Background: an optimization exercise with open tools, aiming at small area. Do not read the settings as production practice.
RTL that was checked went through simulation tests only; none was proved equivalent to the original.
The series may have gaps, and a smaller design here may also do less where the tests do not look.
For runs 7 and 12, only the layout was checked, not whether the RTL still works.

`flow/run.sh`:
```
#!/bin/bash
# synth_recipe.tcl (not shown) runs the flow's synth.tcl, then flattens the netlist and writes it again
# the make line also repeats each setting of config.mk as NAME=value (left out here)
make -C /OpenROAD-flow-scripts/flow DESIGN_CONFIG=/design/flow/config.mk WORK_HOME=/design/flow/orfs CLKGATE_MAP_FILE= SYNTH_SCRIPT=/design/flow/synth_recipe.tcl finish
```
`flow/config.mk`:
```
export PLATFORM = sky130hd
export DESIGN_NAME = fpga_debug_top
export DESIGN_NICKNAME = fpga_debug_top
export VERILOG_FILES = /design/flow/design.v
export SDC_FILE = /design/flow/constraint.sdc
export NUM_CORES = 4
export LEC_CHECK = 0
export CAP_MARGIN = 40
export CORE_MARGIN = 2
export CORE_UTILIZATION = 40
export SLEW_MARGIN = 40
```
`flow/constraint.sdc`:
```
create_clock -name core_clock -period 20.0 [get_ports {clk}]
set_input_delay 4.0000 -clock core_clock [delete_from_list [all_inputs] [get_ports {clk}]]
set_output_delay 4.0000 -clock core_clock [all_outputs]
set_load 0.01 [all_outputs]
```
`flow/design.v`:
```
`timescale 1ns / 1ps
module uart_rx (
    input logic clk,
    input logic rst_n,
    input logic rx_i,
    output logic       push,
    output logic [4:0] code
);
  localparam BAUD_TICK = 54;
  localparam HALF_BAUD = 27;
  logic [5:0] baud_cnt;
  logic [3:0] bit_cnt;
  logic [7:0] rx_shift;
  logic [1:0] rx_sync;
  logic rx_busy;
  logic start_edge;
  always_ff @(posedge clk) begin
    rx_sync <= {rx_sync[0], rx_i};
  end
  always_ff @(posedge clk or negedge rst_n) begin
    if (!rst_n) begin
      start_edge <= 0;
      rx_busy    <= 0;
      push       <= 0;
    end else begin
      start_edge <= (!rx_busy && rx_sync == 2'b10);
      push <= 0;
      if (start_edge) rx_busy <= 1;
      else if (rx_busy && bit_cnt == 9 && baud_cnt == BAUD_TICK) begin
        push    <= 1;
        rx_busy <= 0;
      end
    end
  end
  always_ff @(posedge clk) begin
    if (start_edge) begin
      baud_cnt <= 0;
      bit_cnt  <= 0;
    end else if (rx_busy) begin
      baud_cnt <= baud_cnt + 1'b1;
      if ((bit_cnt == 0 && baud_cnt == HALF_BAUD) || (bit_cnt != 0 && baud_cnt == BAUD_TICK)) begin
        baud_cnt <= 0;
        bit_cnt  <= bit_cnt + 1'b1;
        if (bit_cnt != 0 && bit_cnt != 9) rx_shift <= {rx_sync[0], rx_shift[7:1]};
      end
    end
  end
  logic [3:0] nib;
  logic is_hex, is_w, is_r;
  always_comb begin
    is_hex = 1'b1;
    nib = 4'h0;
    case (rx_shift)
      "0": nib = 4'h0;
      "1": nib = 4'h1;
      "2": nib = 4'h2;
      "3": nib = 4'h3;
      "4": nib = 4'h4;
      "5": nib = 4'h5;
      "6": nib = 4'h6;
      "7": nib = 4'h7;
      "8": nib = 4'h8;
      "9": nib = 4'h9;
      "a", "A": nib = 4'hA;
      "b", "B": nib = 4'hB;
      "c", "C": nib = 4'hC;
      "d", "D": nib = 4'hD;
      "e", "E": nib = 4'hE;
      "f", "F": nib = 4'hF;
      default: begin
        nib = 4'h0;
        is_hex = 1'b0;
      end
    endcase
    is_w = (rx_shift == "w");
    is_r = (rx_shift == "r");
    code = {is_w | is_r, nib[3:1], nib[0] | is_r};
  end
endmodule
`timescale 1ns / 1ps
module uart_tx (
    input logic clk,
    input logic rst_n,
    input logic [7:0] tx_data_i,
    input logic tx_start,
    output logic tx_o,
    output logic tx_busy
);
  localparam BAUD_TICK = 54;
  logic [5:0] baud_cnt;
  logic [10:0] sh;
  assign tx_busy = |sh[10:1];
  assign tx_o = sh[0];
  always_ff @(posedge clk or negedge rst_n) begin
    if (!rst_n) begin
      sh <= 11'b00000000001;
    end else if (tx_start && !tx_busy) begin
      sh[10:1] <= {1'b1, tx_data_i, 1'b0};
    end else if (tx_busy && baud_cnt == BAUD_TICK - 1) begin
      sh <= {1'b0, sh[10:1]};
    end
  end
  always_ff @(posedge clk) begin
    if (tx_start && !tx_busy) baud_cnt <= 0;
    else if (tx_busy) begin
      if (baud_cnt == BAUD_TICK - 1) baud_cnt <= 0;
      else baud_cnt <= baud_cnt + 1'b1;
    end
  end
endmodule
`timescale 1ns / 1ps
module fifo #(
    parameter DataWidth = 5,
    parameter Depth = 16,
    localparam PtrWidth = $clog2(Depth)
) (
    input logic rst_n,
    input logic clk,
    input logic writeEN,
    input logic [DataWidth-1:0] writeData,
    input logic readEN,
    output logic [DataWidth-1:0] readData,
    output logic empty
);
  logic [DataWidth-1:0] mem[Depth];
  logic [PtrWidth:0] wrPtr;
  logic [PtrWidth:0] rdPtr;
  logic full;
  always_ff @(posedge clk or negedge rst_n) begin
    if (!rst_n) begin
      wrPtr <= '0;
      rdPtr <= '0;
    end else begin
      if (writeEN && !full) wrPtr <= wrPtr + 1'b1;
      if (readEN && !empty) rdPtr <= rdPtr + 1'b1;
    end
  end
  always_ff @(posedge clk) begin
    if (writeEN && !full) mem[wrPtr[PtrWidth-1:0]] <= writeData;
  end
  assign readData = mem[rdPtr[PtrWidth-1:0]];
  assign empty = (wrPtr[PtrWidth] == rdPtr[PtrWidth]) && (wrPtr[PtrWidth-1:0] == rdPtr[PtrWidth-1:0]);
  assign full = (wrPtr[PtrWidth] != rdPtr[PtrWidth]) && (wrPtr[PtrWidth-1:0] == rdPtr[PtrWidth-1:0]);
endmodule
module registers (
    input logic clk,
    input logic rst_n,
    input logic [7:0] head,
    input logic       wr_en,     
    input logic [7:0] wr_addr,
    input logic [7:0] wr_data,   
    output logic [7:0] head_data,
    output logic       q_empty
);
  logic [2047:0] ring;
  logic clearing;
  logic [7:0] ring_in;
  logic v0, v1, v2;
  logic [7:0] a0, a1, a2;
  logic [7:0] d0, d1;
  logic apply, mv0, mv1;
  assign head_data = ring[2047:2040];
  assign q_empty = !(v0 | v1 | v2);
  assign apply = v0 && (a0 == head);
  assign mv0 = v1 && (!v0 || apply);
  assign mv1 = v2 && (!v1 || mv0);
  always_comb begin
    if (clearing) ring_in = 8'h00;
    else if (apply) ring_in = d0;
    else ring_in = head_data;
  end
  always_ff @(posedge clk) begin
    ring <= {ring[2039:0], ring_in};
  end
  always_ff @(posedge clk or negedge rst_n) begin
    if (!rst_n) begin
      clearing <= 1'b1;
      v0 <= 1'b0;
      v1 <= 1'b0;
      v2 <= 1'b0;
    end else begin
      if (head == 8'hFF) clearing <= 1'b0;
      v0 <= mv0 | (v0 & !apply);
      v1 <= mv1 | (v1 & !mv0);
      v2 <= wr_en | (v2 & !mv1);
    end
  end
  always_ff @(posedge clk) begin
    if (mv0) begin
      a0 <= a1;
      d0 <= d1;
    end
    if (mv1) begin
      a1 <= a2;
      d1 <= wr_data;
    end
    if (wr_en) a2 <= wr_addr;
  end
endmodule
module command_parser (
    input logic clk,
    input logic rst_n,
    input  logic [4:0] code,     
    input  logic       empty,
    output logic       readEN,
    input  logic [7:0] head,
    input  logic [7:0] head_data,
    input  logic       q_empty,
    output logic       wr_en,
    output logic [7:0] wr_addr,
    output logic [7:0] wr_data,
    output logic [7:0] tx_data_o,
    output logic       tx_start,
    input  logic       busy
);
  typedef enum logic [2:0] {
    IDLE,
    PARSE_ADDR_UPPER,
    PARSE_ADDR_LOWER,
    PARSE_DATA_UPPER,
    PARSE_DATA_LOWER,
    EXECUTE_WRITE,
    EXECUTE_READ,
    RESPOND_SEND
  } state_t;
  state_t state_reg, next_state;
  logic       cmd_w;
  logic [7:0] addr_reg;
  logic [7:0] data_reg;
  logic [1:0] response_idx;
  logic [3:0] hex_nibble;
  logic [3:0] nibble_to_send;
  logic [7:0] ascii_char;
  assign hex_nibble = {code[3:1], code[0] & ~code[4]};
  assign wr_addr = addr_reg;
  assign wr_data = data_reg;
  always_ff @(posedge clk or negedge rst_n) begin
    if (!rst_n) state_reg <= IDLE;
    else state_reg <= next_state;
  end
  always_ff @(posedge clk) begin
    case (state_reg)
      IDLE: if (!empty && code[4]) cmd_w <= ~code[0];
      PARSE_ADDR_UPPER: if (!empty) addr_reg[7:4] <= hex_nibble;
      PARSE_ADDR_LOWER: if (!empty) addr_reg[3:0] <= hex_nibble;
      PARSE_DATA_UPPER: if (!empty) data_reg[7:4] <= hex_nibble;
      PARSE_DATA_LOWER: if (!empty) data_reg[3:0] <= hex_nibble;
      EXECUTE_READ: response_idx <= 2'd0;
      RESPOND_SEND: begin
        if (q_empty && head == addr_reg) data_reg <= head_data;
        if (!busy) response_idx <= response_idx + 1'b1;
      end
      default: ;
    endcase
  end
  always_comb begin
    next_state = state_reg;
    readEN = 1'b0;
    wr_en = 1'b0;
    tx_start = 1'b0;
    case (state_reg)
      IDLE: begin
        if (!empty) begin
          readEN = 1'b1;
          if (code[4]) next_state = PARSE_ADDR_UPPER;
        end
      end
      PARSE_ADDR_UPPER: begin
        if (!empty) begin
          readEN = 1'b1;
          next_state = PARSE_ADDR_LOWER;
        end
      end
      PARSE_ADDR_LOWER: begin
        if (!empty) begin
          if (cmd_w) begin
            readEN = 1'b1;
            next_state = PARSE_DATA_UPPER;
          end else begin
            next_state = EXECUTE_READ;
          end
        end
      end
      PARSE_DATA_UPPER: begin
        if (!empty) begin
          readEN = 1'b1;
          next_state = PARSE_DATA_LOWER;
        end
      end
      PARSE_DATA_LOWER: begin
        if (!empty) next_state = EXECUTE_WRITE;
      end
      EXECUTE_WRITE: begin
        wr_en = (addr_reg != 8'h00);
        next_state = IDLE;
      end
      EXECUTE_READ: next_state = RESPOND_SEND;
      RESPOND_SEND: begin
        if (!busy) begin
          tx_start = 1'b1;
          if (response_idx == 2'd3) next_state = IDLE;
        end
      end
      default: next_state = IDLE;
    endcase
  end
  assign nibble_to_send = response_idx[0] ? data_reg[3:0] : data_reg[7:4];
  assign ascii_char = (nibble_to_send < 4'd10) ? {4'h3, nibble_to_send} : {4'h4, 1'b0, nibble_to_send[2:0] - 3'd1};
  always_comb begin
    case (response_idx)
      2'd0: tx_data_o = 8'h0A;
      2'd1: tx_data_o = 8'h3E;
      default: tx_data_o = ascii_char;
    endcase
  end
endmodule
`timescale 1ns / 1ps
module fpga_debug_top (
    input  logic clk,
    input  logic i_uart_rx_pin,
    output logic o_uart_tx_pin,
    input  logic rst_n,
    output logic led
);
  logic [15:0] blink_cnt;
  always_ff @(posedge clk or negedge rst_n) begin
    if (!rst_n) blink_cnt <= '0;
    else blink_cnt <= blink_cnt + 1'b1;
  end
  assign led = blink_cnt[15];
  logic       rx_push;
  logic [4:0] rx_code;
  logic [4:0] fifo_code;
  logic       fifo_empty;
  logic       fifo_pop;
  logic [7:0] tx_data;
  logic       tx_start;
  logic       tx_busy;
  logic [7:0] head_data;
  logic       q_empty;
  logic       wr_en;
  logic [7:0] wr_addr;
  logic [7:0] wr_data;
  uart_rx u_uart_rx (
      .clk(clk),
      .rst_n(rst_n),
      .rx_i(i_uart_rx_pin),
      .push(rx_push),
      .code(rx_code)
  );
  fifo u_fifo (
      .clk(clk),
      .rst_n(rst_n),
      .writeEN(rx_push),
      .writeData(rx_code),
      .readEN(fifo_pop),
      .readData(fifo_code),
      .empty(fifo_empty)
  );
  command_parser u_command_parser (
      .clk(clk),
      .rst_n(rst_n),
      .code(fifo_code),
      .empty(fifo_empty),
      .readEN(fifo_pop),
      .head(blink_cnt[7:0]),
      .head_data(head_data),
      .q_empty(q_empty),
      .wr_en(wr_en),
      .wr_addr(wr_addr),
      .wr_data(wr_data),
      .tx_data_o(tx_data),
      .tx_start(tx_start),
      .busy(tx_busy)
  );
  registers u_registers (
      .clk(clk),
      .rst_n(rst_n),
      .head(blink_cnt[7:0]),
      .wr_en(wr_en),
      .wr_addr(wr_addr),
      .wr_data(wr_data),
      .head_data(head_data),
      .q_empty(q_empty)
  );
  uart_tx u_uart_tx (
      .clk(clk),
      .rst_n(rst_n),
      .tx_data_i(tx_data),
      .tx_start(tx_start),
      .tx_o(o_uart_tx_pin),
      .tx_busy(tx_busy)
  );
endmodule
```
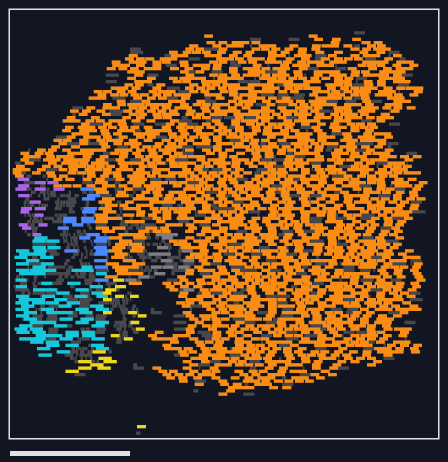
run_1/by_instance.png
Bar = 100 µm. Other sequential cells in the stronger gray, the rest of the logic in the fainter gray.
Key: u_uart_tx = purple [placed flops 17, where west]; u_registers = orange [placed flops 2092]; u_uart_rx = yellow [placed flops 23, where south-west]; u_command_parser = blue [placed flops 22, where west]; u_fifo = cyan [placed flops 90]

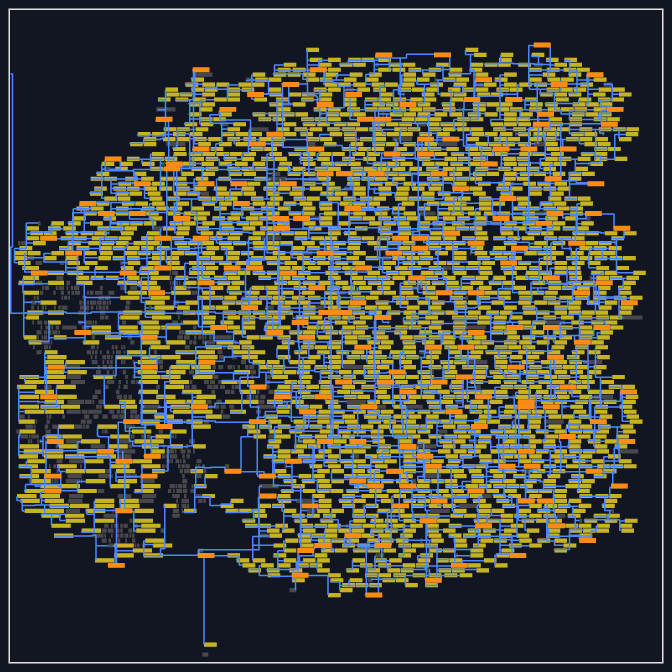
run_1/clk_routes.png
Key: clock drivers = orange [count 193]; clock wires = blue [length 21.3 mm]; flip-flops = yellow [count 2260]
There are 194 routed clock nets.

==> results.py, run 1 <==
metrics = {
    "status": {
        "status": "complete, no violations",
    },
    "job": {
        "cap_violations": 0,
    },
    "detailed_routing": {
        "vias": 17856,
        "vias_per_cell": 3.82,
        "totalWireLength_um": 54800,
        "wl_met1_um": 30600,
        "drtAntennaViolNets": 0,
        "first_pass_iters": 4,
        "met2WireLength_um": 20100,
        "route.top_layer_used": "met4",
        "wl_met3_um": 2550,
        "drc_errors": 0,
    },
    "clock_network": {
        "cts_sinks": 2260,
        "tritoncts": "yes",
        "clkLatencyLatePin_ns": 0.77,
        "clk_pin_slew_ns": 0.06,
        "cts_root_buf": "clkbuf_16",
        "holdBufCountCts": 0,
        "cts-resized-gates": 0,
        "cts_made_buffers": 193,
        "htreeDepth": 4,
    },
    "die": {
        "dieArea_um2": 128000,
        "initial_core_util_pct": 40.4,
        "taps": 1637,
        "io_pins": 5,
        "rows": 129,
    },
    "worst_setup_path": {
        "slowest_stage": "clkdlybuf4s50_1",
        "slowest_delay_ns": 0.76,
        "crit_type": "register to output port",
        "cp_max_fo": 2,
        "critPathRequiredTime_ns": 16.00,
        "regToRegEndpoint": "u_fifo.mem[1][2]",
        "path_depth": 1,
        "crit_chain": "clkdlybuf4s50_1",
        "cp-startpoint": "blink_cnt[15]",
        "worstSetupStartpointType": "register",
        "arrival_ns": 1.85,
        "r2r-start": "u_fifo.rdPtr[0]",
        "path_delay_family": "buffers and inverters",
        "reg2reg_depth": 5,
    },
    "synth": {
        "synth_area_leaders": "dfxtp_1 (83%), edfxtp_1 (8.8%), dfrtp_1 (2.2%)",
        "synth_most_common_cell": "dfxtp_1",
        "synth.top_cells.by_count": "dfxtp_1 (2066), edfxtp_1 (147), nor2_1 (53)",
        "synth_edf_count": 147,
        "synth_top_family_by_area": "simple AND/OR/NAND/NOR gates",
        "yosys.area_share.adder_pct": 0.425,
        "synth_seq_area_share_pct": 93.8,
        "synth_compound_area_share_pct": 0.937,
        "syn-num-nets": 2707,
        "synthCells": 2687,
        "async_flop_share_pct": 2.08,
        "synth-simple-area-share_pct": 1.90,
        "yosysTopAreaCell": "dfxtp_1",
        "syn_avg_cell_area_um2": 18.6,
        "syn_area_um2": 50100,
        "synthMuxAreaShare_pct": 1.56,
        "synth.distinct_cells": 61,
        "synth_top_area_share_pct": 82.6,
    },
    "placed_design": {
        "hpwl_um": 26000,
        "gp_congestion": 0.702,
        "dpl_worst_slack_ns": 14.89,
        "placed_cells": 4307,
        "io_buffers": 4,
    },
    "timing": {
        "rsz0062_at_grt": "no",
        "fmax_ghz": 0.171,
        "finalHoldViolations": 0,
        "worst_slew_pin_slew_ns": 0.763,
        "whs_ns": 0.277,
        "finalMaxSlewViolations": 0,
        "fin_crit_ns": 5.85,
        "clock_skew_ns": 0.0531,
        "fin_crit_sh_pct": 29.2,
        "final-setup-viol-count": 0,
        "slew_headroom_pct": 49.1,
        "setup_ws_ns": 14.15,
    },
    "global_route": {
        "met3_usage_pct": 2.79,
        "met2_usage_pct": 11.2,
        "grtUsageTotal_pct": 8.92,
        "grt_pass1_wl_um": 92700,
        "use_met1_pct": 13.6,
        "grt-busiest-layer": "met1",
        "first_global_vias": 17931,
        "grt_max_degree": 48,
        "grt_overflow_total": 0,
        "antenna_found_initial": 0,
    },
    "cells_and_area": {
        "multi_input_comb_cells": 380,
        "n_all_inverters": 20,
        "largest_class": "registers",
        "layout-drive-gt1-share_pct": 12.0,
        "register_area_um2": 47000,
        "areaGrowthSynthToFinish_pct": 17.6,
        "layout_common_cells": "dfxtp_1 (2066), clkbuf_16 (195), edfxtp_1 (147)",
        "largest_reg_flops": 2048,
        "seq_cell_count": 2260,
        "multiInputGateArea_um2": 2940,
        "fin_nets": 2885,
        "buffers": 10,
        "finalNonFillerCells": 4671,
        "buf_share_pct": 0.136,
        "final_common_cell": "dfxtp_1",
        "fillers": 10247,
        "sh_seq_area_pct": 79.7,
        "multi_input_area_share_pct": 4.99,
        "n_antenna_cell": 0,
        "postLayoutCoreUtil_pct": 47.5,
    },
    "worst_hold_path": {
        "worstHoldStart": "u_registers.ring[1957]",
        "hold_end": "u_registers.ring[1965]",
        "holdPathStages": 0,
    },
}
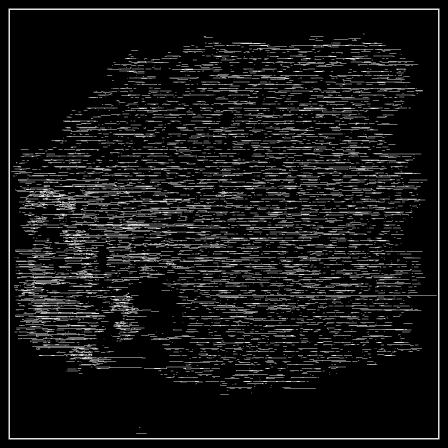
run_1/layer_met1.png
The wires run mostly horizontal. The layer carries 30.6 mm of wire. The longest straight run is 129 µm. 2852 nets have wire on it.

==> run 2: changes to the inputs <==
==> flow/flow/run.sh (new file) <==
#!/bin/bash
set -euo pipefail
export CTS_ARGS="-sink_clustering_enable -repair_clock_nets -dont_use_dummy_load -buf_list sky130_fd_sc_hd__clkbuf_8 -sink_clustering_size 16 -sink_clustering_max_diameter 40"
bash standard.sh > standard_flow.log 2>&1
==> flow/standard.sh (new file) <==
#!/bin/bash
# synth_recipe.tcl (not shown) runs the flow's synth.tcl, then flattens the netlist and writes it again
# the make line also repeats each setting of config.mk as NAME=value (left out here)
make -C /OpenROAD-flow-scripts/flow DESIGN_CONFIG=/design/flow/config.mk WORK_HOME=/design/flow/orfs CLKGATE_MAP_FILE= SYNTH_SCRIPT=/design/flow/synth_recipe.tcl "${@:-finish}"
--- a/flow/config.mk
+++ b/flow/config.mk
@@ -7,5 +7,5 @@
 export LEC_CHECK = 0
-export CAP_MARGIN = 40
+export CAP_MARGIN = 20
 export CORE_MARGIN = 2
-export CORE_UTILIZATION = 40
-export SLEW_MARGIN = 40
+export CORE_UTILIZATION = 60
+export SLEW_MARGIN = 20
removed: flow/run.sh
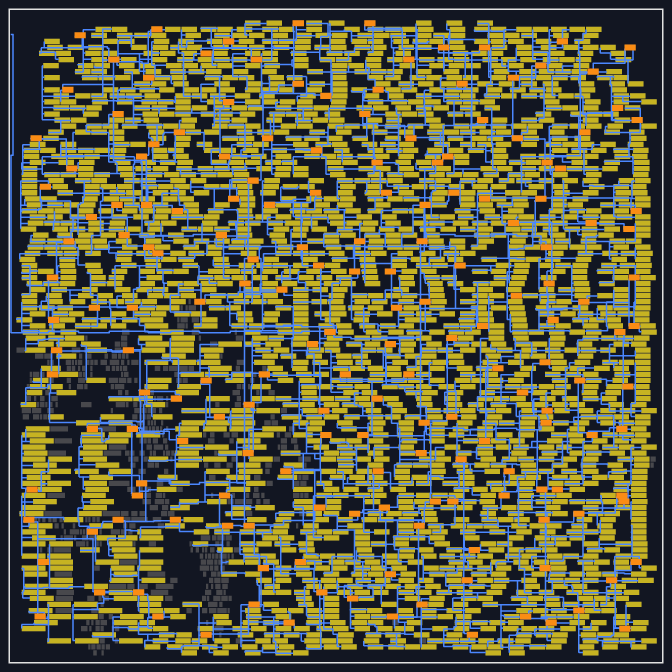
run_2/clk_routes.png
Key: clock drivers = orange [count 181]; clock wires = blue [length 18800 µm]; flip-flops = yellow [count 2260]
There are 182 routed clock nets. Position of the flops: all over the die.
Skew-Pair Late Insertion Delay: 0.81 ns

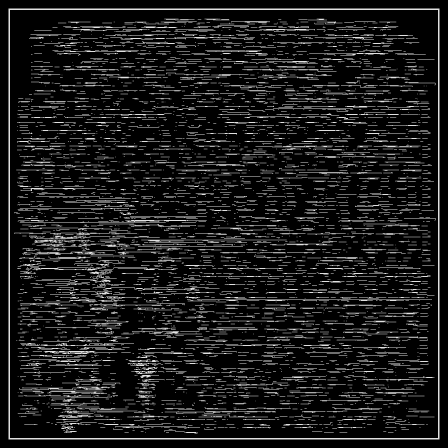
run_2/layer_met1.png
The layer carries 28.1 mm of wire. 2838 nets have wire on it. The layer holds 53% of the routed length. The longest straight run is 158 µm. The wires run mostly horizontal.

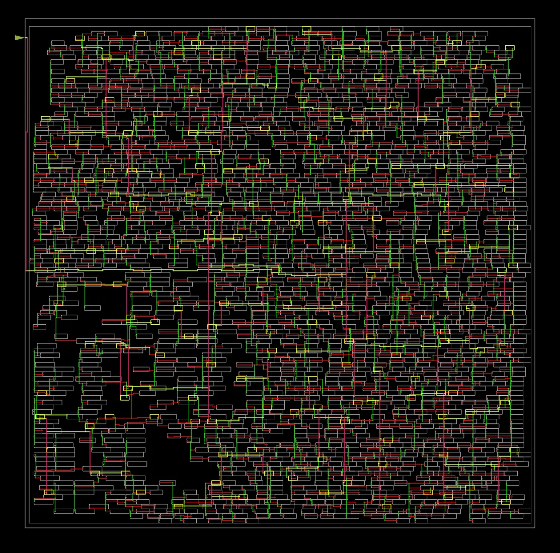
run_2/clocks.png
Setup Skew: 0.109 ns
Clock Sinks: 2260

==> run 2 against run 1 <==
First-iteration DRC count is 29% lower. Global-route usage is 4.2 points higher. Clock-buffer cell count is 95 lower. Register-to-register slack worse by 0.14 ns. Highest routed layer unchanged. Wire length is 3.0% lower. Sequential share of layout area is 7.5 points higher. Non-clock buffer count is 2 lower. Critical path type unchanged. Synthesized cell count stayed put. Flip-flop and latch count stayed put.
==> results.py, run 2 <==
metrics = {
    "cells_and_area": {
        "multiInputGateArea_um2": 2920,
        "finalNonFillerCells": 3922,
        "buf_share_pct": 0.121,
        "sh_seq_area_pct": 87.2,
        "fillers": 5632,
        "seq_cell_count": 2260,
        "layout-drive-gt1-share_pct": 7.83,
        "multi_input_area_share_pct": 5.43,
        "layout_common_cells": "dfxtp_1 (2066), clkbuf_8 (181), edfxtp_1 (147)",
        "largest_reg_flops": 2048,
        "n_all_inverters": 20,
        "largest_class": "registers",
        "fin_nets": 2871,
        "n_antenna_cell": 3,
        "buffers": 8,
    },
    "timing": {
        "final-setup-viol-count": 0,
        "fin_crit_ns": 5.81,
        "worst_slew_pin_slew_ns": 1.06,
        "slew_headroom_pct": 29.4,
        "fmax_ghz": 0.172,
        "finalMaxSlewViolations": 0,
        "setup_ws_ns": 14.19,
        "rsz0062_at_grt": "no",
        "whs_ns": 0.273,
        "fin_crit_sh_pct": 29.1,
    },
    "synth": {
        "synth_top_family_by_area": "simple AND/OR/NAND/NOR gates",
        "async_flop_share_pct": 2.08,
        "synthCells": 2687,
        "syn-num-nets": 2707,
        "synth-simple-area-share_pct": 1.90,
        "synth_seq_area_share_pct": 93.8,
        "syn_area_um2": 50100,
        "synth_edf_count": 147,
        "synth_most_common_cell": "dfxtp_1",
        "yosysTopAreaCell": "dfxtp_1",
        "synth.distinct_cells": 61,
    },
    "die": {
        "initial_core_util_pct": 60.8,
        "rows": 105,
        "taps": 1070,
    },
    "worst_hold_path": {
        "worstHoldStart": "u_registers.ring[1787]",
        "holdPathStages": 0,
    },
    "global_route": {
        "met3_usage_pct": 3.28,
        "grt_max_degree": 48,
        "grtUsageTotal_pct": 13.1,
        "use_met1_pct": 19.7,
    },
    "worst_setup_path": {
        "crit_type": "register to output port",
        "crit_chain": "clkdlybuf4s50_1",
        "cp_max_fo": 2,
        "slowest_delay_ns": 0.56,
        "path_delay_family": "buffers and inverters",
        "cp-startpoint": "u_uart_tx.sh[0]",
        "critPathRequiredTime_ns": 16.00,
        "slowest_stage": "clkdlybuf4s50_1",
        "reg2reg_depth": 5,
        "worstSetupStartpointType": "register",
    },
    "clock_network": {
        "cts_made_buffers": 181,
        "cts_root_buf": "clkbuf_8",
        "holdBufCountCts": 0,
        "clk_pin_slew_ns": 0.08,
        "htreeDepth": 4,
        "tritoncts": "yes",
    },
    "placed_design": {
        "gp_congestion": 0.736,
        "dpl_worst_slack_ns": 14.91,
        "hpwl_um": 27300,
    },
    "detailed_routing": {
        "vias_per_cell": 4.50,
        "route.top_layer_used": "met4",
        "drtAntennaViolNets": 0,
        "wl_met1_um": 28100,
    },
    "job": {
        "cap_violations": 0,
    },
    "status": {
        "status": "complete, no violations",
    },
}
==> run 3: changes to the inputs <==
==> flow/flow/run.sh (replaced) <==
#!/bin/bash
set -euo pipefail
export CTS_ARGS="-sink_clustering_enable -repair_clock_nets -dont_use_dummy_load -buf_list sky130_fd_sc_hd__clkbuf_4 -sink_clustering_size 8 -sink_clustering_max_diameter 30"
bash standard.sh > standard_flow.log 2>&1
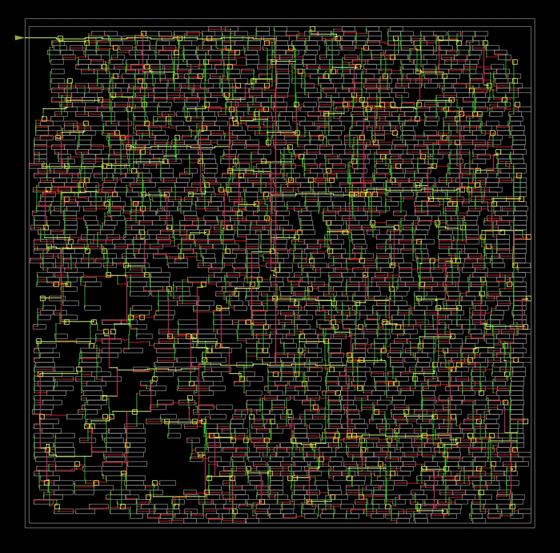
run_3/clocks.png
Seq cells: 2260
clock buf count: 359

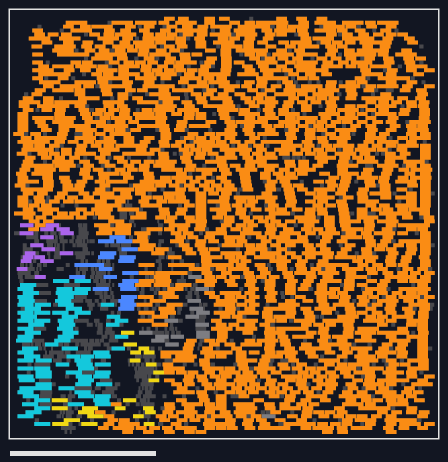
run_3/by_instance.png
Bar = 100 µm. Other sequential cells in the stronger gray, the rest of the logic in the fainter gray.
Key: u_registers = orange [placed flops 2092, where all over the die]; u_uart_tx = purple [placed flops 17, where west]; u_fifo = cyan [placed flops 90, where south-west]; u_uart_rx = yellow [placed flops 23, where south-west]; u_command_parser = blue [placed flops 22, where west]
Another 16 sequential cells are not colored.

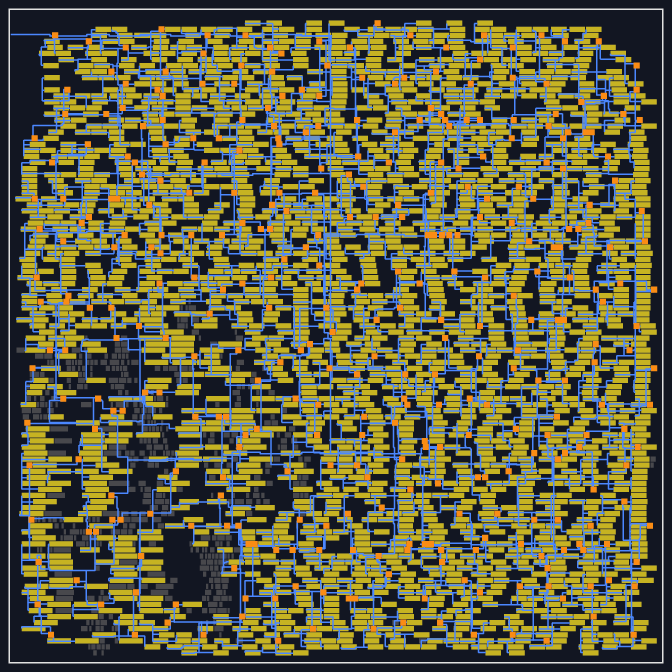
run_3/clk_routes.png
Key: clock wires = blue [length 20.5 mm]; flip-flops = yellow [count 2260]; clock drivers = orange [count 359]
Position of the flops: all over the die.
Setup Skew: 0.0921 ns
Skew-Pair Late Insertion Delay: 1.09 ns

==> run 3 against run 2 <==
Highest routed layer unchanged. Setup slack got worse by 0.32 ns. Critical endpoint unchanged. Non-clock buffer count unchanged. Die area unchanged. Critical path depth unchanged. Still clean on timing, DRC and antenna. Wire length increased by 3.2%.
==> results.py, run 3 <==
metrics = {
    "status": {
        "status": "complete, no violations",
    },
    "global_route": {
        "grtUsageTotal_pct": 13.8,
        "first_global_vias": 20179,
        "grt_pass1_wl_um": 96100,
        "met2_usage_pct": 18.5,
        "antenna_found_initial": 2,
        "grt_overflow_total": 0,
        "grt_max_degree": 48,
        "grt-busiest-layer": "met1",
        "use_met1_pct": 19.7,
        "met3_usage_pct": 4.06,
    },
    "worst_hold_path": {
        "holdPathStages": 0,
        "worstHoldStart": "u_registers.ring[264]",
        "hold_path.class": "register to register",
    },
    "placed_design": {
        "io_buffers": 4,
        "placed_cells": 3738,
        "hpwl_um": 27300,
        "dpl_worst_slack_ns": 14.91,
        "gp_congestion": 0.736,
        "placed_area_um2": 51300,
    },
    "synth": {
        "synth-simple-area-share_pct": 1.90,
        "synth.distinct_cells": 61,
        "yosys.area_share.adder_pct": 0.425,
        "synth_top_family_by_area": "simple AND/OR/NAND/NOR gates",
        "yosysTopAreaCell": "dfxtp_1",
        "syn_area_um2": 50100,
        "syn-num-nets": 2707,
        "synthCells": 2687,
        "ys.flop_type": "dfxtp_1",
        "async_flop_share_pct": 2.08,
        "synth_most_common_cell": "dfxtp_1",
        "synth_compound_area_share_pct": 0.937,
        "yosysWarningCount": 6,
        "synth_edf_count": 147,
        "synthMuxAreaShare_pct": 1.56,
        "synth_seq_area_share_pct": 93.8,
        "synth_area_leaders": "dfxtp_1 (83%), edfxtp_1 (8.8%), dfrtp_1 (2.2%)",
    },
    "clock_network": {
        "clk_pin_slew_ns": 0.08,
        "holdBufCountCts": 0,
        "post_cts_buffers": 0,
        "cts-resized-gates": 0,
        "tritoncts": "yes",
        "cts_sinks": 2260,
        "cts.path.max_buffers": 4,
        "htreeDepth": 5,
        "cts_made_buffers": 359,
        "cts_root_buf": "clkbuf_4",
    },
    "worst_setup_path": {
        "path_delay_family": "buffers and inverters",
        "r2r-start": "u_fifo.rdPtr[2]",
        "arrival_ns": 2.14,
        "crit_buf_inv": 1,
        "rrSetupSlack_ns": 16.96,
        "slowest_delay_ns": 0.57,
        "crit_type": "register to output port",
        "reg2reg_depth": 5,
        "cp_max_fo": 2,
        "path_depth": 1,
        "crit_chain": "clkdlybuf4s50_1",
        "critPathRequiredTime_ns": 16.00,
        "slowest_stage": "clkdlybuf4s50_1",
        "cp-startpoint": "u_uart_tx.sh[0]",
        "regToRegEndpoint": "u_fifo.mem[1][2]",
        "worstSetupStartpointType": "register",
    },
    "detailed_routing": {
        "wl_met1_um": 28600,
        "route.top_layer_used": "met4",
        "drtAntennaViolNets": 0,
        "drc_errors": 0,
        "first_pass_iters": 5,
        "vias_per_cell": 4.54,
        "wl_met3_um": 2270,
        "post_drt_wl_per_cell_um": 13.4,
        "totalWireLength_um": 54900,
        "drtIter0Drc": 680,
    },
    "die": {
        "io_pins": 5,
        "rows": 105,
        "taps": 1070,
        "die-height_um": 293,
        "die_x_um": 293,
        "dieArea_um2": 85800,
        "initial_core_util_pct": 60.8,
    },
    "timing": {
        "whs_ns": 0.240,
        "fin_crit_ns": 6.14,
        "slew_headroom_pct": 27.9,
        "fmax_ghz": 0.163,
        "rsz0062_at_grt": "no",
        "finalSetupTns_ns": 0,
        "final-setup-viol-count": 0,
        "fin_crit_sh_pct": 30.7,
        "worst_slew_pin_slew_ns": 1.08,
        "setup_ws_ns": 13.86,
        "finalMaxSlewViolations": 0,
    },
    "cells_and_area": {
        "n_antenna_cell": 7,
        "fin_nets": 3049,
        "finalNonFillerCells": 4104,
        "n_all_inverters": 20,
        "fillers": 5734,
        "final_common_cell": "dfxtp_1",
        "buf_share_pct": 0.120,
        "largest_class": "registers",
        "regMostFlops": "u_registers.ring",
        "multiInputGateArea_um2": 2920,
        "postLayoutCoreUtil_pct": 65.6,
        "multi_input_comb_cells": 380,
        "largest_reg_flops": 2048,
        "clk_share_pct": 4.98,
        "layout-drive-gt1-share_pct": 13.2,
        "sh_seq_area_pct": 86.8,
        "multi_input_area_share_pct": 5.41,
        "buffers": 8,
        "layout_common_cells": "dfxtp_1 (2066), clkbuf_4 (359), edfxtp_1 (147)",
    },
    "job": {
        "cap_violations": 0,
    },
}
==> run 4: changes to the inputs <==
==> flow/flow/run.sh (replaced) <==
#!/bin/bash
set -euo pipefail
export CTS_ARGS="-sink_clustering_enable -repair_clock_nets -dont_use_dummy_load -buf_list sky130_fd_sc_hd__clkbuf_8 -sink_clustering_size 22 -sink_clustering_max_diameter 50"
bash standard.sh > standard_flow.log 2>&1
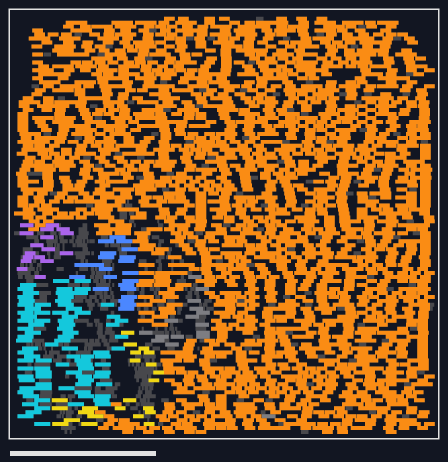
run_4/by_instance.png
Bar = 100 µm. Other sequential cells in the stronger gray, the rest of the logic in the fainter gray.
Key: u_fifo = cyan [placed flops 90, where south-west]; u_uart_rx = yellow [placed flops 23, where south-west]; u_registers = orange [placed flops 2092, where all over the die]; u_uart_tx = purple [placed flops 17, where west]; u_command_parser = blue [placed flops 22, where west]
Another 16 sequential cells are not colored.

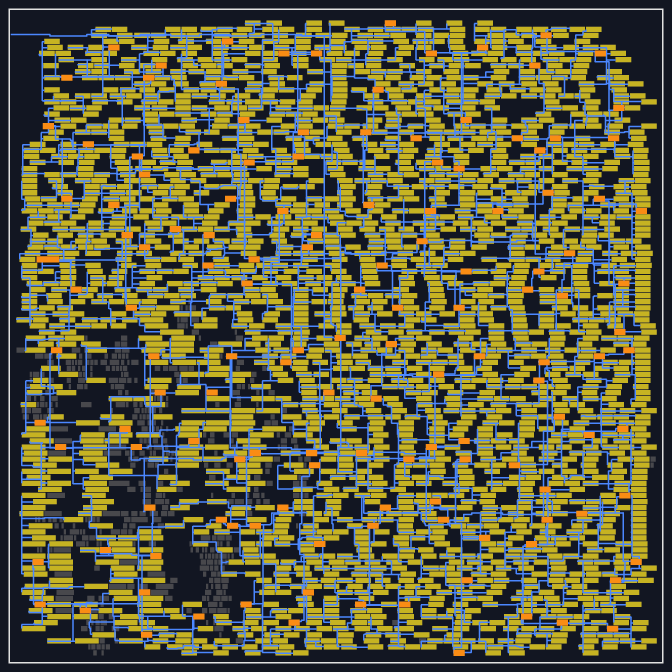
run_4/clk_routes.png
Key: clock wires = blue [length 18200 µm]; clock drivers = orange [count 140]; flip-flops = yellow [count 2260]
There are 141 routed clock nets. Position of the flops: all over the die.

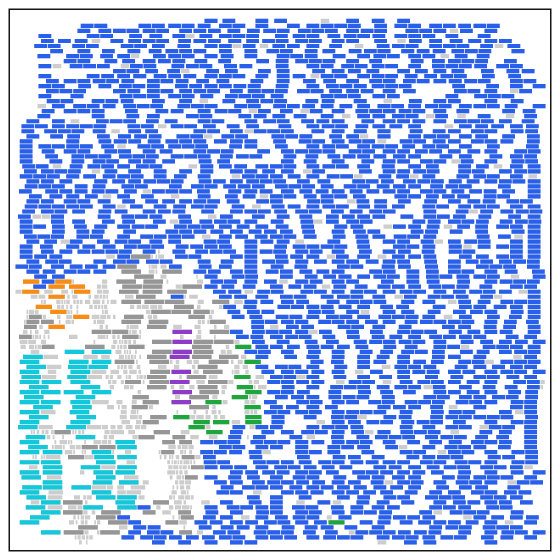
run_4/flops_by_reg.png
Other sequential cells in the stronger gray, the rest of the logic in the fainter gray.
Key: u_uart_tx.sh = orange [placed flops 11, where west]; u_fifo.mem = cyan [placed flops 80, where south-west]; u_registers.ring = blue [placed flops 2048, where all over the die]; u_registers.a2 = purple [placed flops 8]; blink_cnt = green [placed flops 16, where south]
Another 97 sequential cells are not colored.

==> run 4 against run 3 <==
Still clean. Cell area decreased by 1.4%. Via count decreased by 6.3%. Hold slack improved by 0.018 ns. Flip-flop and latch count unchanged. Maximum frequency increased by 5.5%. Synthesized cell count unchanged. Clock-buffer cell count decreased by 219. Clock skew decreased by 0.027 ns. Sequential share of layout area increased by 1.3 points. Highest routed layer unchanged.
==> results.py, run 4 <==
metrics = {
    "status": {
        "status": "complete, no violations",
    },
    "synth": {
        "yosysTopAreaCell": "dfxtp_1",
        "synth-seq-cells": 2260,
        "ys.flop_type": "dfxtp_1",
        "syn_area_um2": 50100,
        "async_flop_share_pct": 2.08,
        "synth_area_leaders": "dfxtp_1 (83%), edfxtp_1 (8.8%), dfrtp_1 (2.2%)",
        "synth.distinct_cells": 61,
        "synth_top_area_share_pct": 82.6,
        "synth-simple-area-share_pct": 1.90,
        "synth_top_family_by_area": "simple AND/OR/NAND/NOR gates",
        "yosys.area_share.adder_pct": 0.425,
        "synth_seq_area_share_pct": 93.8,
        "synthMuxAreaShare_pct": 1.56,
        "yosysWarningCount": 6,
        "synth_compound_area_share_pct": 0.937,
        "synth_edf_count": 147,
        "synth_most_common_cell": "dfxtp_1",
        "synthCells": 2687,
        "syn-num-nets": 2707,
    },
    "die": {
        "initial_core_util_pct": 60.8,
        "die_x_um": 293,
        "taps": 1070,
        "io_pins": 5,
        "die-height_um": 293,
        "rows": 105,
        "dieArea_um2": 85800,
    },
    "worst_setup_path": {
        "crit_buf_inv": 1,
        "rrSetupSlack_ns": 16.92,
        "crit_chain": "clkdlybuf4s50_1",
        "slowest_stage": "clkdlybuf4s50_1",
        "arrival_ns": 1.82,
        "r2r-start": "u_fifo.rdPtr[2]",
        "worstSetupStartpointType": "register",
        "slowest_delay_ns": 0.56,
        "regToRegEndpoint": "u_fifo.mem[3][1]",
        "cp_max_fo": 2,
        "cp-startpoint": "u_uart_tx.sh[0]",
        "path_depth": 1,
        "reg2reg_depth": 5,
        "path_delay_family": "buffers and inverters",
        "crit_type": "register to output port",
        "critPathRequiredTime_ns": 16.00,
    },
    "clock_network": {
        "cts_sinks": 2260,
        "cts_made_buffers": 140,
        "cts-resized-gates": 0,
        "clkLatencyLatePin_ns": 0.79,
        "post_cts_buffers": 0,
        "clk_pin_slew_ns": 0.11,
        "holdBufCountCts": 0,
        "cts.path.max_buffers": 3,
        "cts_root_buf": "clkbuf_8",
        "tritoncts": "yes",
        "htreeDepth": 4,
    },
    "timing": {
        "finalMaxSlewViolations": 0,
        "clock_skew_ns": 0.0647,
        "fin_crit_sh_pct": 29.1,
        "setup_ws_ns": 14.18,
        "final-setup-viol-count": 0,
        "fin_crit_ns": 5.82,
        "fmax_ghz": 0.172,
        "slew_headroom_pct": 27.9,
        "rsz0062_at_grt": "no",
        "whs_ns": 0.258,
    },
    "cells_and_area": {
        "fillers": 5725,
        "multiInputGateArea_um2": 2920,
        "n_all_inverters": 20,
        "regMostFlops": "u_registers.ring",
        "n_antenna_cell": 2,
        "buf_share_pct": 0.122,
        "layout-drive-gt1-share_pct": 6.48,
        "multi_input_comb_cells": 380,
        "final_common_cell": "dfxtp_1",
        "finalNonFillerCells": 3880,
        "postLayoutCoreUtil_pct": 64.7,
        "largest_reg_flops": 2048,
        "sh_seq_area_pct": 88.1,
        "areaGrowthSynthToFinish_pct": 6.41,
        "layout_common_cells": "dfxtp_1 (2066), edfxtp_1 (147), clkbuf_8 (140)",
        "seq_cell_count": 2260,
        "buffers": 8,
        "clkbuf_count": 140,
        "multi_input_area_share_pct": 5.49,
        "fin_nets": 2830,
        "largest_class": "registers",
    },
    "detailed_routing": {
        "totalWireLength_um": 52500,
        "drtAntennaViolNets": 0,
        "wl_met3_um": 2050,
        "post_drt_wl_per_cell_um": 13.5,
        "vias": 17446,
        "first_pass_iters": 5,
        "route.top_layer_used": "met4",
        "drc_errors": 0,
        "drtIter0Drc": 811,
        "wl_met1_um": 28100,
        "vias_per_cell": 4.50,
    },
    "global_route": {
        "grt-busiest-layer": "met1",
        "antenna_found_initial": 1,
        "met2_usage_pct": 17.9,
        "use_met1_pct": 19.5,
        "grtUsageTotal_pct": 13.0,
        "grt_overflow_total": 0,
        "first_global_vias": 17952,
        "grt_max_degree": 48,
        "met3_usage_pct": 3.18,
    },
    "placed_design": {
        "hpwl_um": 27300,
        "io_buffers": 4,
        "gp_congestion": 0.736,
        "placed_cells": 3738,
        "placed_area_um2": 51300,
        "dpl_worst_slack_ns": 14.91,
    },
    "job": {
        "cap_violations": 0,
    },
    "worst_hold_path": {
        "holdPathStages": 0,
        "worstHoldStart": "u_registers.ring[356]",
        "hold_path.class": "register to register",
    },
}
==> run 5: changes to the inputs <==
--- a/flow/design.v
+++ b/flow/design.v
@@ -124,13 +124,22 @@
 );
-  logic [DataWidth-1:0] mem[Depth];
-  logic [PtrWidth:0] wrPtr;
-  logic [PtrWidth:0] rdPtr;
+  logic [DataWidth*Depth-1:0] ring;
+  logic [PtrWidth:0] count;
+  logic [PtrWidth-1:0] rdPos;
   logic full;
+  logic pend;
+  logic push, pop;
+  logic ins;
+  assign empty = (count == 0);
+  assign full = count[PtrWidth];
+  assign push = writeEN && !full;
+  assign pop = readEN && !empty;
+  assign ins = pend && (rdPos == count[PtrWidth-1:0] - 2'd2);
   always_ff @(posedge clk or negedge rst_n) begin
     if (!rst_n) begin
-      wrPtr <= '0;
-      rdPtr <= '0;
+      count <= '0;
+      pend  <= 1'b0;
     end else begin
-      if (writeEN && !full) wrPtr <= wrPtr + 1'b1;
-      if (readEN && !empty) rdPtr <= rdPtr + 1'b1;
+      if (push && !pop) count <= count + 1'b1;
+      else if (pop && !push) count <= count - 1'b1;
+      pend <= push | (pend & !ins);
     end
@@ -138,7 +147,6 @@
   always_ff @(posedge clk) begin
-    if (writeEN && !full) mem[wrPtr[PtrWidth-1:0]] <= writeData;
+    if (!pop) rdPos <= rdPos + 1'b1;
+    ring <= {ring[DataWidth*(Depth-1)-1:0], ins ? writeData : ring[DataWidth*Depth-1-:DataWidth]};
   end
-  assign readData = mem[rdPtr[PtrWidth-1:0]];
-  assign empty = (wrPtr[PtrWidth] == rdPtr[PtrWidth]) && (wrPtr[PtrWidth-1:0] == rdPtr[PtrWidth-1:0]);
-  assign full = (wrPtr[PtrWidth] != rdPtr[PtrWidth]) && (wrPtr[PtrWidth-1:0] == rdPtr[PtrWidth-1:0]);
+  assign readData = (pend && count == 1) ? writeData : ring[DataWidth*rdPos+:DataWidth];
 endmodule
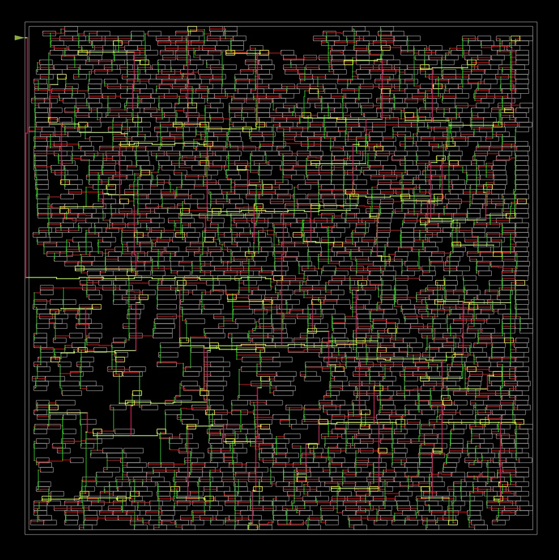
run_5/clocks.png
Setup Skew: 0.0704 ns
Num CTS Buffers: 138
Skew-Pair Late Insertion Delay: 0.77 ns

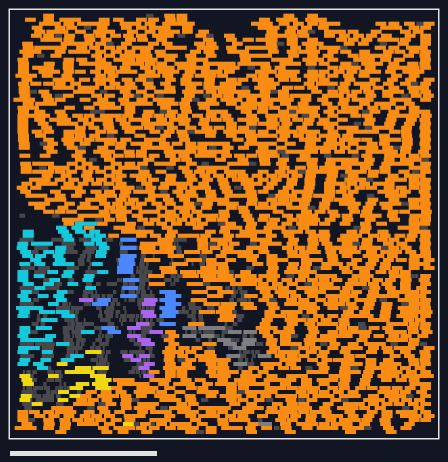
run_5/by_instance.png
Bar = 100 µm. Other sequential cells in the stronger gray, the rest of the logic in the fainter gray.
Key: u_uart_rx = yellow [placed flops 23, where south-west]; u_registers = orange [placed flops 2092, where all over the die]; u_uart_tx = purple [placed flops 17]; u_command_parser = blue [placed flops 22]; u_fifo = cyan [placed flops 90]
Another 16 sequential cells are not colored.
Layout Cells excl Fill: 3878
Die Area: 84600 µm²
Final Core Density: 64.3%

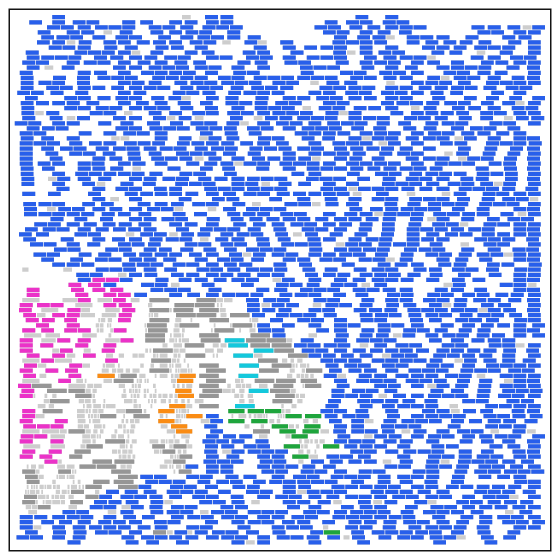
run_5/flops_by_reg.png
Other sequential cells in the stronger gray, the rest of the logic in the fainter gray.
Key: u_uart_tx.sh = orange [placed flops 11]; u_registers.a2 = cyan [placed flops 8]; u_registers.ring = blue [placed flops 2048, where all over the die]; blink_cnt = green [placed flops 16, where south]; u_fifo.ring = magenta [placed flops 80]

==> run 5 against run 4 <==
Non-clock buffer count fell by 3. Still clean. Via count shrank 1.7%.
==> results.py, run 5 <==
metrics = {
    "status": {
        "status": "complete, no violations",
    },
    "cells_and_area": {
        "layout_common_cells": "dfxtp_1 (2146), clkbuf_8 (138), edfxtp_1 (71)",
        "multiInputGateArea_um2": 3010,
        "sh_seq_area_pct": 87.9,
        "fillers": 5704,
        "multi_input_comb_cells": 380,
        "regMostFlops": "u_registers.ring",
        "n_all_inverters": 20,
        "buf_share_pct": 0.0857,
        "largest_class": "registers",
        "buffers": 5,
        "clkbuf_count": 138,
    },
    "synth": {
        "ys.flop_type": "dfxtp_1",
        "synth_most_common_cell": "dfxtp_1",
        "synth_top_area_share_pct": 87.0,
        "synth_seq_area_share_pct": 93.5,
        "synth_compound_area_share_pct": 0.798,
        "synth_edf_count": 71,
        "synth-seq-cells": 2260,
        "yosys.area_share.adder_pct": 0.532,
        "synth_area_leaders": "dfxtp_1 (87%), edfxtp_1 (4.3%), dfrtp_1 (2.1%)",
        "synth-simple-area-share_pct": 1.98,
        "syn-num-nets": 2709,
    },
    "clock_network": {
        "holdBufCountCts": 0,
        "htreeDepth": 4,
        "post_cts_buffers": 0,
        "tritoncts": "yes",
        "clk_pin_slew_ns": 0.11,
        "cts_sinks": 2260,
        "cts_root_buf": "clkbuf_8",
    },
    "global_route": {
        "grt_max_degree": 44,
        "grt_overflow_total": 0,
        "grtUsageTotal_pct": 12.9,
        "grt-busiest-layer": "met1",
        "use_met1_pct": 19.5,
        "antenna_found_initial": 1,
    },
    "worst_setup_path": {
        "cp-startpoint": "u_uart_tx.sh[0]",
        "r2r-start": "u_fifo.count[0]",
        "path_delay_family": "flip-flops",
        "reg2reg_depth": 9,
        "crit_type": "register to output port",
        "rrSetupSlack_ns": 16.93,
        "path_depth": 1,
        "cp_max_fo": 2,
        "regToRegEndpoint": "u_fifo.count[4]",
    },
    "timing": {
        "final-setup-viol-count": 0,
        "finalMaxSlewViolations": 0,
        "slew_headroom_pct": 29.4,
        "fmax_ghz": 0.172,
        "fin_crit_ns": 5.82,
    },
    "worst_hold_path": {
        "holdPathStages": 0,
    },
    "detailed_routing": {
        "wl_met3_um": 1960,
        "route.top_layer_used": "met4",
        "post_drt_wl_per_cell_um": 13.5,
        "wl_met1_um": 28100,
        "vias": 17141,
        "drtIter0Drc": 706,
        "totalWireLength_um": 52200,
    },
    "die": {
        "die_x_um": 291,
        "io_pins": 5,
    },
    "placed_design": {
        "hpwl_um": 27600,
        "placed_cells": 3735,
        "placed_area_um2": 50600,
    },
}
==> run 6: changes to the inputs <==
==> flow/flow/run.sh (replaced) <==
#!/bin/bash
set -euo pipefail
export CTS_ARGS="-sink_clustering_enable -repair_clock_nets -dont_use_dummy_load -buf_list sky130_fd_sc_hd__clkbuf_16 -sink_clustering_size 36 -sink_clustering_max_diameter 60"
bash standard.sh > standard_flow.log 2>&1
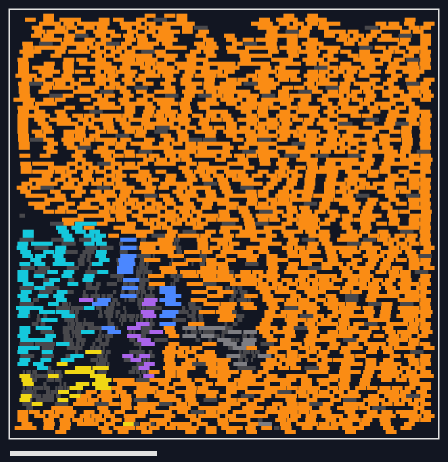
run_6/by_instance.png
Bar = 100 µm. Other sequential cells in the stronger gray, the rest of the logic in the fainter gray.
Key: u_registers = orange [placed flops 2092, where all over the die]; u_command_parser = blue [placed flops 22]; u_uart_tx = purple [placed flops 17]; u_fifo = cyan [placed flops 90]; u_uart_rx = yellow [placed flops 23, where south-west]
Another 16 sequential cells are not colored.

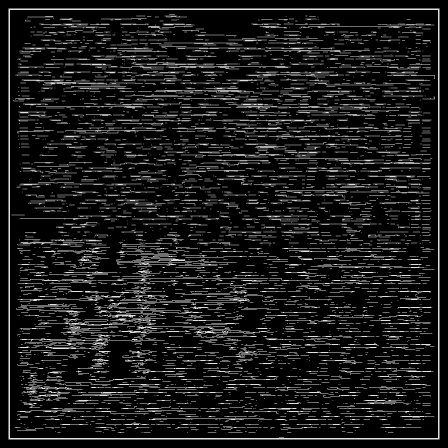
run_6/layer_met1.png
The wires run mostly horizontal. 2770 nets have wire on it. The layer carries 28.2 mm of wire. The layer holds 54% of the routed length.
final wirelength: 52600 µm
routed vias: 17.1k
met1 usage: 19.7%

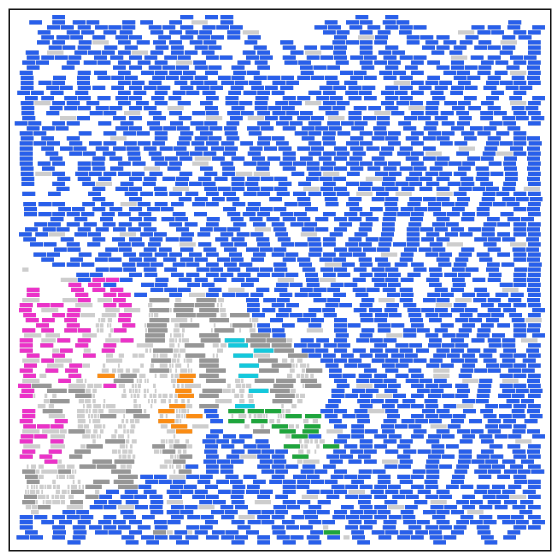
run_6/flops_by_reg.png
Other sequential cells in the stronger gray, the rest of the logic in the fainter gray.
Key: u_uart_tx.sh = orange [placed flops 11]; u_fifo.ring = magenta [placed flops 80]; blink_cnt = green [placed flops 16, where south]; u_registers.a2 = cyan [placed flops 8]; u_registers.ring = blue [placed flops 2048, where all over the die]
Another 97 sequential cells are not colored.

==> run 6 against run 5 <==
Flip-flop and latch count unchanged. Clock-buffer cell count decreased by 33. First-iteration DRC count increased by 3.7%. Critical path depth unchanged. Synthesized cell count unchanged. Via count decreased by 0.48%. Still clean on timing, DRC and antenna. Sequential share of layout area decreased by 1.2 points.
==> results.py, run 6 <==
metrics = {
    "status": {
        "status": "complete, no violations",
    },
    "cells_and_area": {
        "postLayoutCoreUtil_pct": 65.2,
        "fillers": 5600,
        "layout_common_cells": "dfxtp_1 (2146), clkbuf_16 (105), edfxtp_1 (71)",
        "clkbuf_count": 105,
        "areaGrowthSynthToFinish_pct": 7.90,
        "multi_input_comb_cells": 380,
        "regMostFlops": "u_registers.ring",
        "n_all_inverters": 20,
        "multiInputGateArea_um2": 3010,
        "buf_share_pct": 0.0846,
        "largest_class": "registers",
        "buffers": 5,
        "layout-drive-gt1-share_pct": 5.02,
        "finalNonFillerCells": 3840,
    },
    "synth": {
        "ys.flop_type": "dfxtp_1",
        "yosys.area_share.adder_pct": 0.532,
        "synth_edf_count": 71,
        "synth_area_leaders": "dfxtp_1 (87%), edfxtp_1 (4.3%), dfrtp_1 (2.1%)",
        "syn_area_um2": 49400,
        "synth-seq-cells": 2260,
        "synth_most_common_cell": "dfxtp_1",
        "synth_seq_area_share_pct": 93.5,
        "syn-num-nets": 2709,
        "synth_compound_area_share_pct": 0.798,
        "synth_top_area_share_pct": 87.0,
    },
    "placed_design": {
        "placed_cells": 3735,
        "placed_area_um2": 50600,
        "hpwl_um": 27600,
    },
    "timing": {
        "final-setup-viol-count": 0,
        "clock_skew_ns": 0.0708,
        "fmax_ghz": 0.175,
        "slew_headroom_pct": 25.9,
        "fin_crit_ns": 5.71,
        "finalMaxSlewViolations": 0,
        "rsz0062_at_grt": "no",
    },
    "global_route": {
        "antenna_found_initial": 0,
        "grt_max_degree": 44,
        "grtUsageTotal_pct": 12.8,
        "grt-busiest-layer": "met1",
        "grt_overflow_total": 0,
    },
    "clock_network": {
        "clkLatencyLatePin_ns": 0.69,
        "cts_sinks": 2260,
        "clk_pin_slew_ns": 0.12,
        "holdBufCountCts": 0,
        "cts_made_buffers": 105,
        "htreeDepth": 3,
        "cts_root_buf": "clkbuf_16",
        "post_cts_buffers": 0,
        "tritoncts": "yes",
    },
    "detailed_routing": {
        "wl_met3_um": 1640,
        "route.top_layer_used": "met4",
        "drtIter0Drc": 732,
        "post_drt_wl_per_cell_um": 13.7,
    },
    "worst_setup_path": {
        "rrSetupSlack_ns": 16.89,
        "path_delay_family": "flip-flops",
        "worstSetupEndpointType": "output port",
        "cp_max_fo": 2,
        "cp-startpoint": "u_uart_tx.sh[0]",
        "path_depth": 1,
        "reg2reg_depth": 9,
        "arrival_ns": 1.71,
        "r2r-start": "u_fifo.count[0]",
        "regToRegEndpoint": "u_fifo.count[4]",
        "crit_type": "register to output port",
    },
    "worst_hold_path": {
        "holdPathStages": 0,
        "worstHoldStart": "u_registers.ring[4]",
    },
    "die": {
        "die_x_um": 291,
    },
}
==> run 7: changes to the inputs <==
--- a/flow/design.v
+++ b/flow/design.v
@@ -36,3 +36,3 @@
     if (start_edge) begin
-      baud_cnt <= 0;
+      baud_cnt <= BAUD_TICK - HALF_BAUD;
       bit_cnt  <= 0;
@@ -40,3 +40,3 @@
       baud_cnt <= baud_cnt + 1'b1;
-      if ((bit_cnt == 0 && baud_cnt == HALF_BAUD) || (bit_cnt != 0 && baud_cnt == BAUD_TICK)) begin
+      if (baud_cnt == BAUD_TICK) begin
         baud_cnt <= 0;
@@ -139,2 +139,3 @@
       count <= '0;
+      rdPos <= '0;
       pend  <= 1'b0;
@@ -143,2 +144,3 @@
       else if (pop && !push) count <= count - 1'b1;
+      if (!pop) rdPos <= rdPos + 1'b1;
       pend <= push | (pend & !ins);
@@ -147,3 +149,2 @@
   always_ff @(posedge clk) begin
-    if (!pop) rdPos <= rdPos + 1'b1;
     ring <= {ring[DataWidth*(Depth-1)-1:0], ins ? writeData : ring[DataWidth*Depth-1-:DataWidth]};
==> flow/flow/run.sh (replaced) <==
#!/bin/bash
set -euo pipefail
export CTS_ARGS="-sink_clustering_enable -repair_clock_nets -dont_use_dummy_load -buf_list sky130_fd_sc_hd__clkbuf_8 -sink_clustering_size 22 -sink_clustering_max_diameter 50"
bash standard.sh > standard_flow.log 2>&1
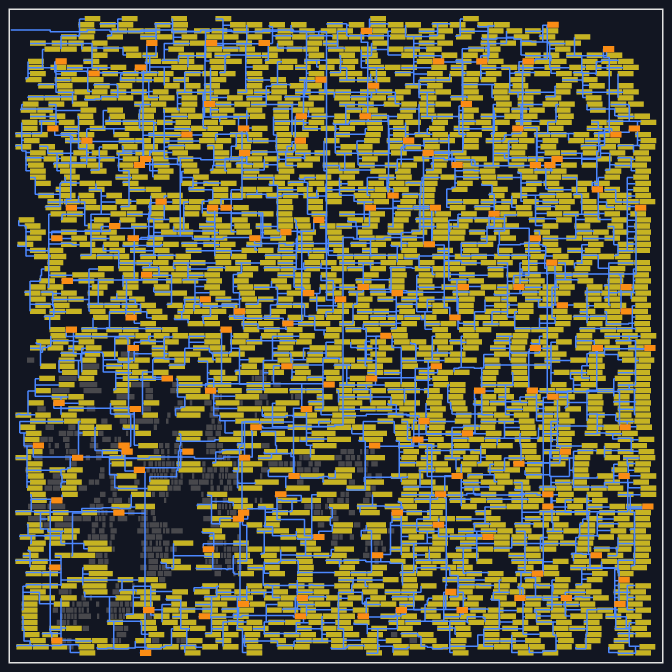
run_7/clk_routes.png
Key: flip-flops = yellow [count 2260]; clock drivers = orange [count 140]; clock wires = blue [length 18500 µm]
There are 141 routed clock nets.

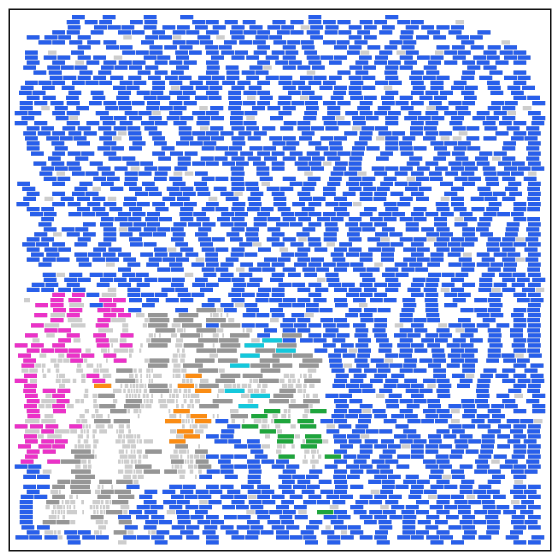
run_7/flops_by_reg.png
Other sequential cells in the stronger gray, the rest of the logic in the fainter gray.
Key: u_fifo.ring = magenta [placed flops 80]; blink_cnt = green [placed flops 16, where south]; u_registers.ring = blue [placed flops 2048, where all over the die]; u_registers.a2 = cyan [placed flops 8]; u_uart_tx.sh = orange [placed flops 11]
Final Core Density: 64.3%
FF+latch area: 46200 µm²
register share of the cell area: 87.8%

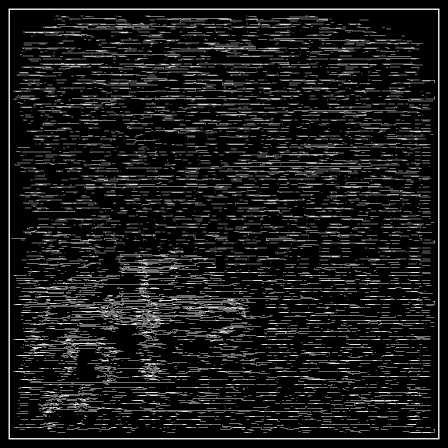
run_7/layer_met1.png
The layer carries 28.4 mm of wire. The layer holds 54% of the routed length. The wires run mostly horizontal.

==> run 7 against run 6 <==
Hold slack got worse by 0.0029 ns. Largest cell class unchanged. First-iteration DRC count increased by 27%. Clock-buffer cell count increased by 35. Global-route usage increased by 0.19 points.
==> results.py, run 7 <==
metrics = {
    "detailed_routing": {
        "drtAntennaViolNets": 0,
        "drtIter0Drc": 929,
        "wl_met3_um": 2300,
        "totalWireLength_um": 52900,
        "route.top_layer_used": "met4",
        "wl_met1_um": 28400,
        "vias": 17494,
        "post_drt_wl_per_cell_um": 13.6,
    },
    "die": {
        "rows": 105,
        "die_x_um": 291,
        "core_um2": 81700,
        "dieArea_um2": 84600,
        "die-height_um": 291,
    },
    "synth": {
        "synth.top_cells.by_count": "dfxtp_1 (2146), edfxtp_1 (67), nor2_1 (49)",
        "synth_seq_area_share_pct": 93.5,
        "synth_area_leaders": "dfxtp_1 (87%), edfxtp_1 (4.1%), dfrtp_1 (2.3%)",
        "synth_compound_area_share_pct": 1.09,
        "synth-simple-area-share_pct": 1.88,
        "yosys.area_share.adder_pct": 0.532,
        "synth.distinct_cells": 63,
        "synth_xor_area_share_pct": 0.994,
        "synth-seq-cells": 2260,
        "syn_area_um2": 49400,
        "synth_most_common_cell": "dfxtp_1",
        "synth_top_area_share_pct": 87.0,
        "syn-num-nets": 2726,
        "ys.flop_type": "dfxtp_1",
        "synth_edf_count": 67,
    },
    "clock_network": {
        "tritoncts": "yes",
        "clkLatencyLatePin_ns": 0.79,
        "cts_made_buffers": 140,
        "cts_root_buf": "clkbuf_8",
        "clk_pin_slew_ns": 0.11,
        "htreeDepth": 4,
        "cts_sinks": 2260,
        "cts-resized-gates": 0,
        "post_cts_buffers": 0,
        "holdBufCountCts": 0,
    },
    "cells_and_area": {
        "multiInputGateArea_um2": 3000,
        "regMostFlops": "u_registers.ring",
        "layout_common_cells": "dfxtp_1 (2146), clkbuf_8 (140), edfxtp_1 (67)",
        "buf_share_pct": 0.109,
        "largest_class": "registers",
        "areaGrowthSynthToFinish_pct": 6.49,
        "layout-drive-gt1-share_pct": 6.02,
        "multi_input_comb_cells": 393,
        "multi_input_area_share_pct": 5.71,
        "fillers": 5694,
        "finalNonFillerCells": 3895,
        "clkbuf_count": 140,
        "buffers": 7,
        "n_all_inverters": 24,
    },
    "global_route": {
        "grt_overflow_total": 0,
        "grt_pass1_wl_um": 90000,
        "grtUsageTotal_pct": 13.0,
        "use_met1_pct": 19.9,
        "grt_max_degree": 48,
        "grt-busiest-layer": "met1",
        "antenna_found_initial": 1,
    },
    "timing": {
        "finalSetupTns_ns": 0,
        "fin_crit_sh_pct": 29.3,
        "rsz0062_at_grt": "no",
        "fmax_ghz": 0.171,
        "clock_skew_ns": 0.0679,
        "final-setup-viol-count": 0,
        "finalMaxSlewViolations": 0,
        "fin_crit_ns": 5.86,
        "slew_headroom_pct": 35.9,
    },
    "worst_setup_path": {
        "worstSetupEndpointType": "output port",
        "path_depth": 1,
        "rrSetupSlack_ns": 17.06,
        "reg2reg_depth": 6,
        "cp-startpoint": "u_uart_tx.sh[0]",
        "cp_max_fo": 2,
        "crit_type": "register to output port",
        "slowest_stage": "dfstp_2",
        "arrival_ns": 1.86,
        "path_delay_family": "flip-flops",
        "regToRegEndpoint": "u_uart_rx.rx_shift[5]",
        "r2r-start": "u_uart_rx.baud_cnt[0]",
    },
    "placed_design": {
        "placed_cells": 3754,
        "hpwl_um": 27600,
        "io_buffers": 4,
        "placed_area_um2": 50600,
    },
    "worst_hold_path": {
        "worstHoldStart": "u_registers.ring[1710]",
        "hold_end": "u_registers.ring[1718]",
        "holdPathStages": 0,
        "hold_path.class": "register to register",
    },
    "status": {
        "status": "complete, no violations",
    },
    "job": {
        "cap_violations": 0,
    },
}
==> run 8: changes to the inputs <==
--- a/flow/design.v
+++ b/flow/design.v
@@ -159,3 +159,3 @@
     input logic [7:0] wr_addr,
-    input logic [7:0] wr_data,   
+    input logic [7:0] wr_data,
     output logic [7:0] head_data,
@@ -166,8 +166,8 @@
   logic [7:0] ring_in;
-  logic v0, v1, v2;
+  logic v0, v1, v2, v3;
   logic [7:0] a0, a1, a2;
-  logic [7:0] d0, d1;
-  logic apply, mv0, mv1;
+  logic [7:0] d0, d1, d2;
+  logic apply, mv0, mv1, mv2;
   assign head_data = ring[2047:2040];
-  assign q_empty = !(v0 | v1 | v2);
+  assign q_empty = !(v0 | v1 | v2 | v3);
   assign apply = v0 && (a0 == head);
@@ -175,2 +175,3 @@
   assign mv1 = v2 && (!v1 || mv0);
+  assign mv2 = v3 && (!v2 || mv1);
   always_comb begin
@@ -189,2 +190,3 @@
       v2 <= 1'b0;
+      v3 <= 1'b0;
     end else begin
@@ -193,3 +195,4 @@
       v1 <= mv1 | (v1 & !mv0);
-      v2 <= wr_en | (v2 & !mv1);
+      v2 <= mv2 | (v2 & !mv1);
+      v3 <= wr_en | (v3 & !mv2);
     end
@@ -203,5 +206,8 @@
       a1 <= a2;
-      d1 <= wr_data;
+      d1 <= d2;
+    end
+    if (mv2) begin
+      a2 <= wr_addr;
+      d2 <= wr_data;
     end
-    if (wr_en) a2 <= wr_addr;
   end
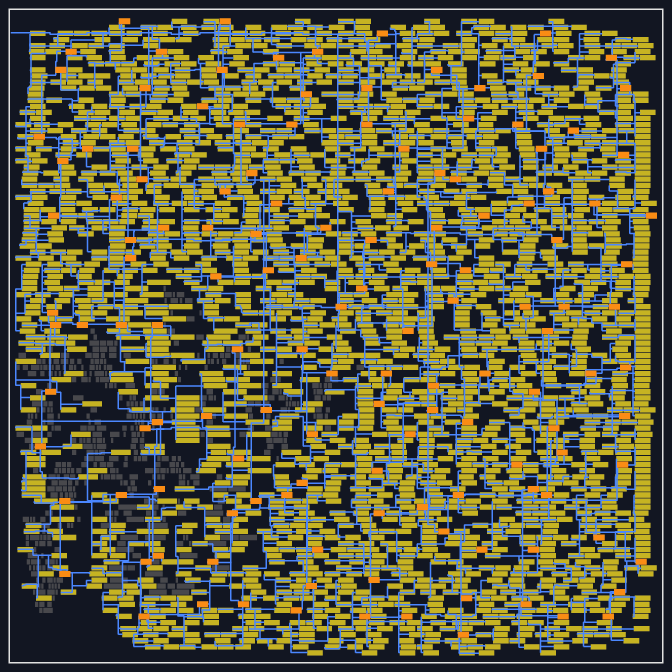
run_8/clk_routes.png
Key: clock wires = blue [length 18400 µm]; flip-flops = yellow [count 2269]; clock drivers = orange [count 137]
There are 138 routed clock nets. Position of the flops: all over the die.

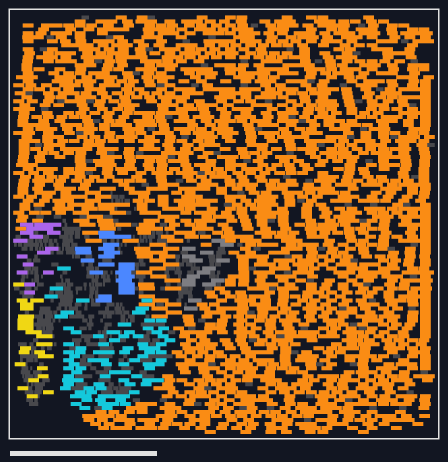
run_8/by_instance.png
Bar = 100 µm. Other sequential cells in the stronger gray, the rest of the logic in the fainter gray.
Key: u_command_parser = blue [placed flops 22, where west]; u_registers = orange [placed flops 2101, where all over the die]; u_uart_rx = yellow [placed flops 23, where south-west]; u_uart_tx = purple [placed flops 17, where west]; u_fifo = cyan [placed flops 90, where south-west]
Another 16 sequential cells are not colored.

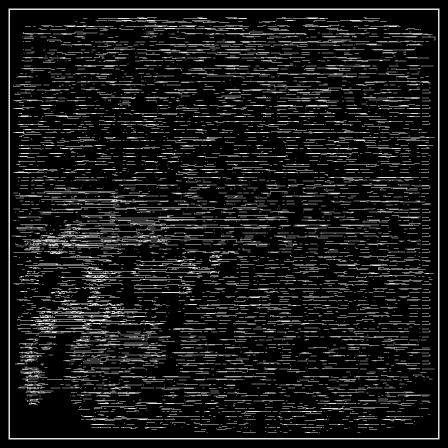
run_8/layer_met1.png
The wires run mostly horizontal. The longest straight run is 88.3 µm. The layer carries 28.0 mm of wire. The layer holds 54% of the routed length. 2847 nets have wire on it.

==> run 8 against run 7 <==
Still clean. Clock skew rose by 0.00063 ns. Global-route usage is 0.17 points lower. Die area rose by 0.82%.
==> results.py, run 8 <==
metrics = {
    "synth": {
        "synth_edf_count": 75,
        "yosys.area_share.adder_pct": 0.528,
        "synth_xor_area_share_pct": 0.950,
        "synth.top_cells.by_count": "dfxtp_1 (2146), edfxtp_1 (75), nor2_1 (53)",
        "synth_top_area_share_pct": 86.3,
        "synth.distinct_cells": 59,
        "ys.flop_type": "dfxtp_1",
        "syn-num-nets": 2761,
        "synth_most_common_cell": "dfxtp_1",
        "synth_seq_area_share_pct": 93.3,
        "syn_area_um2": 49800,
        "synth_compound_area_share_pct": 1.08,
        "synth-seq-cells": 2269,
    },
    "worst_hold_path": {
        "holdPathStages": 0,
        "hold_end": "u_registers.ring[308]",
        "hold_path.class": "register to register",
        "worstHoldStart": "u_registers.ring[300]",
    },
    "die": {
        "rows": 105,
        "dieArea_um2": 85300,
        "die_x_um": 292,
        "die-height_um": 292,
        "core_um2": 82100,
    },
    "status": {
        "status": "complete, no violations",
    },
    "detailed_routing": {
        "wl_met1_um": 28000,
        "drtIter0Drc": 710,
        "totalWireLength_um": 52300,
        "post_drt_wl_per_cell_um": 13.3,
        "wl_met3_um": 2070,
        "vias": 17651,
    },
    "global_route": {
        "grt_pass1_wl_um": 90000,
        "antenna_found_initial": 1,
        "grt_max_degree": 49,
        "grt_overflow_total": 0,
    },
    "clock_network": {
        "cts_root_buf": "clkbuf_8",
        "cts-resized-gates": 0,
        "htreeDepth": 4,
        "clk_pin_slew_ns": 0.11,
        "cts_made_buffers": 137,
        "tritoncts": "yes",
        "holdBufCountCts": 0,
        "clkLatencyLatePin_ns": 0.77,
        "post_cts_buffers": 0,
    },
    "worst_setup_path": {
        "crit_type": "register to output port",
        "r2r-start": "u_fifo.rdPos[1]",
        "reg2reg_depth": 5,
        "arrival_ns": 1.77,
        "rrSetupSlack_ns": 17.08,
        "path_depth": 1,
        "cp_max_fo": 2,
        "worstSetupEndpointType": "output port",
    },
    "timing": {
        "slew_headroom_pct": 33.6,
        "final-setup-viol-count": 0,
        "finalSetupTns_ns": 0,
        "fmax_ghz": 0.173,
        "finalMaxSlewViolations": 0,
        "rsz0062_at_grt": "no",
    },
    "cells_and_area": {
        "fillers": 5693,
        "register_area_um2": 46400,
        "sh_seq_area_pct": 87.7,
        "postLayoutCoreUtil_pct": 64.5,
        "buf_share_pct": 0.132,
        "finalNonFillerCells": 3926,
        "areaGrowthSynthToFinish_pct": 6.39,
        "clkbuf_count": 137,
        "regMostFlops": "u_registers.ring",
        "buffers": 9,
        "n_all_inverters": 27,
        "layout-drive-gt1-share_pct": 6.51,
        "layout_common_cells": "dfxtp_1 (2146), clkbuf_8 (137), edfxtp_1 (75)",
    },
    "placed_design": {
        "placed_cells": 3787,
        "io_buffers": 4,
        "placed_area_um2": 51100,
    },
    "job": {
        "cap_violations": 0,
    },
}
==> run 9: changes to the inputs <==
==> flow/flow/run.sh (replaced) <==
#!/bin/bash
set -euo pipefail
export CTS_ARGS="-sink_clustering_enable -repair_clock_nets -dont_use_dummy_load -buf_list sky130_fd_sc_hd__buf_6 -sink_clustering_size 16 -sink_clustering_max_diameter 45"
bash standard.sh > standard_flow.log 2>&1
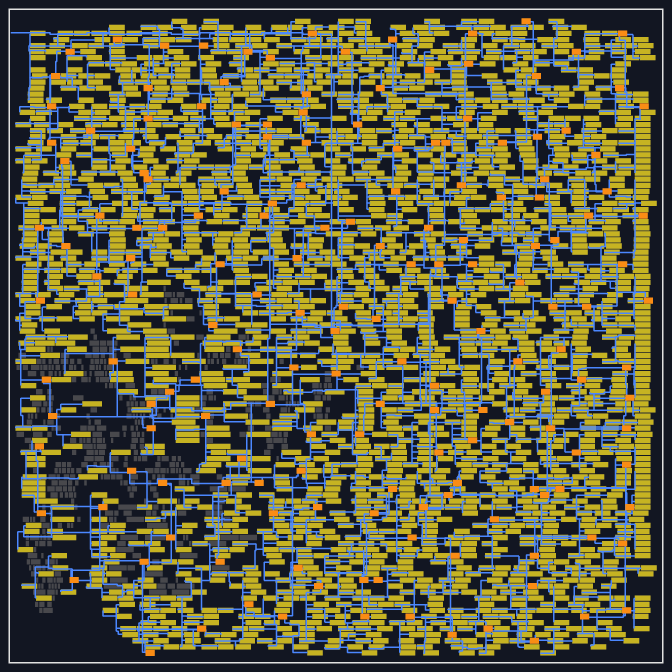
run_9/clk_routes.png
Key: flip-flops = yellow [count 2269]; clock drivers = orange [count 171]; clock wires = blue [length 18800 µm]
Position of the flops: all over the die. There are 172 routed clock nets.

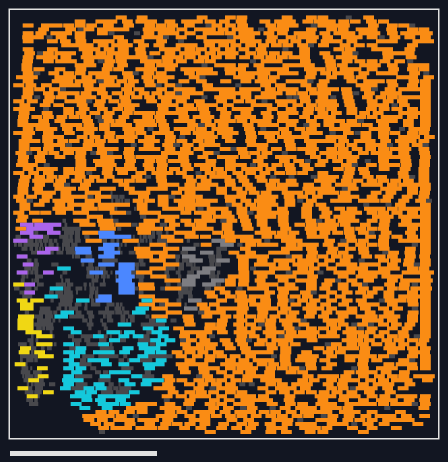
run_9/by_instance.png
Bar = 100 µm. Other sequential cells in the stronger gray, the rest of the logic in the fainter gray.
Key: u_command_parser = blue [placed flops 22, where west]; u_uart_tx = purple [placed flops 17, where west]; u_registers = orange [placed flops 2101, where all over the die]; u_fifo = cyan [placed flops 90, where south-west]; u_uart_rx = yellow [placed flops 23, where south-west]
Another 16 sequential cells are not colored.
Layout Cells excl Fill: 3960
Die Area: 85300 µm²

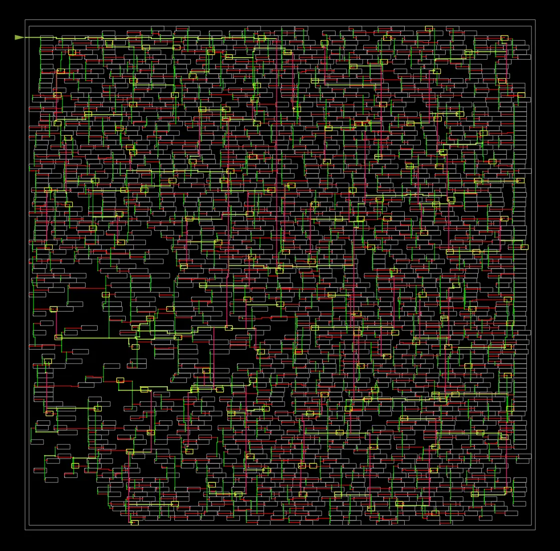
run_9/clocks.png
clock buf count: 171
Seq cells: 2269
Skew-Pair Late Insertion Delay: 0.76 ns

==> run 9 against run 8 <==
Still clean on timing, DRC and antenna. Non-clock buffer count unchanged. Register-to-register slack worse by 0.02 ns. Critical path depth unchanged. Clock-buffer cell count is 34 higher. Clock skew rose by 0.017 ns. Largest cell class unchanged. Highest routed layer unchanged.
==> results.py, run 9 <==
metrics = {
    "cells_and_area": {
        "buffers": 9,
        "postLayoutCoreUtil_pct": 64.5,
        "buf_share_pct": 0.132,
        "areaGrowthSynthToFinish_pct": 6.47,
        "fillers": 5729,
        "n_all_inverters": 27,
        "layout_common_cells": "dfxtp_1 (2146), buf_6 (171), edfxtp_1 (75)",
        "register_area_um2": 46400,
        "sh_seq_area_pct": 87.6,
        "regMostFlops": "u_registers.ring",
        "layout-drive-gt1-share_pct": 7.62,
    },
    "worst_setup_path": {
        "r2r-start": "u_fifo.rdPos[1]",
        "worstSetupEndpointType": "output port",
        "arrival_ns": 1.76,
        "rrSetupSlack_ns": 17.06,
        "cp_max_fo": 2,
        "crit_type": "register to output port",
        "path_depth": 1,
    },
    "die": {
        "die_x_um": 292,
        "rows": 105,
        "core_um2": 82100,
        "die-height_um": 292,
    },
    "synth": {
        "yosys.area_share.adder_pct": 0.528,
        "synth_compound_area_share_pct": 1.08,
        "synth.distinct_cells": 59,
        "synth_seq_area_share_pct": 93.3,
        "synth-seq-cells": 2269,
        "ys.flop_type": "dfxtp_1",
        "synth_most_common_cell": "dfxtp_1",
        "synth_top_area_share_pct": 86.3,
        "synth_edf_count": 75,
        "synth.top_cells.by_count": "dfxtp_1 (2146), edfxtp_1 (75), nor2_1 (53)",
        "syn_area_um2": 49800,
        "syn-num-nets": 2761,
    },
    "placed_design": {
        "placed_area_um2": 51100,
        "io_buffers": 4,
        "placed_cells": 3787,
    },
    "status": {
        "status": "complete, no violations",
    },
    "clock_network": {
        "post_cts_buffers": 0,
        "cts_made_buffers": 171,
        "holdBufCountCts": 0,
        "tritoncts": "yes",
        "clk_pin_slew_ns": 0.10,
        "htreeDepth": 4,
    },
    "global_route": {
        "grt_pass1_wl_um": 91200,
        "grt_overflow_total": 0,
        "use_met1_pct": 19.6,
        "grt_max_degree": 49,
        "antenna_found_initial": 1,
    },
    "worst_hold_path": {
        "hold_path.class": "register to register",
        "holdPathStages": 0,
        "worstHoldStart": "u_registers.ring[801]",
        "hold_end": "u_registers.ring[809]",
    },
    "timing": {
        "slew_headroom_pct": 30.5,
        "setup_ws_ns": 14.24,
        "whs_ns": 0.266,
        "rsz0062_at_grt": "no",
        "final-setup-viol-count": 0,
        "worst_slew_pin_slew_ns": 1.04,
        "fmax_ghz": 0.174,
        "finalMaxSlewViolations": 0,
        "finalSetupTns_ns": 0,
    },
    "detailed_routing": {
        "post_drt_wl_per_cell_um": 13.3,
        "totalWireLength_um": 52800,
        "drtIter0Drc": 711,
        "drc_errors": 0,
        "vias": 17914,
        "wl_met3_um": 2390,
        "route.top_layer_used": "met4",
    },
}
==> run 10: changes to the inputs <==
==> flow/flow/run.sh (replaced) <==
#!/bin/bash
set -euo pipefail
export CTS_ARGS="-sink_clustering_enable -repair_clock_nets -dont_use_dummy_load -buf_list sky130_fd_sc_hd__clkbuf_8 -sink_clustering_size 20 -sink_clustering_max_diameter 55"
bash standard.sh > standard_flow.log 2>&1
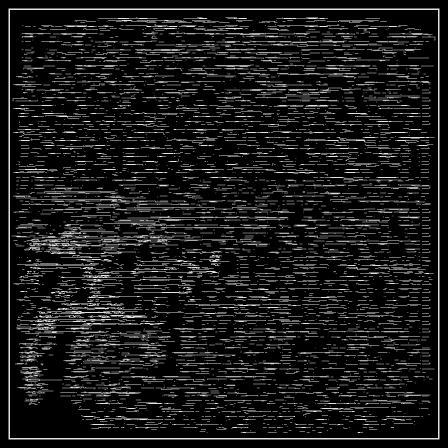
run_10/layer_met1.png
The layer holds 53% of the routed length. The longest straight run is 78.2 µm. The layer carries 27.6 mm of wire.
routed vias: 17.7k
final wirelength: 52000 µm

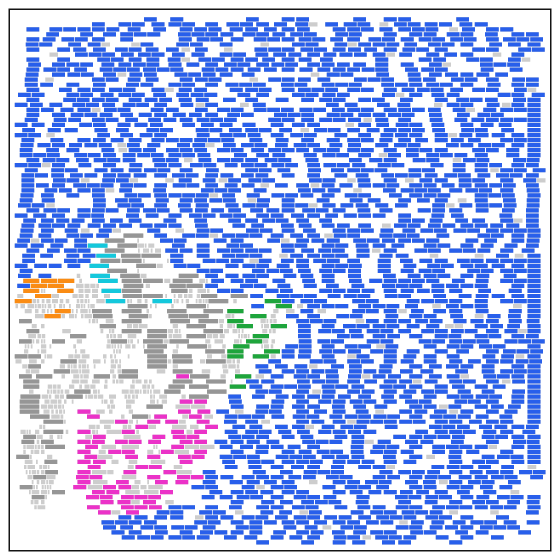
run_10/flops_by_reg.png
Other sequential cells in the stronger gray, the rest of the logic in the fainter gray.
Key: u_fifo.ring = magenta [placed flops 80, where south-west]; u_uart_tx.sh = orange [placed flops 11, where west]; u_registers.d2 = cyan [placed flops 8, where west]; blink_cnt = green [placed flops 16, where center]; u_registers.ring = blue [placed flops 2048, where all over the die]
Another 106 sequential cells are not colored.
Final Core Density: 64.5%
register share of the cell area: 87.6%
FF+latch area: 46400 µm²

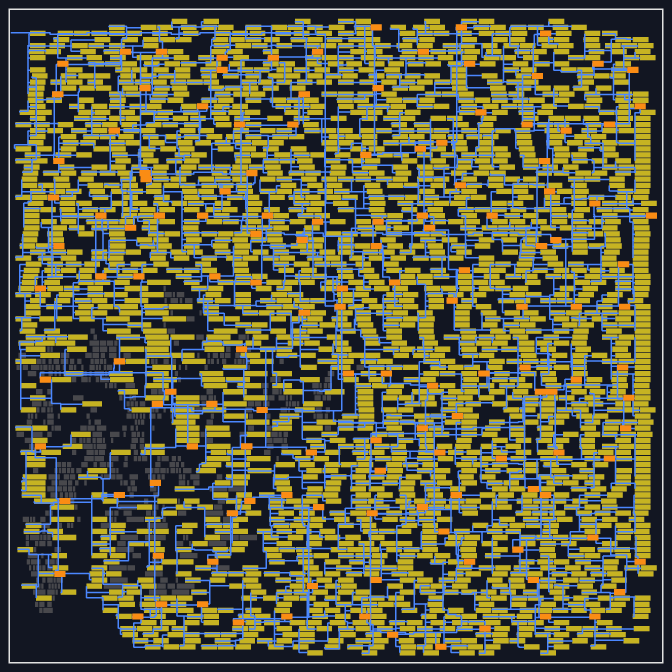
run_10/clk_routes.png
Key: clock wires = blue [length 18100 µm]; clock drivers = orange [count 138]; flip-flops = yellow [count 2269]
There are 139 routed clock nets. Position of the flops: all over the die.

==> run 10 against run 9 <==
Still clean. Flip-flop and latch count stayed put. Hold slack gained 0.027 ns. Synthesized cell count unchanged. Die area unchanged. Critical endpoint is now led. Largest cell class unchanged. Highest routed layer unchanged.
==> results.py, run 10 <==
metrics = {
    "die": {
        "dieArea_um2": 85300,
        "die-height_um": 292,
    },
    "placed_design": {
        "io_buffers": 4,
        "placed_area_um2": 51100,
        "placed_cells": 3787,
    },
    "cells_and_area": {
        "layout_common_cells": "dfxtp_1 (2146), clkbuf_8 (138), edfxtp_1 (75)",
        "seq_cell_count": 2269,
        "areaGrowthSynthToFinish_pct": 6.41,
        "finalNonFillerCells": 3927,
        "clkbuf_count": 138,
        "fillers": 5707,
        "buf_share_pct": 0.132,
        "layout-drive-gt1-share_pct": 6.55,
    },
    "synth": {
        "synth_compound_area_share_pct": 1.08,
        "syn_area_um2": 49800,
        "syn-num-nets": 2761,
        "synth_seq_area_share_pct": 93.3,
        "synth_edf_count": 75,
        "ys.flop_type": "dfxtp_1",
        "yosys.area_share.adder_pct": 0.528,
        "synth_most_common_cell": "dfxtp_1",
        "synth.distinct_cells": 59,
        "synth_top_area_share_pct": 86.3,
        "synth-seq-cells": 2269,
    },
    "detailed_routing": {
        "drtIter0Drc": 703,
        "post_drt_wl_per_cell_um": 13.2,
        "wl_met3_um": 2300,
        "route.top_layer_used": "met4",
        "drc_errors": 0,
    },
    "global_route": {
        "grt_max_degree": 49,
        "use_met1_pct": 19.4,
        "antenna_found_initial": 1,
    },
    "clock_network": {
        "cts_made_buffers": 138,
        "htreeDepth": 4,
        "clk_pin_slew_ns": 0.11,
        "tritoncts": "yes",
        "clkLatencyLatePin_ns": 0.77,
    },
    "worst_hold_path": {
        "holdPathStages": 0,
        "hold_path.class": "register to register",
        "worstHoldStart": "u_registers.ring[692]",
    },
    "timing": {
        "whs_ns": 0.293,
        "finalSetupTns_ns": 0,
        "worst_slew_pin_slew_ns": 1.01,
        "final-setup-viol-count": 0,
        "slew_headroom_pct": 32.8,
        "rsz0062_at_grt": "no",
        "fmax_ghz": 0.172,
    },
    "worst_setup_path": {
        "r2r-start": "u_fifo.rdPos[1]",
        "arrival_ns": 1.80,
        "rrSetupSlack_ns": 17.12,
        "path_depth": 1,
        "cp_max_fo": 2,
        "worstSetupEndpointType": "output port",
    },
    "status": {
        "status": "complete, no violations",
    },
}
==> run 11: changes to the inputs <==
--- a/flow/design.v
+++ b/flow/design.v
@@ -16,2 +16,4 @@
   logic start_edge;
+  assign rx_busy = !(bit_cnt[3] & bit_cnt[1]);
+  assign push = (bit_cnt == 4'd10);
   always_ff @(posedge clk) begin
@@ -22,12 +24,8 @@
       start_edge <= 0;
-      rx_busy    <= 0;
-      push       <= 0;
+      bit_cnt    <= 4'd11;
     end else begin
       start_edge <= (!rx_busy && rx_sync == 2'b10);
-      push <= 0;
-      if (start_edge) rx_busy <= 1;
-      else if (rx_busy && bit_cnt == 9 && baud_cnt == BAUD_TICK) begin
-        push    <= 1;
-        rx_busy <= 0;
-      end
+      if (start_edge) bit_cnt <= 4'd0;
+      else if (push) bit_cnt <= 4'd11;
+      else if (rx_busy && baud_cnt == BAUD_TICK) bit_cnt <= bit_cnt + 1'b1;
     end
@@ -37,3 +35,2 @@
       baud_cnt <= BAUD_TICK - HALF_BAUD;
-      bit_cnt  <= 0;
     end else if (rx_busy) begin
@@ -42,3 +39,2 @@
         baud_cnt <= 0;
-        bit_cnt  <= bit_cnt + 1'b1;
         if (bit_cnt != 0 && bit_cnt != 9) rx_shift <= {rx_sync[0], rx_shift[7:1]};
==> flow/flow/run.sh (replaced) <==
#!/bin/bash
set -euo pipefail
export CTS_ARGS="-sink_clustering_enable -repair_clock_nets -dont_use_dummy_load -buf_list sky130_fd_sc_hd__buf_6 -sink_clustering_size 20 -sink_clustering_max_diameter 50"
bash standard.sh > standard_flow.log 2>&1
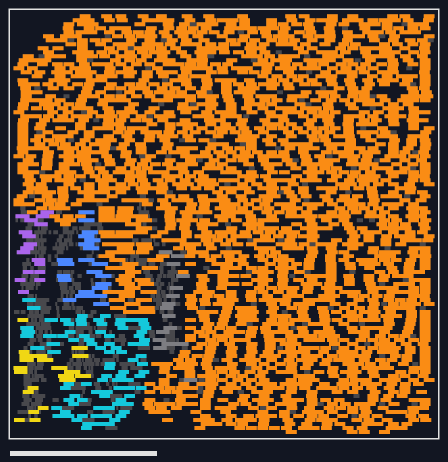
run_11/by_instance.png
Bar = 100 µm. Other sequential cells in the stronger gray, the rest of the logic in the fainter gray.
Key: u_uart_tx = purple [placed flops 17, where west]; u_command_parser = blue [placed flops 22, where west]; u_fifo = cyan [placed flops 90, where south-west]; u_registers = orange [placed flops 2101, where all over the die]; u_uart_rx = yellow [placed flops 21, where south-west]

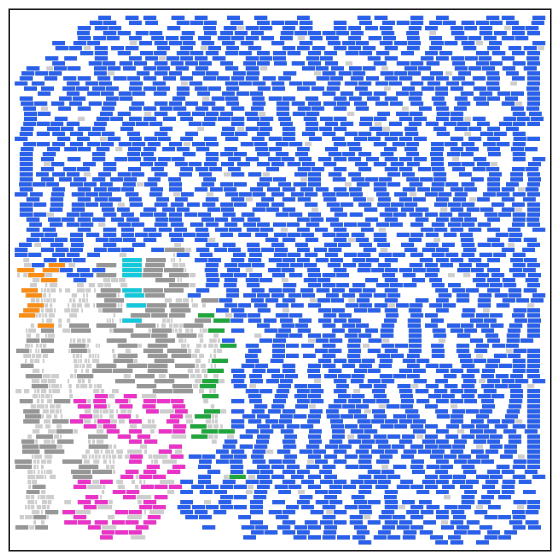
run_11/flops_by_reg.png
Other sequential cells in the stronger gray, the rest of the logic in the fainter gray.
Key: u_fifo.ring = magenta [placed flops 80, where south-west]; blink_cnt = green [placed flops 16]; u_registers.ring = blue [placed flops 2048, where all over the die]; u_registers.d2 = cyan [placed flops 8, where west]; u_uart_tx.sh = orange [placed flops 11, where west]

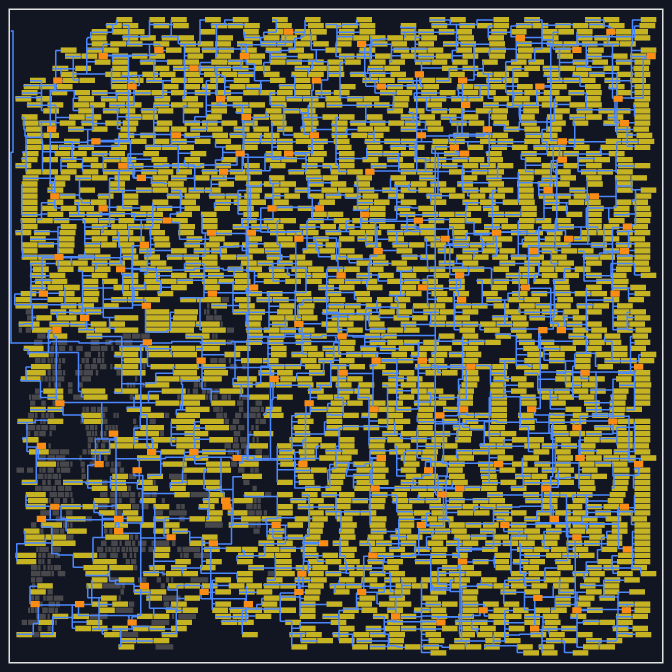
run_11/clk_routes.png
Key: clock wires = blue [length 18600 µm]; clock drivers = orange [count 144]; flip-flops = yellow [count 2267]
There are 145 routed clock nets. Position of the flops: all over the die.
Skew-Pair Late Insertion Delay: 0.79 ns
Setup Skew: 0.0648 ns

==> run 11 against run 10 <==
Still clean on timing, DRC and antenna. Die area fell by 0.53%. Via count fell by 1.8%. Cell area fell by 0.99%. Wire length fell by 1.2%. Hold slack got worse by 0.014 ns. Non-clock buffer count fell by 2. Clock-buffer cell count rose by 6. Utilization fell by 0.44 points. Cell count fell by 0.61%. Flip-flop and latch count fell by 2. Largest cell class unchanged. Highest routed layer unchanged.
==> results.py, run 11 <==
metrics = {
    "status": {
        "status": "complete, no violations",
    },
    "placed_design": {
        "gp_congestion": 0.745,
        "placed_area_um2": 50800,
        "dpl_worst_slack_ns": 14.96,
        "io_buffers": 4,
        "placed_cells": 3754,
    },
    "worst_hold_path": {
        "holdPathStages": 0,
        "hold_end": "u_registers.ring[1898]",
        "hold_path.class": "register to register",
        "worstHoldStart": "u_registers.ring[1890]",
    },
    "worst_setup_path": {
        "arrival_ns": 1.81,
        "path_depth": 1,
        "regToRegEndpoint": "u_fifo.count[4]",
        "crit_buf_inv": 1,
        "cp-startpoint": "u_uart_tx.sh[0]",
        "worstSetupEndpointType": "output port",
        "r2r-start": "u_fifo.count[0]",
        "rrSetupSlack_ns": 17.06,
        "crit_chain": "clkdlybuf4s50_1",
        "cp_max_fo": 2,
    },
    "clock_network": {
        "tritoncts": "yes",
        "cts_sinks": 2267,
        "cts-resized-gates": 0,
        "clk_pin_slew_ns": 0.12,
        "cts_made_buffers": 144,
        "htreeDepth": 4,
    },
    "cells_and_area": {
        "fillers": 5754,
        "regMostFlops": "u_registers.ring",
        "layout-drive-gt1-share_pct": 6.97,
        "finalNonFillerCells": 3903,
        "areaGrowthSynthToFinish_pct": 5.93,
        "fin_nets": 2855,
        "largest_class": "registers",
        "postLayoutCoreUtil_pct": 64.1,
        "layout_common_cells": "dfxtp_1 (2142), buf_6 (144), edfxtp_1 (75)",
        "buf_share_pct": 0.110,
        "largest_reg_flops": 2048,
        "seq_cell_count": 2267,
        "register_area_um2": 46400,
        "clkbuf_count": 144,
        "multiInputGateArea_um2": 2940,
        "sh_seq_area_pct": 88.5,
    },
    "synth": {
        "synth-seq-cells": 2267,
        "synth.top_cells.by_count": "dfxtp_1 (2142), edfxtp_1 (75), nor2_1 (46)",
        "yosys.area_share.adder_pct": 0.556,
        "syn_avg_cell_area_um2": 18.3,
        "syn_area_um2": 49500,
        "synth_top_area_share_pct": 86.6,
        "synth_edf_count": 75,
        "yosysWarningCount": 6,
        "synth_most_common_cell": "dfxtp_1",
        "synth_area_leaders": "dfxtp_1 (87%), edfxtp_1 (4.5%), dfrtp_1 (2.3%)",
        "synthCells": 2698,
        "synth_seq_area_share_pct": 93.7,
        "synth_compound_area_share_pct": 0.968,
        "synth_top_family_by_area": "simple AND/OR/NAND/NOR gates",
        "synth-simple-area-share_pct": 1.89,
        "synth.distinct_cells": 60,
        "synth_xor_area_share_pct": 1.01,
        "ys.flop_type": "dfxtp_1",
        "syn-num-nets": 2723,
        "yosysTopAreaCell": "dfxtp_1",
    },
    "global_route": {
        "grt_pass1_wl_um": 89000,
        "grt_max_degree": 51,
        "met3_usage_pct": 3.47,
        "antenna_found_initial": 2,
        "use_met1_pct": 19.4,
    },
    "detailed_routing": {
        "totalWireLength_um": 51300,
        "drtIter0Drc": 712,
        "wl_met3_um": 2270,
        "route.top_layer_used": "met4",
        "post_drt_wl_per_cell_um": 13.1,
        "vias": 17365,
        "wl_met1_um": 27700,
        "drtAntennaViolNets": 0,
        "drc_errors": 0,
    },
    "timing": {
        "final-setup-viol-count": 0,
        "finalMaxSlewViolations": 0,
        "fin_crit_ns": 5.81,
        "fmax_ghz": 0.172,
        "slew_headroom_pct": 49.8,
        "rsz0062_at_grt": "no",
        "finalSetupTns_ns": 0,
        "whs_ns": 0.279,
        "fin_crit_sh_pct": 29.0,
        "worst_slew_pin_slew_ns": 0.749,
        "setup_ws_ns": 14.19,
    },
    "die": {
        "die_x_um": 291,
        "io_pins": 5,
        "initial_core_util_pct": 60.5,
        "dieArea_um2": 84800,
        "taps": 1070,
        "die-height_um": 291,
        "rows": 105,
    },
    "job": {
        "cap_violations": 0,
    },
}
==> run 12: changes to the inputs <==
--- a/flow/design.v
+++ b/flow/design.v
@@ -127,2 +127,3 @@
   logic ins;
+  logic [DataWidth-1:0] ring_out;
   assign empty = (count == 0);
@@ -147,3 +148,10 @@
   end
-  assign readData = (pend && count == 1) ? writeData : ring[DataWidth*rdPos+:DataWidth];
+  logic [Depth-1:0] rdSel;
+  always_comb begin
+    rdSel = '0;
+    rdSel[rdPos] = 1'b1;
+    ring_out = '0;
+    for (int i = 0; i < Depth; i++) ring_out = ring_out | (ring[DataWidth*i+:DataWidth] & {DataWidth{rdSel[i]}});
+  end
+  assign readData = (pend && count == 1) ? writeData : ring_out;
 endmodule
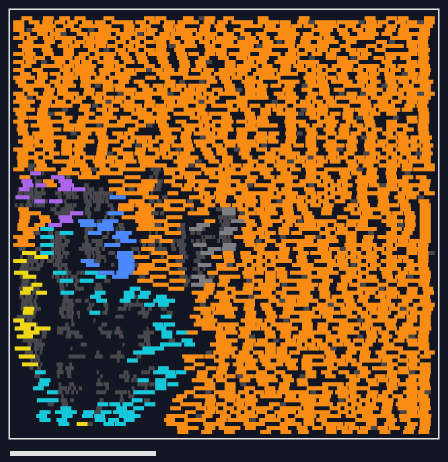
run_12/by_instance.png
Bar = 100 µm. Other sequential cells in the stronger gray, the rest of the logic in the fainter gray.
Key: u_uart_rx = yellow [placed flops 21]; u_command_parser = blue [placed flops 22, where west]; u_uart_tx = purple [placed flops 17, where west]; u_fifo = cyan [placed flops 90]; u_registers = orange [placed flops 2101, where all over the die]
Another 16 sequential cells are not colored.

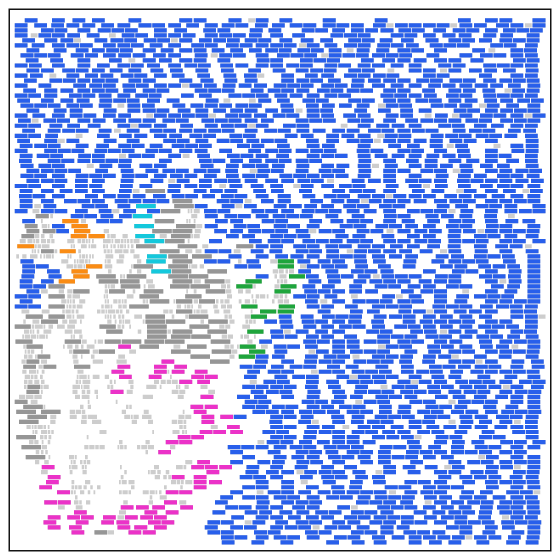
run_12/flops_by_reg.png
Other sequential cells in the stronger gray, the rest of the logic in the fainter gray.
Key: u_fifo.ring = magenta [placed flops 80]; u_registers.d2 = cyan [placed flops 8, where west]; u_registers.ring = blue [placed flops 2048, where all over the die]; blink_cnt = green [placed flops 16, where center]; u_uart_tx.sh = orange [placed flops 11, where west]
register share of the cell area: 87.8%
Final Core Density: 64.3%
FF+latch area: 46400 µm²

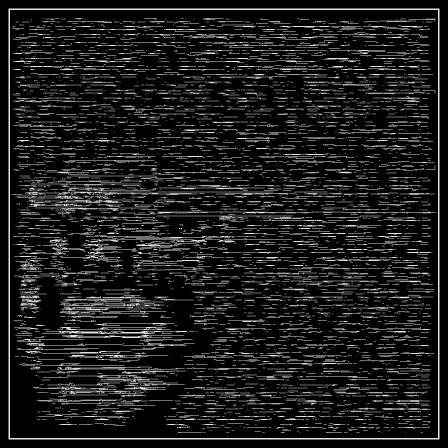
run_12/layer_met1.png
The layer holds 53% of the routed length. The layer carries 30.3 mm of wire. The longest straight run is 79.1 µm. 2907 nets have wire on it. The wires run mostly horizontal.
final wirelength: 56700 µm
met1 usage: 21.1%

==> run 12 against run 11 <==
Die area rose by 0.89%. Critical endpoint is now led. Critical path type unchanged. Wire length is 11% higher. First-iteration DRC count is 1.1% lower. Synthesized cell count is 4.0% higher. Clock-buffer cell count grew 1. Clock skew is 0.032 ns higher. Setup slack improved by 0.039 ns. Area after synthesis is 0.91% higher.
==> results.py, run 12 <==
metrics = {
    "status": {
        "status": "complete, no violations",
    },
    "synth": {
        "synth_compound_area_share_pct": 1.78,
        "yosysWarningCount": 6,
        "synthCells": 2806,
        "synth_xor_area_share_pct": 1.11,
        "syn-num-nets": 2834,
        "synth-simple-area-share_pct": 2.49,
        "synth_top_family_by_area": "simple AND/OR/NAND/NOR gates",
        "synth.top_cells.by_count": "dfxtp_1 (2142), edfxtp_1 (75), nand2_1 (65)",
        "yosys.area_share.adder_pct": 0.626,
        "synth_top_area_share_pct": 85.8,
        "synth_most_common_cell": "dfxtp_1",
        "syn_area_um2": 50000,
        "yosysTopAreaCell": "dfxtp_1",
        "synth_edf_count": 75,
        "synth_seq_area_share_pct": 92.9,
        "synth_area_leaders": "dfxtp_1 (86%), edfxtp_1 (4.5%), dfrtp_1 (2.3%)",
        "async_flop_share_pct": 2.21,
        "ys.flop_type": "dfxtp_1",
        "syn_avg_cell_area_um2": 17.8,
        "synth-seq-cells": 2267,
        "synth.distinct_cells": 79,
    },
    "clock_network": {
        "cts-resized-gates": 0,
        "clk_pin_slew_ns": 0.11,
        "cts_made_buffers": 145,
        "cts_sinks": 2267,
        "tritoncts": "yes",
        "post_cts_buffers": 0,
        "clkLatencyLatePin_ns": 0.73,
        "htreeDepth": 4,
        "holdBufCountCts": 0,
    },
    "die": {
        "die_x_um": 293,
        "die-height_um": 293,
        "taps": 1070,
        "dieArea_um2": 85600,
        "initial_core_util_pct": 60.7,
        "io_pins": 5,
        "rows": 105,
    },
    "placed_design": {
        "placed_cells": 3855,
        "io_buffers": 4,
        "placed_area_um2": 51200,
        "dpl_worst_slack_ns": 14.96,
        "gp_congestion": 0.734,
    },
    "global_route": {
        "met2_usage_pct": 19.3,
        "grt_max_degree": 51,
        "grt_overflow_total": 0,
        "antenna_found_initial": 1,
        "met3_usage_pct": 3.44,
        "first_global_vias": 18863,
        "grt_pass1_wl_um": 96600,
    },
    "worst_hold_path": {
        "hold_end": "u_registers.ring[536]",
        "worstHoldStart": "u_registers.ring[528]",
        "holdPathStages": 0,
        "hold_path.class": "register to register",
    },
    "cells_and_area": {
        "largest_class": "registers",
        "seq_cell_count": 2267,
        "clkbuf_count": 145,
        "buf_share_pct": 0.123,
        "multi_input_comb_cells": 485,
        "multiInputGateArea_um2": 3330,
        "n_all_inverters": 25,
        "n_antenna_cell": 1,
        "layout_common_cells": "dfxtp_1 (2142), buf_6 (145), edfxtp_1 (75)",
        "fin_nets": 2960,
        "finalNonFillerCells": 4001,
        "largest_reg_flops": 2048,
        "fillers": 5808,
        "areaGrowthSynthToFinish_pct": 5.81,
        "design_area_um2": 52900,
        "regMostFlops": "u_registers.ring",
        "buffers": 8,
        "layout-drive-gt1-share_pct": 6.48,
    },
    "worst_setup_path": {
        "worstSetupStartpointType": "register",
        "rrSetupSlack_ns": 16.08,
        "reg2reg_depth": 9,
        "endpoint": "led",
        "worstSetupEndpointType": "output port",
        "cp_max_fo": 2,
        "slowest_stage": "clkdlybuf4s50_1",
        "regToRegEndpoint": "u_command_parser.data_reg[5]",
        "arrival_ns": 1.77,
        "r2r-start": "u_fifo.rdPos[0]",
        "cp-startpoint": "blink_cnt[15]",
        "crit_buf_inv": 1,
        "critPathRequiredTime_ns": 16.00,
        "path_depth": 1,
        "crit_chain": "clkdlybuf4s50_1",
        "slowest_delay_ns": 0.68,
    },
    "timing": {
        "setup_ws_ns": 14.23,
        "finalHoldViolations": 0,
        "worst_slew_pin_slew_ns": 1.10,
        "whs_ns": 0.266,
        "clock_skew_ns": 0.0969,
        "slew_headroom_pct": 26.3,
        "rsz0062_at_grt": "no",
        "final-setup-viol-count": 0,
        "fin_crit_ns": 5.77,
        "fmax_ghz": 0.173,
        "fin_crit_sh_pct": 28.8,
        "finalMaxSlewViolations": 0,
        "finalSetupTns_ns": 0,
    },
    "detailed_routing": {
        "drtIter0Drc": 704,
        "wl_met1_um": 30300,
        "post_drt_wl_per_cell_um": 14.2,
        "drc_errors": 0,
        "vias": 18187,
        "drtAntennaViolNets": 0,
        "route.top_layer_used": "met4",
        "wl_met3_um": 2280,
        "vias_per_cell": 4.55,
        "met2WireLength_um": 22700,
        "first_pass_iters": 5,
    },
    "job": {
        "cap_violations": 0,
    },
}
==> run 13: changes to the inputs <==
--- a/flow/design.v
+++ b/flow/design.v
@@ -127,3 +127,2 @@
   logic ins;
-  logic [DataWidth-1:0] ring_out;
   assign empty = (count == 0);
@@ -148,10 +147,3 @@
   end
-  logic [Depth-1:0] rdSel;
-  always_comb begin
-    rdSel = '0;
-    rdSel[rdPos] = 1'b1;
-    ring_out = '0;
-    for (int i = 0; i < Depth; i++) ring_out = ring_out | (ring[DataWidth*i+:DataWidth] & {DataWidth{rdSel[i]}});
-  end
-  assign readData = (pend && count == 1) ? writeData : ring_out;
+  assign readData = (pend && count == 1) ? writeData : ring[DataWidth*rdPos+:DataWidth];
 endmodule
==> flow/flow/run.sh (replaced) <==
#!/bin/bash
set -euo pipefail
export CTS_ARGS="-sink_clustering_enable -repair_clock_nets -dont_use_dummy_load -buf_list sky130_fd_sc_hd__clkbuf_8 -sink_clustering_size 22 -sink_clustering_max_diameter 50"
bash standard.sh > standard_flow.log 2>&1
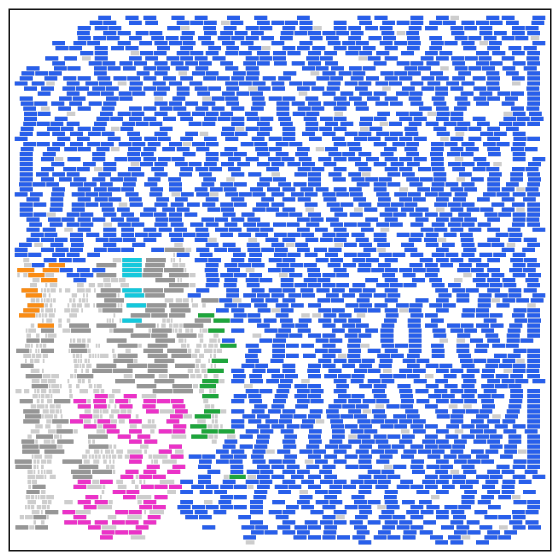
run_13/flops_by_reg.png
Other sequential cells in the stronger gray, the rest of the logic in the fainter gray.
Key: u_fifo.ring = magenta [placed flops 80, where south-west]; u_registers.d2 = cyan [placed flops 8, where west]; u_registers.ring = blue [placed flops 2048, where all over the die]; u_uart_tx.sh = orange [placed flops 11, where west]; blink_cnt = green [placed flops 16]
Another 104 sequential cells are not colored.
FF+latch area: 46400 µm²
Final Core Density: 64.4%
register share of the cell area: 87.9%

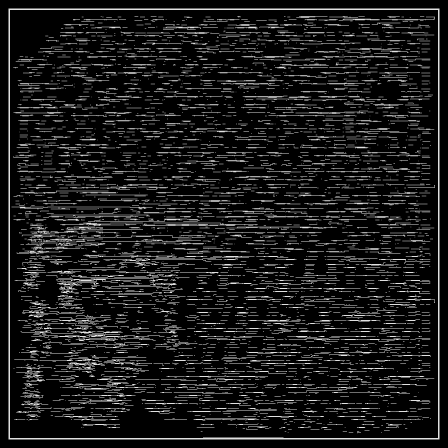
run_13/layer_met1.png
The layer holds 54% of the routed length. The wires run mostly horizontal. The longest straight run is 66.2 µm.

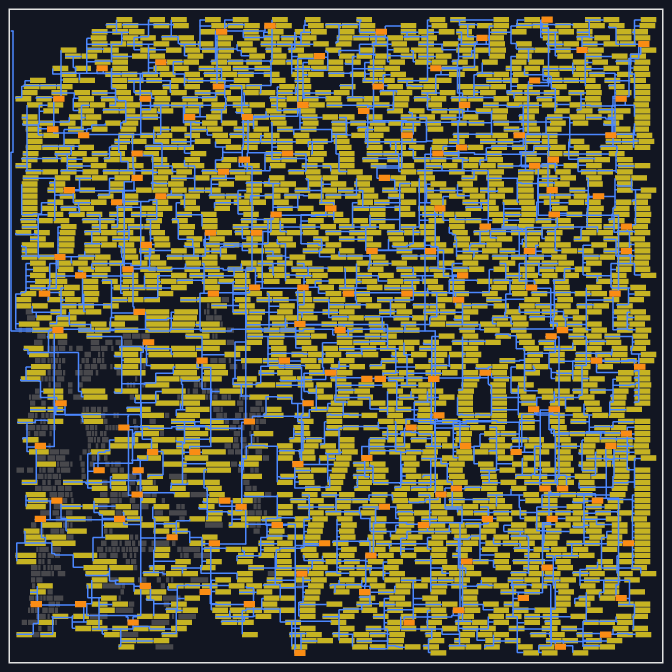
run_13/clk_routes.png
Key: flip-flops = yellow [count 2267]; clock drivers = orange [count 141]; clock wires = blue [length 18400 µm]
There are 142 routed clock nets. Position of the flops: all over the die.

==> run 13 against run 12 <==
Cell count down 2.6%. Setup slack got worse by 0.038 ns. Wire length decreased by 9.9%. Non-clock buffer count decreased by 1. Clock skew shrank 0.045 ns. Synthesized cell count shrank 3.8%. Highest routed layer unchanged. Still clean. Largest cell class unchanged. Cell area is 0.20% lower.
==> results.py, run 13 <==
metrics = {
    "placed_design": {
        "placed_area_um2": 50800,
        "io_buffers": 4,
        "dpl_worst_slack_ns": 14.96,
    },
    "synth": {
        "yosysTopAreaCell": "dfxtp_1",
        "syn_area_um2": 49500,
        "synth-simple-area-share_pct": 1.89,
        "synth_compound_area_share_pct": 0.968,
        "syn_avg_cell_area_um2": 18.3,
        "ys.flop_type": "dfxtp_1",
        "yosys.area_share.adder_pct": 0.556,
        "synth.top_cells.by_count": "dfxtp_1 (2142), edfxtp_1 (75), nor2_1 (46)",
        "synth_xor_area_share_pct": 1.01,
        "async_flop_share_pct": 2.21,
        "synth_top_family_by_area": "simple AND/OR/NAND/NOR gates",
        "synth_top_area_share_pct": 86.6,
    },
    "cells_and_area": {
        "n_antenna_cell": 2,
        "fillers": 5718,
        "layout-drive-gt1-share_pct": 6.87,
        "seq_cell_count": 2267,
        "design_area_um2": 52700,
        "areaGrowthSynthToFinish_pct": 6.56,
        "layout_common_cells": "dfxtp_1 (2142), clkbuf_8 (141), edfxtp_1 (75)",
        "fin_nets": 2852,
        "clkbuf_count": 141,
        "finalNonFillerCells": 3897,
        "regMostFlops": "u_registers.ring",
    },
    "clock_network": {
        "tritoncts": "yes",
        "post_cts_buffers": 0,
        "cts_sinks": 2267,
        "cts-resized-gates": 0,
        "cts_made_buffers": 141,
        "clk_pin_slew_ns": 0.11,
    },
    "worst_setup_path": {
        "cp_max_fo": 2,
        "worstSetupEndpointType": "output port",
        "slowest_delay_ns": 0.54,
        "r2r-start": "u_fifo.count[0]",
        "worstSetupStartpointType": "register",
        "crit_buf_inv": 1,
        "path_depth": 1,
    },
    "timing": {
        "finalMaxSlewViolations": 0,
        "slew_headroom_pct": 49.3,
        "whs_ns": 0.292,
        "finalSetupTns_ns": 0,
        "worst_slew_pin_slew_ns": 0.758,
        "fin_crit_ns": 5.81,
        "finalHoldViolations": 0,
    },
    "worst_hold_path": {
        "worstHoldStart": "u_registers.ring[684]",
        "hold_end": "u_registers.ring[692]",
        "hold_path.class": "register to register",
    },
    "global_route": {
        "first_global_vias": 17696,
        "use_met1_pct": 19.4,
        "grt_max_degree": 51,
    },
    "detailed_routing": {
        "vias": 17349,
        "first_pass_iters": 4,
        "drtAntennaViolNets": 0,
        "post_drt_wl_per_cell_um": 13.1,
        "drtIter0Drc": 747,
    },
    "die": {
        "die_x_um": 291,
        "dieArea_um2": 84800,
    },
    "job": {
        "cap_violations": 0,
    },
    "status": {
        "status": "complete, no violations",
    },
}
==> run 14: changes to the inputs <==
==> flow/flow/run.sh (replaced) <==
#!/bin/bash
set -euo pipefail
export CTS_ARGS="-sink_clustering_enable -repair_clock_nets -dont_use_dummy_load -buf_list sky130_fd_sc_hd__buf_6 -sink_clustering_size 20 -sink_clustering_max_diameter 42"
bash standard.sh > standard_flow.log 2>&1
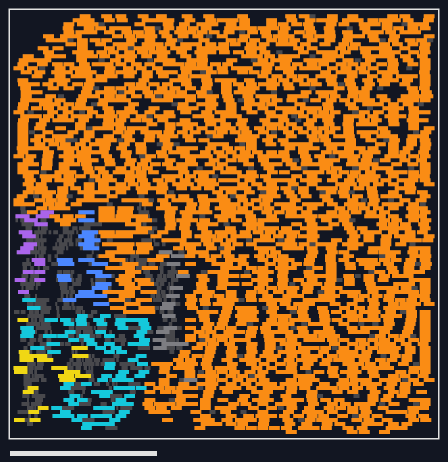
run_14/by_instance.png
Bar = 100 µm. Other sequential cells in the stronger gray, the rest of the logic in the fainter gray.
Key: u_command_parser = blue [placed flops 22, where west]; u_fifo = cyan [placed flops 90, where south-west]; u_uart_tx = purple [placed flops 17, where west]; u_uart_rx = yellow [placed flops 21, where south-west]; u_registers = orange [placed flops 2101, where all over the die]
Another 16 sequential cells are not colored.

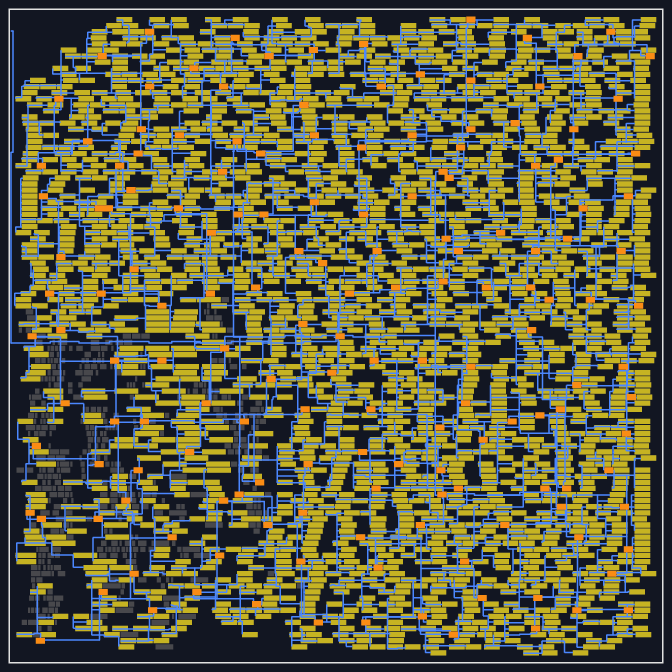
run_14/clk_routes.png
Key: flip-flops = yellow [count 2267]; clock drivers = orange [count 160]; clock wires = blue [length 18700 µm]
Position of the flops: all over the die. There are 161 routed clock nets.

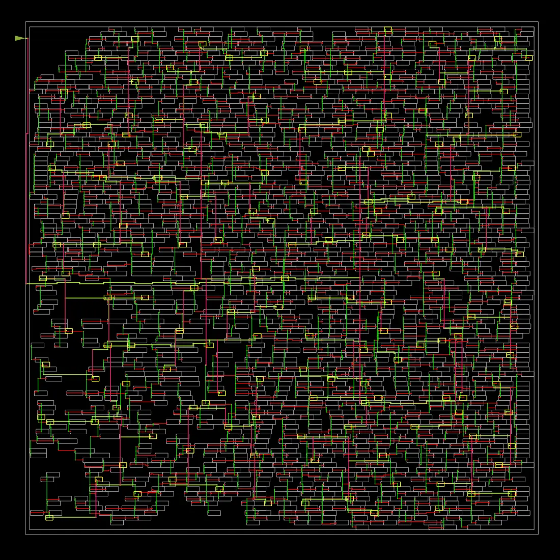
run_14/clocks.png
Seq cells: 2267
clock buf count: 160

==> run 14 against run 13 <==
Still clean on timing, DRC and antenna. Wire length up 0.34%. Synthesized cell count unchanged. Sequential share of layout area up 0.23 points. Area after synthesis unchanged. Clock skew up 0.0056 ns. Cell area down 0.26%. Via count about the same. Utilization down 0.17 points. Register-to-register slack worse by 0.03 ns. Critical endpoint unchanged.
==> results.py, run 14 <==
metrics = {
    "worst_setup_path": {
        "worstSetupEndpointType": "output port",
        "crit_buf_inv": 1,
        "slowest_delay_ns": 0.54,
        "r2r-start": "u_fifo.count[0]",
        "path_depth": 1,
        "cp_max_fo": 2,
    },
    "detailed_routing": {
        "drtAntennaViolNets": 0,
        "wl_met3_um": 2250,
        "vias": 17358,
        "post_drt_wl_per_cell_um": 13.1,
        "first_pass_iters": 4,
        "drc_errors": 0,
    },
    "cells_and_area": {
        "n_antenna_cell": 2,
        "layout-drive-gt1-share_pct": 7.49,
        "postLayoutCoreUtil_pct": 64.3,
        "fin_nets": 2871,
        "sh_seq_area_pct": 88.2,
        "regMostFlops": "u_registers.ring",
        "largest_class": "registers",
        "areaGrowthSynthToFinish_pct": 6.28,
        "design_area_um2": 52600,
        "layout_common_cells": "dfxtp_1 (2142), buf_6 (160), edfxtp_1 (75)",
        "finalNonFillerCells": 3916,
        "register_area_um2": 46400,
    },
    "timing": {
        "finalSetupTns_ns": 0,
        "fin_crit_ns": 5.76,
        "slew_headroom_pct": 49.5,
        "whs_ns": 0.271,
        "worst_slew_pin_slew_ns": 0.754,
        "finalHoldViolations": 0,
        "fin_crit_sh_pct": 28.8,
        "finalMaxSlewViolations": 0,
    },
    "synth": {
        "synth-simple-area-share_pct": 1.89,
        "ys.flop_type": "dfxtp_1",
        "synth_compound_area_share_pct": 0.968,
        "yosys.area_share.adder_pct": 0.556,
        "synth_top_area_share_pct": 86.6,
        "syn_area_um2": 49500,
        "async_flop_share_pct": 2.21,
        "synth.top_cells.by_count": "dfxtp_1 (2142), edfxtp_1 (75), nor2_1 (46)",
        "yosysTopAreaCell": "dfxtp_1",
        "syn_avg_cell_area_um2": 18.3,
        "synth_xor_area_share_pct": 1.01,
    },
    "worst_hold_path": {
        "worstHoldStart": "u_registers.ring[1522]",
        "hold_end": "u_registers.ring[1530]",
        "hold_path.class": "register to register",
    },
    "placed_design": {
        "io_buffers": 4,
        "placed_area_um2": 50800,
        "dpl_worst_slack_ns": 14.96,
    },
    "clock_network": {
        "cts_made_buffers": 160,
        "cts_sinks": 2267,
        "tritoncts": "yes",
        "post_cts_buffers": 0,
        "clk_pin_slew_ns": 0.11,
    },
    "die": {
        "die_x_um": 291,
        "dieArea_um2": 84800,
    },
    "global_route": {
        "grt_max_degree": 51,
        "use_met1_pct": 19.4,
    },
    "status": {
        "status": "complete, no violations",
    },
    "job": {
        "cap_violations": 0,
    },
}
==> run 15: changes to the inputs <==
==> flow/flow/run.sh (replaced) <==
#!/bin/bash
set -euo pipefail
export CTS_ARGS="-sink_clustering_enable -repair_clock_nets -dont_use_dummy_load -buf_list sky130_fd_sc_hd__buf_6 -sink_clustering_size 18 -sink_clustering_max_diameter 50"
bash standard.sh > standard_flow.log 2>&1
--- a/flow/config.mk
+++ b/flow/config.mk
@@ -9,3 +9,3 @@
 export CORE_MARGIN = 2
-export CORE_UTILIZATION = 60
+export CORE_UTILIZATION = 70
 export SLEW_MARGIN = 20
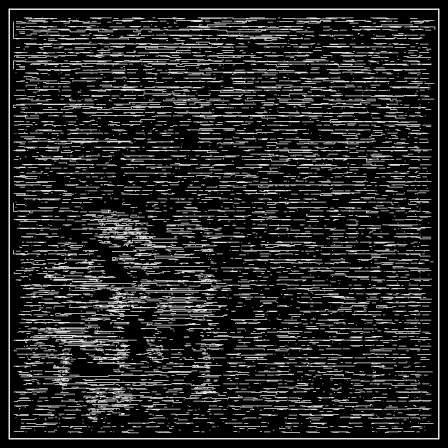
run_15/layer_met1.png
The wires run mostly horizontal. The longest straight run is 62.6 µm. 2822 nets have wire on it.

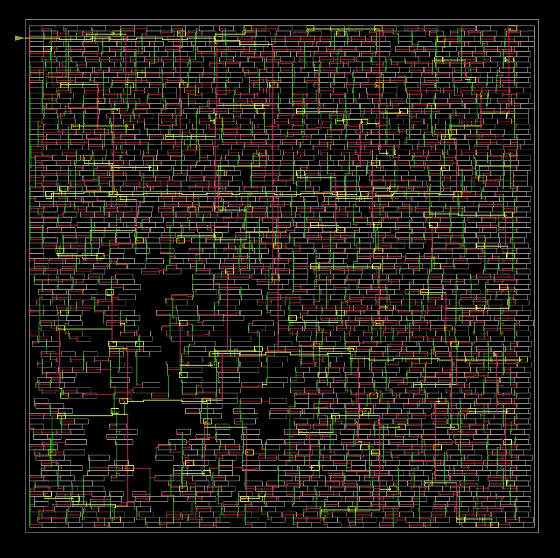
run_15/clocks.png
Setup Skew: 0.0781 ns
Clock Sinks: 2267
Num CTS Buffers: 148

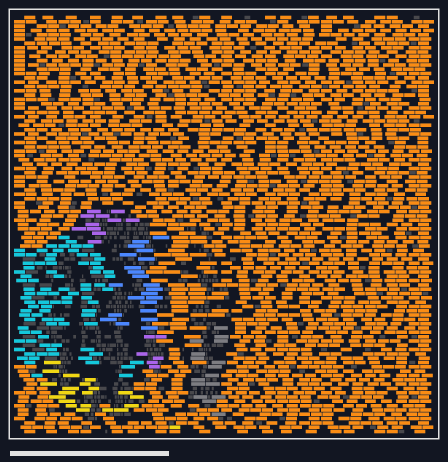
run_15/by_instance.png
Bar = 100 µm. Other sequential cells in the stronger gray, the rest of the logic in the fainter gray.
Key: u_uart_rx = yellow [placed flops 21, where south-west]; u_fifo = cyan [placed flops 90]; u_registers = orange [placed flops 2101, where all over the die]; u_command_parser = blue [placed flops 22]; u_uart_tx = purple [placed flops 17, where west]
Another 16 sequential cells are not colored.
Layout Cells excl Fill: 3774
Final Core Density: 74.7%
Die Area: 72900 µm²

==> run 15 against run 14 <==
Still clean on timing, DRC and antenna. Utilization grew 10 points. Synthesized cell count did not move. Via count about the same. Critical endpoint unchanged.
==> results.py, run 15 <==
metrics = {
    "status": {
        "status": "complete, no violations",
    },
    "cells_and_area": {
        "largest_class": "registers",
        "clk_share_pct": 3.19,
        "layout_common_cells": "dfxtp_1 (2142), buf_6 (148), edfxtp_1 (75)",
        "register_area_um2": 46400,
        "n_antenna_cell": 1,
        "regMostFlops": "u_registers.ring",
        "layout-drive-gt1-share_pct": 7.09,
        "multi_input_comb_cells": 391,
        "buffers": 8,
        "seq_cell_count": 2267,
        "clkbuf_count": 148,
        "areaGrowthSynthToFinish_pct": 5.68,
        "final_common_cell": "dfxtp_1",
        "fillers": 4106,
        "buf_share_pct": 0.124,
        "design_area_um2": 52300,
        "multi_input_area_share_pct": 5.62,
        "multiInputGateArea_um2": 2940,
        "fin_nets": 2860,
        "largest_reg_flops": 2048,
        "n_all_inverters": 19,
        "sh_seq_area_pct": 88.7,
    },
    "synth": {
        "yosys.area_share.adder_pct": 0.556,
        "syn_avg_cell_area_um2": 18.3,
        "synthCells": 2698,
        "synth_most_common_cell": "dfxtp_1",
        "synthMuxAreaShare_pct": 1.51,
        "synth_seq_area_share_pct": 93.7,
        "synth_top_family_by_area": "simple AND/OR/NAND/NOR gates",
        "yosysTopAreaCell": "dfxtp_1",
        "synth-seq-cells": 2267,
        "syn_area_um2": 49500,
        "synth_xor_area_share_pct": 1.01,
        "synth-simple-area-share_pct": 1.89,
        "ys.flop_type": "dfxtp_1",
        "async_flop_share_pct": 2.21,
        "synth.distinct_cells": 60,
        "synth_edf_count": 75,
        "yosysWarningCount": 6,
        "synth.top_cells.by_count": "dfxtp_1 (2142), edfxtp_1 (75), nor2_1 (46)",
        "synth_top_area_share_pct": 86.6,
        "synth_area_leaders": "dfxtp_1 (87%), edfxtp_1 (4.5%), dfrtp_1 (2.3%)",
        "syn-num-nets": 2723,
        "synth_compound_area_share_pct": 0.968,
    },
    "die": {
        "core_um2": 70000,
        "initial_core_util_pct": 70.7,
        "die_x_um": 270,
        "rows": 97,
        "die-height_um": 270,
        "taps": 940,
        "io_pins": 5,
    },
    "detailed_routing": {
        "route.top_layer_used": "met4",
        "drtIter0Drc": 782,
        "totalWireLength_um": 53300,
        "vias_per_cell": 4.60,
        "post_drt_wl_per_cell_um": 14.1,
        "vias": 17342,
        "drtAntennaViolNets": 0,
        "first_pass_iters": 5,
        "drc_errors": 0,
        "met2WireLength_um": 21100,
        "wl_met3_um": 2120,
        "wl_met1_um": 28400,
    },
    "clock_network": {
        "holdBufCountCts": 0,
        "htreeDepth": 4,
        "cts_root_buf": "buf_6",
        "tritoncts": "yes",
        "clkLatencyLatePin_ns": 0.75,
        "cts-resized-gates": 0,
        "post_cts_buffers": 0,
        "clk_pin_slew_ns": 0.11,
        "cts.path.max_buffers": 3,
    },
    "timing": {
        "rsz0062_at_grt": "no",
        "finalMaxSlewViolations": 0,
        "finalSetupTns_ns": 0,
        "worst_slew_pin_slew_ns": 0.710,
        "fin_crit_ns": 5.80,
        "final-setup-viol-count": 0,
        "fmax_ghz": 0.172,
        "finalHoldViolations": 0,
        "fin_crit_sh_pct": 29.0,
        "setup_ws_ns": 14.20,
        "slew_headroom_pct": 52.0,
        "whs_ns": 0.278,
    },
    "global_route": {
        "met2_usage_pct": 21.3,
        "antenna_found_initial": 2,
        "grt_pass1_wl_um": 90900,
        "grt-busiest-layer": "met1",
        "first_global_vias": 18085,
        "met3_usage_pct": 3.58,
        "use_met1_pct": 23.3,
        "grtUsageTotal_pct": 15.3,
        "grt_overflow_total": 0,
        "grt_max_degree": 51,
    },
    "worst_setup_path": {
        "crit_type": "register to output port",
        "cp-startpoint": "u_uart_tx.sh[0]",
        "cp_max_fo": 2,
        "critPathRequiredTime_ns": 16.00,
        "r2r-start": "u_fifo.count[0]",
        "reg2reg_depth": 9,
        "regToRegEndpoint": "u_fifo.count[4]",
        "crit_chain": "clkdlybuf4s50_1",
        "arrival_ns": 1.80,
        "crit_buf_inv": 1,
        "rrSetupSlack_ns": 17.00,
        "path_delay_family": "buffers and inverters",
        "slowest_delay_ns": 0.56,
        "worstSetupEndpointType": "output port",
        "endpoint": "o_uart_tx_pin",
        "path_depth": 1,
        "slowest_stage": "clkdlybuf4s50_1",
        "worstSetupStartpointType": "register",
    },
    "placed_design": {
        "hpwl_um": 27900,
        "io_buffers": 4,
        "gp_congestion": 0.797,
        "dpl_worst_slack_ns": 14.91,
        "placed_cells": 3625,
        "placed_area_um2": 50600,
    },
    "job": {
        "cap_violations": 0,
    },
    "worst_hold_path": {
        "hold_path.class": "register to register",
        "worstHoldStart": "u_registers.ring[1764]",
        "hold_end": "u_registers.ring[1772]",
        "holdPathStages": 0,
    },
}

[what the ideal ports hide]
How much do the figures lean on ideal ports? The routed layouts below were timed once more, with nothing changed but the port constraints.
Step 1 assumes that a clkbuf_16 drives the clock port and a buf_2 every other input.
Step 2 moves the port delays by t, midway between the first and last clock arrival at a register: inputs arrive t later, outputs are due t later. That takes back most of the time a late clock gives input paths.
Slacks: ideal / step 1 / step 2; pairs: ideal / step 1.
| run | shift t [ns] | slack for setup (ns) | hold slack, ns | worst setup path after step 2 | worst data-port slew with drivers (ns) |
|---|---|---|---|---|---|
| run 1 | 0.809 | 14.152 / 14.087 / 14.897 | 0.277 / 0.277 / 0.277 | register to output | 0.03 |
| run 2 | 0.809 | 14.188 / 14.129 / 14.938 | 0.273 / 0.273 / 0.273 | register to output | 0.03 |
| run 3 | 1.127 | 13.864 / 13.802 / 14.928 | 0.240 / 0.240 / 0.240 | register to output | 0.03 |
| run 4 | 0.822 | 14.183 / 14.120 / 14.942 | 0.258 / 0.258 / 0.258 | register to output | 0.03 |
| run 5 | 0.808 | 14.183 / 14.125 / 14.933 | 0.254 / 0.254 / 0.254 | register to output | 0.03 |
| run 6 | 0.708 | 14.286 / 14.221 / 14.929 | 0.264 / 0.264 / 0.264 | register to output | 0.03 |
| run 7 | 0.815 | 14.135 / 14.075 / 14.889 | 0.261 / 0.261 / 0.261 | register to output | 0.03 |
| run 8 | 0.807 | 14.226 / 14.165 / 14.972 | 0.273 / 0.273 / 0.273 | register to output | 0.03 |
| run 9 | 0.793 | 14.243 / 14.179 / 14.972 | 0.266 / 0.266 / 0.266 | register to output | 0.03 |
| run 10 | 0.810 | 14.196 / 14.134 / 14.944 | 0.293 / 0.293 / 0.293 | register to output | 0.03 |
| run 11 | 0.802 | 14.192 / 14.130 / 14.932 | 0.279 / 0.279 / 0.279 | register to output | 0.03 |
| run 12 | 0.758 | 14.231 / 14.175 / 14.932 | 0.266 / 0.266 / 0.266 | register to output | 0.03 |
| run 13 | 0.815 | 14.193 / 14.135 / 14.950 | 0.292 / 0.292 / 0.292 | register to output | 0.03 |
| run 14 | 0.791 | 14.237 / 14.178 / 14.969 | 0.271 / 0.271 / 0.271 | register to output | 0.03 |
| run 15 | 0.784 | 14.202 / 14.141 / 14.926 | 0.278 / 0.278 / 0.278 | register to output | 0.03 |
After both steps setup and hold are still met in every run listed.
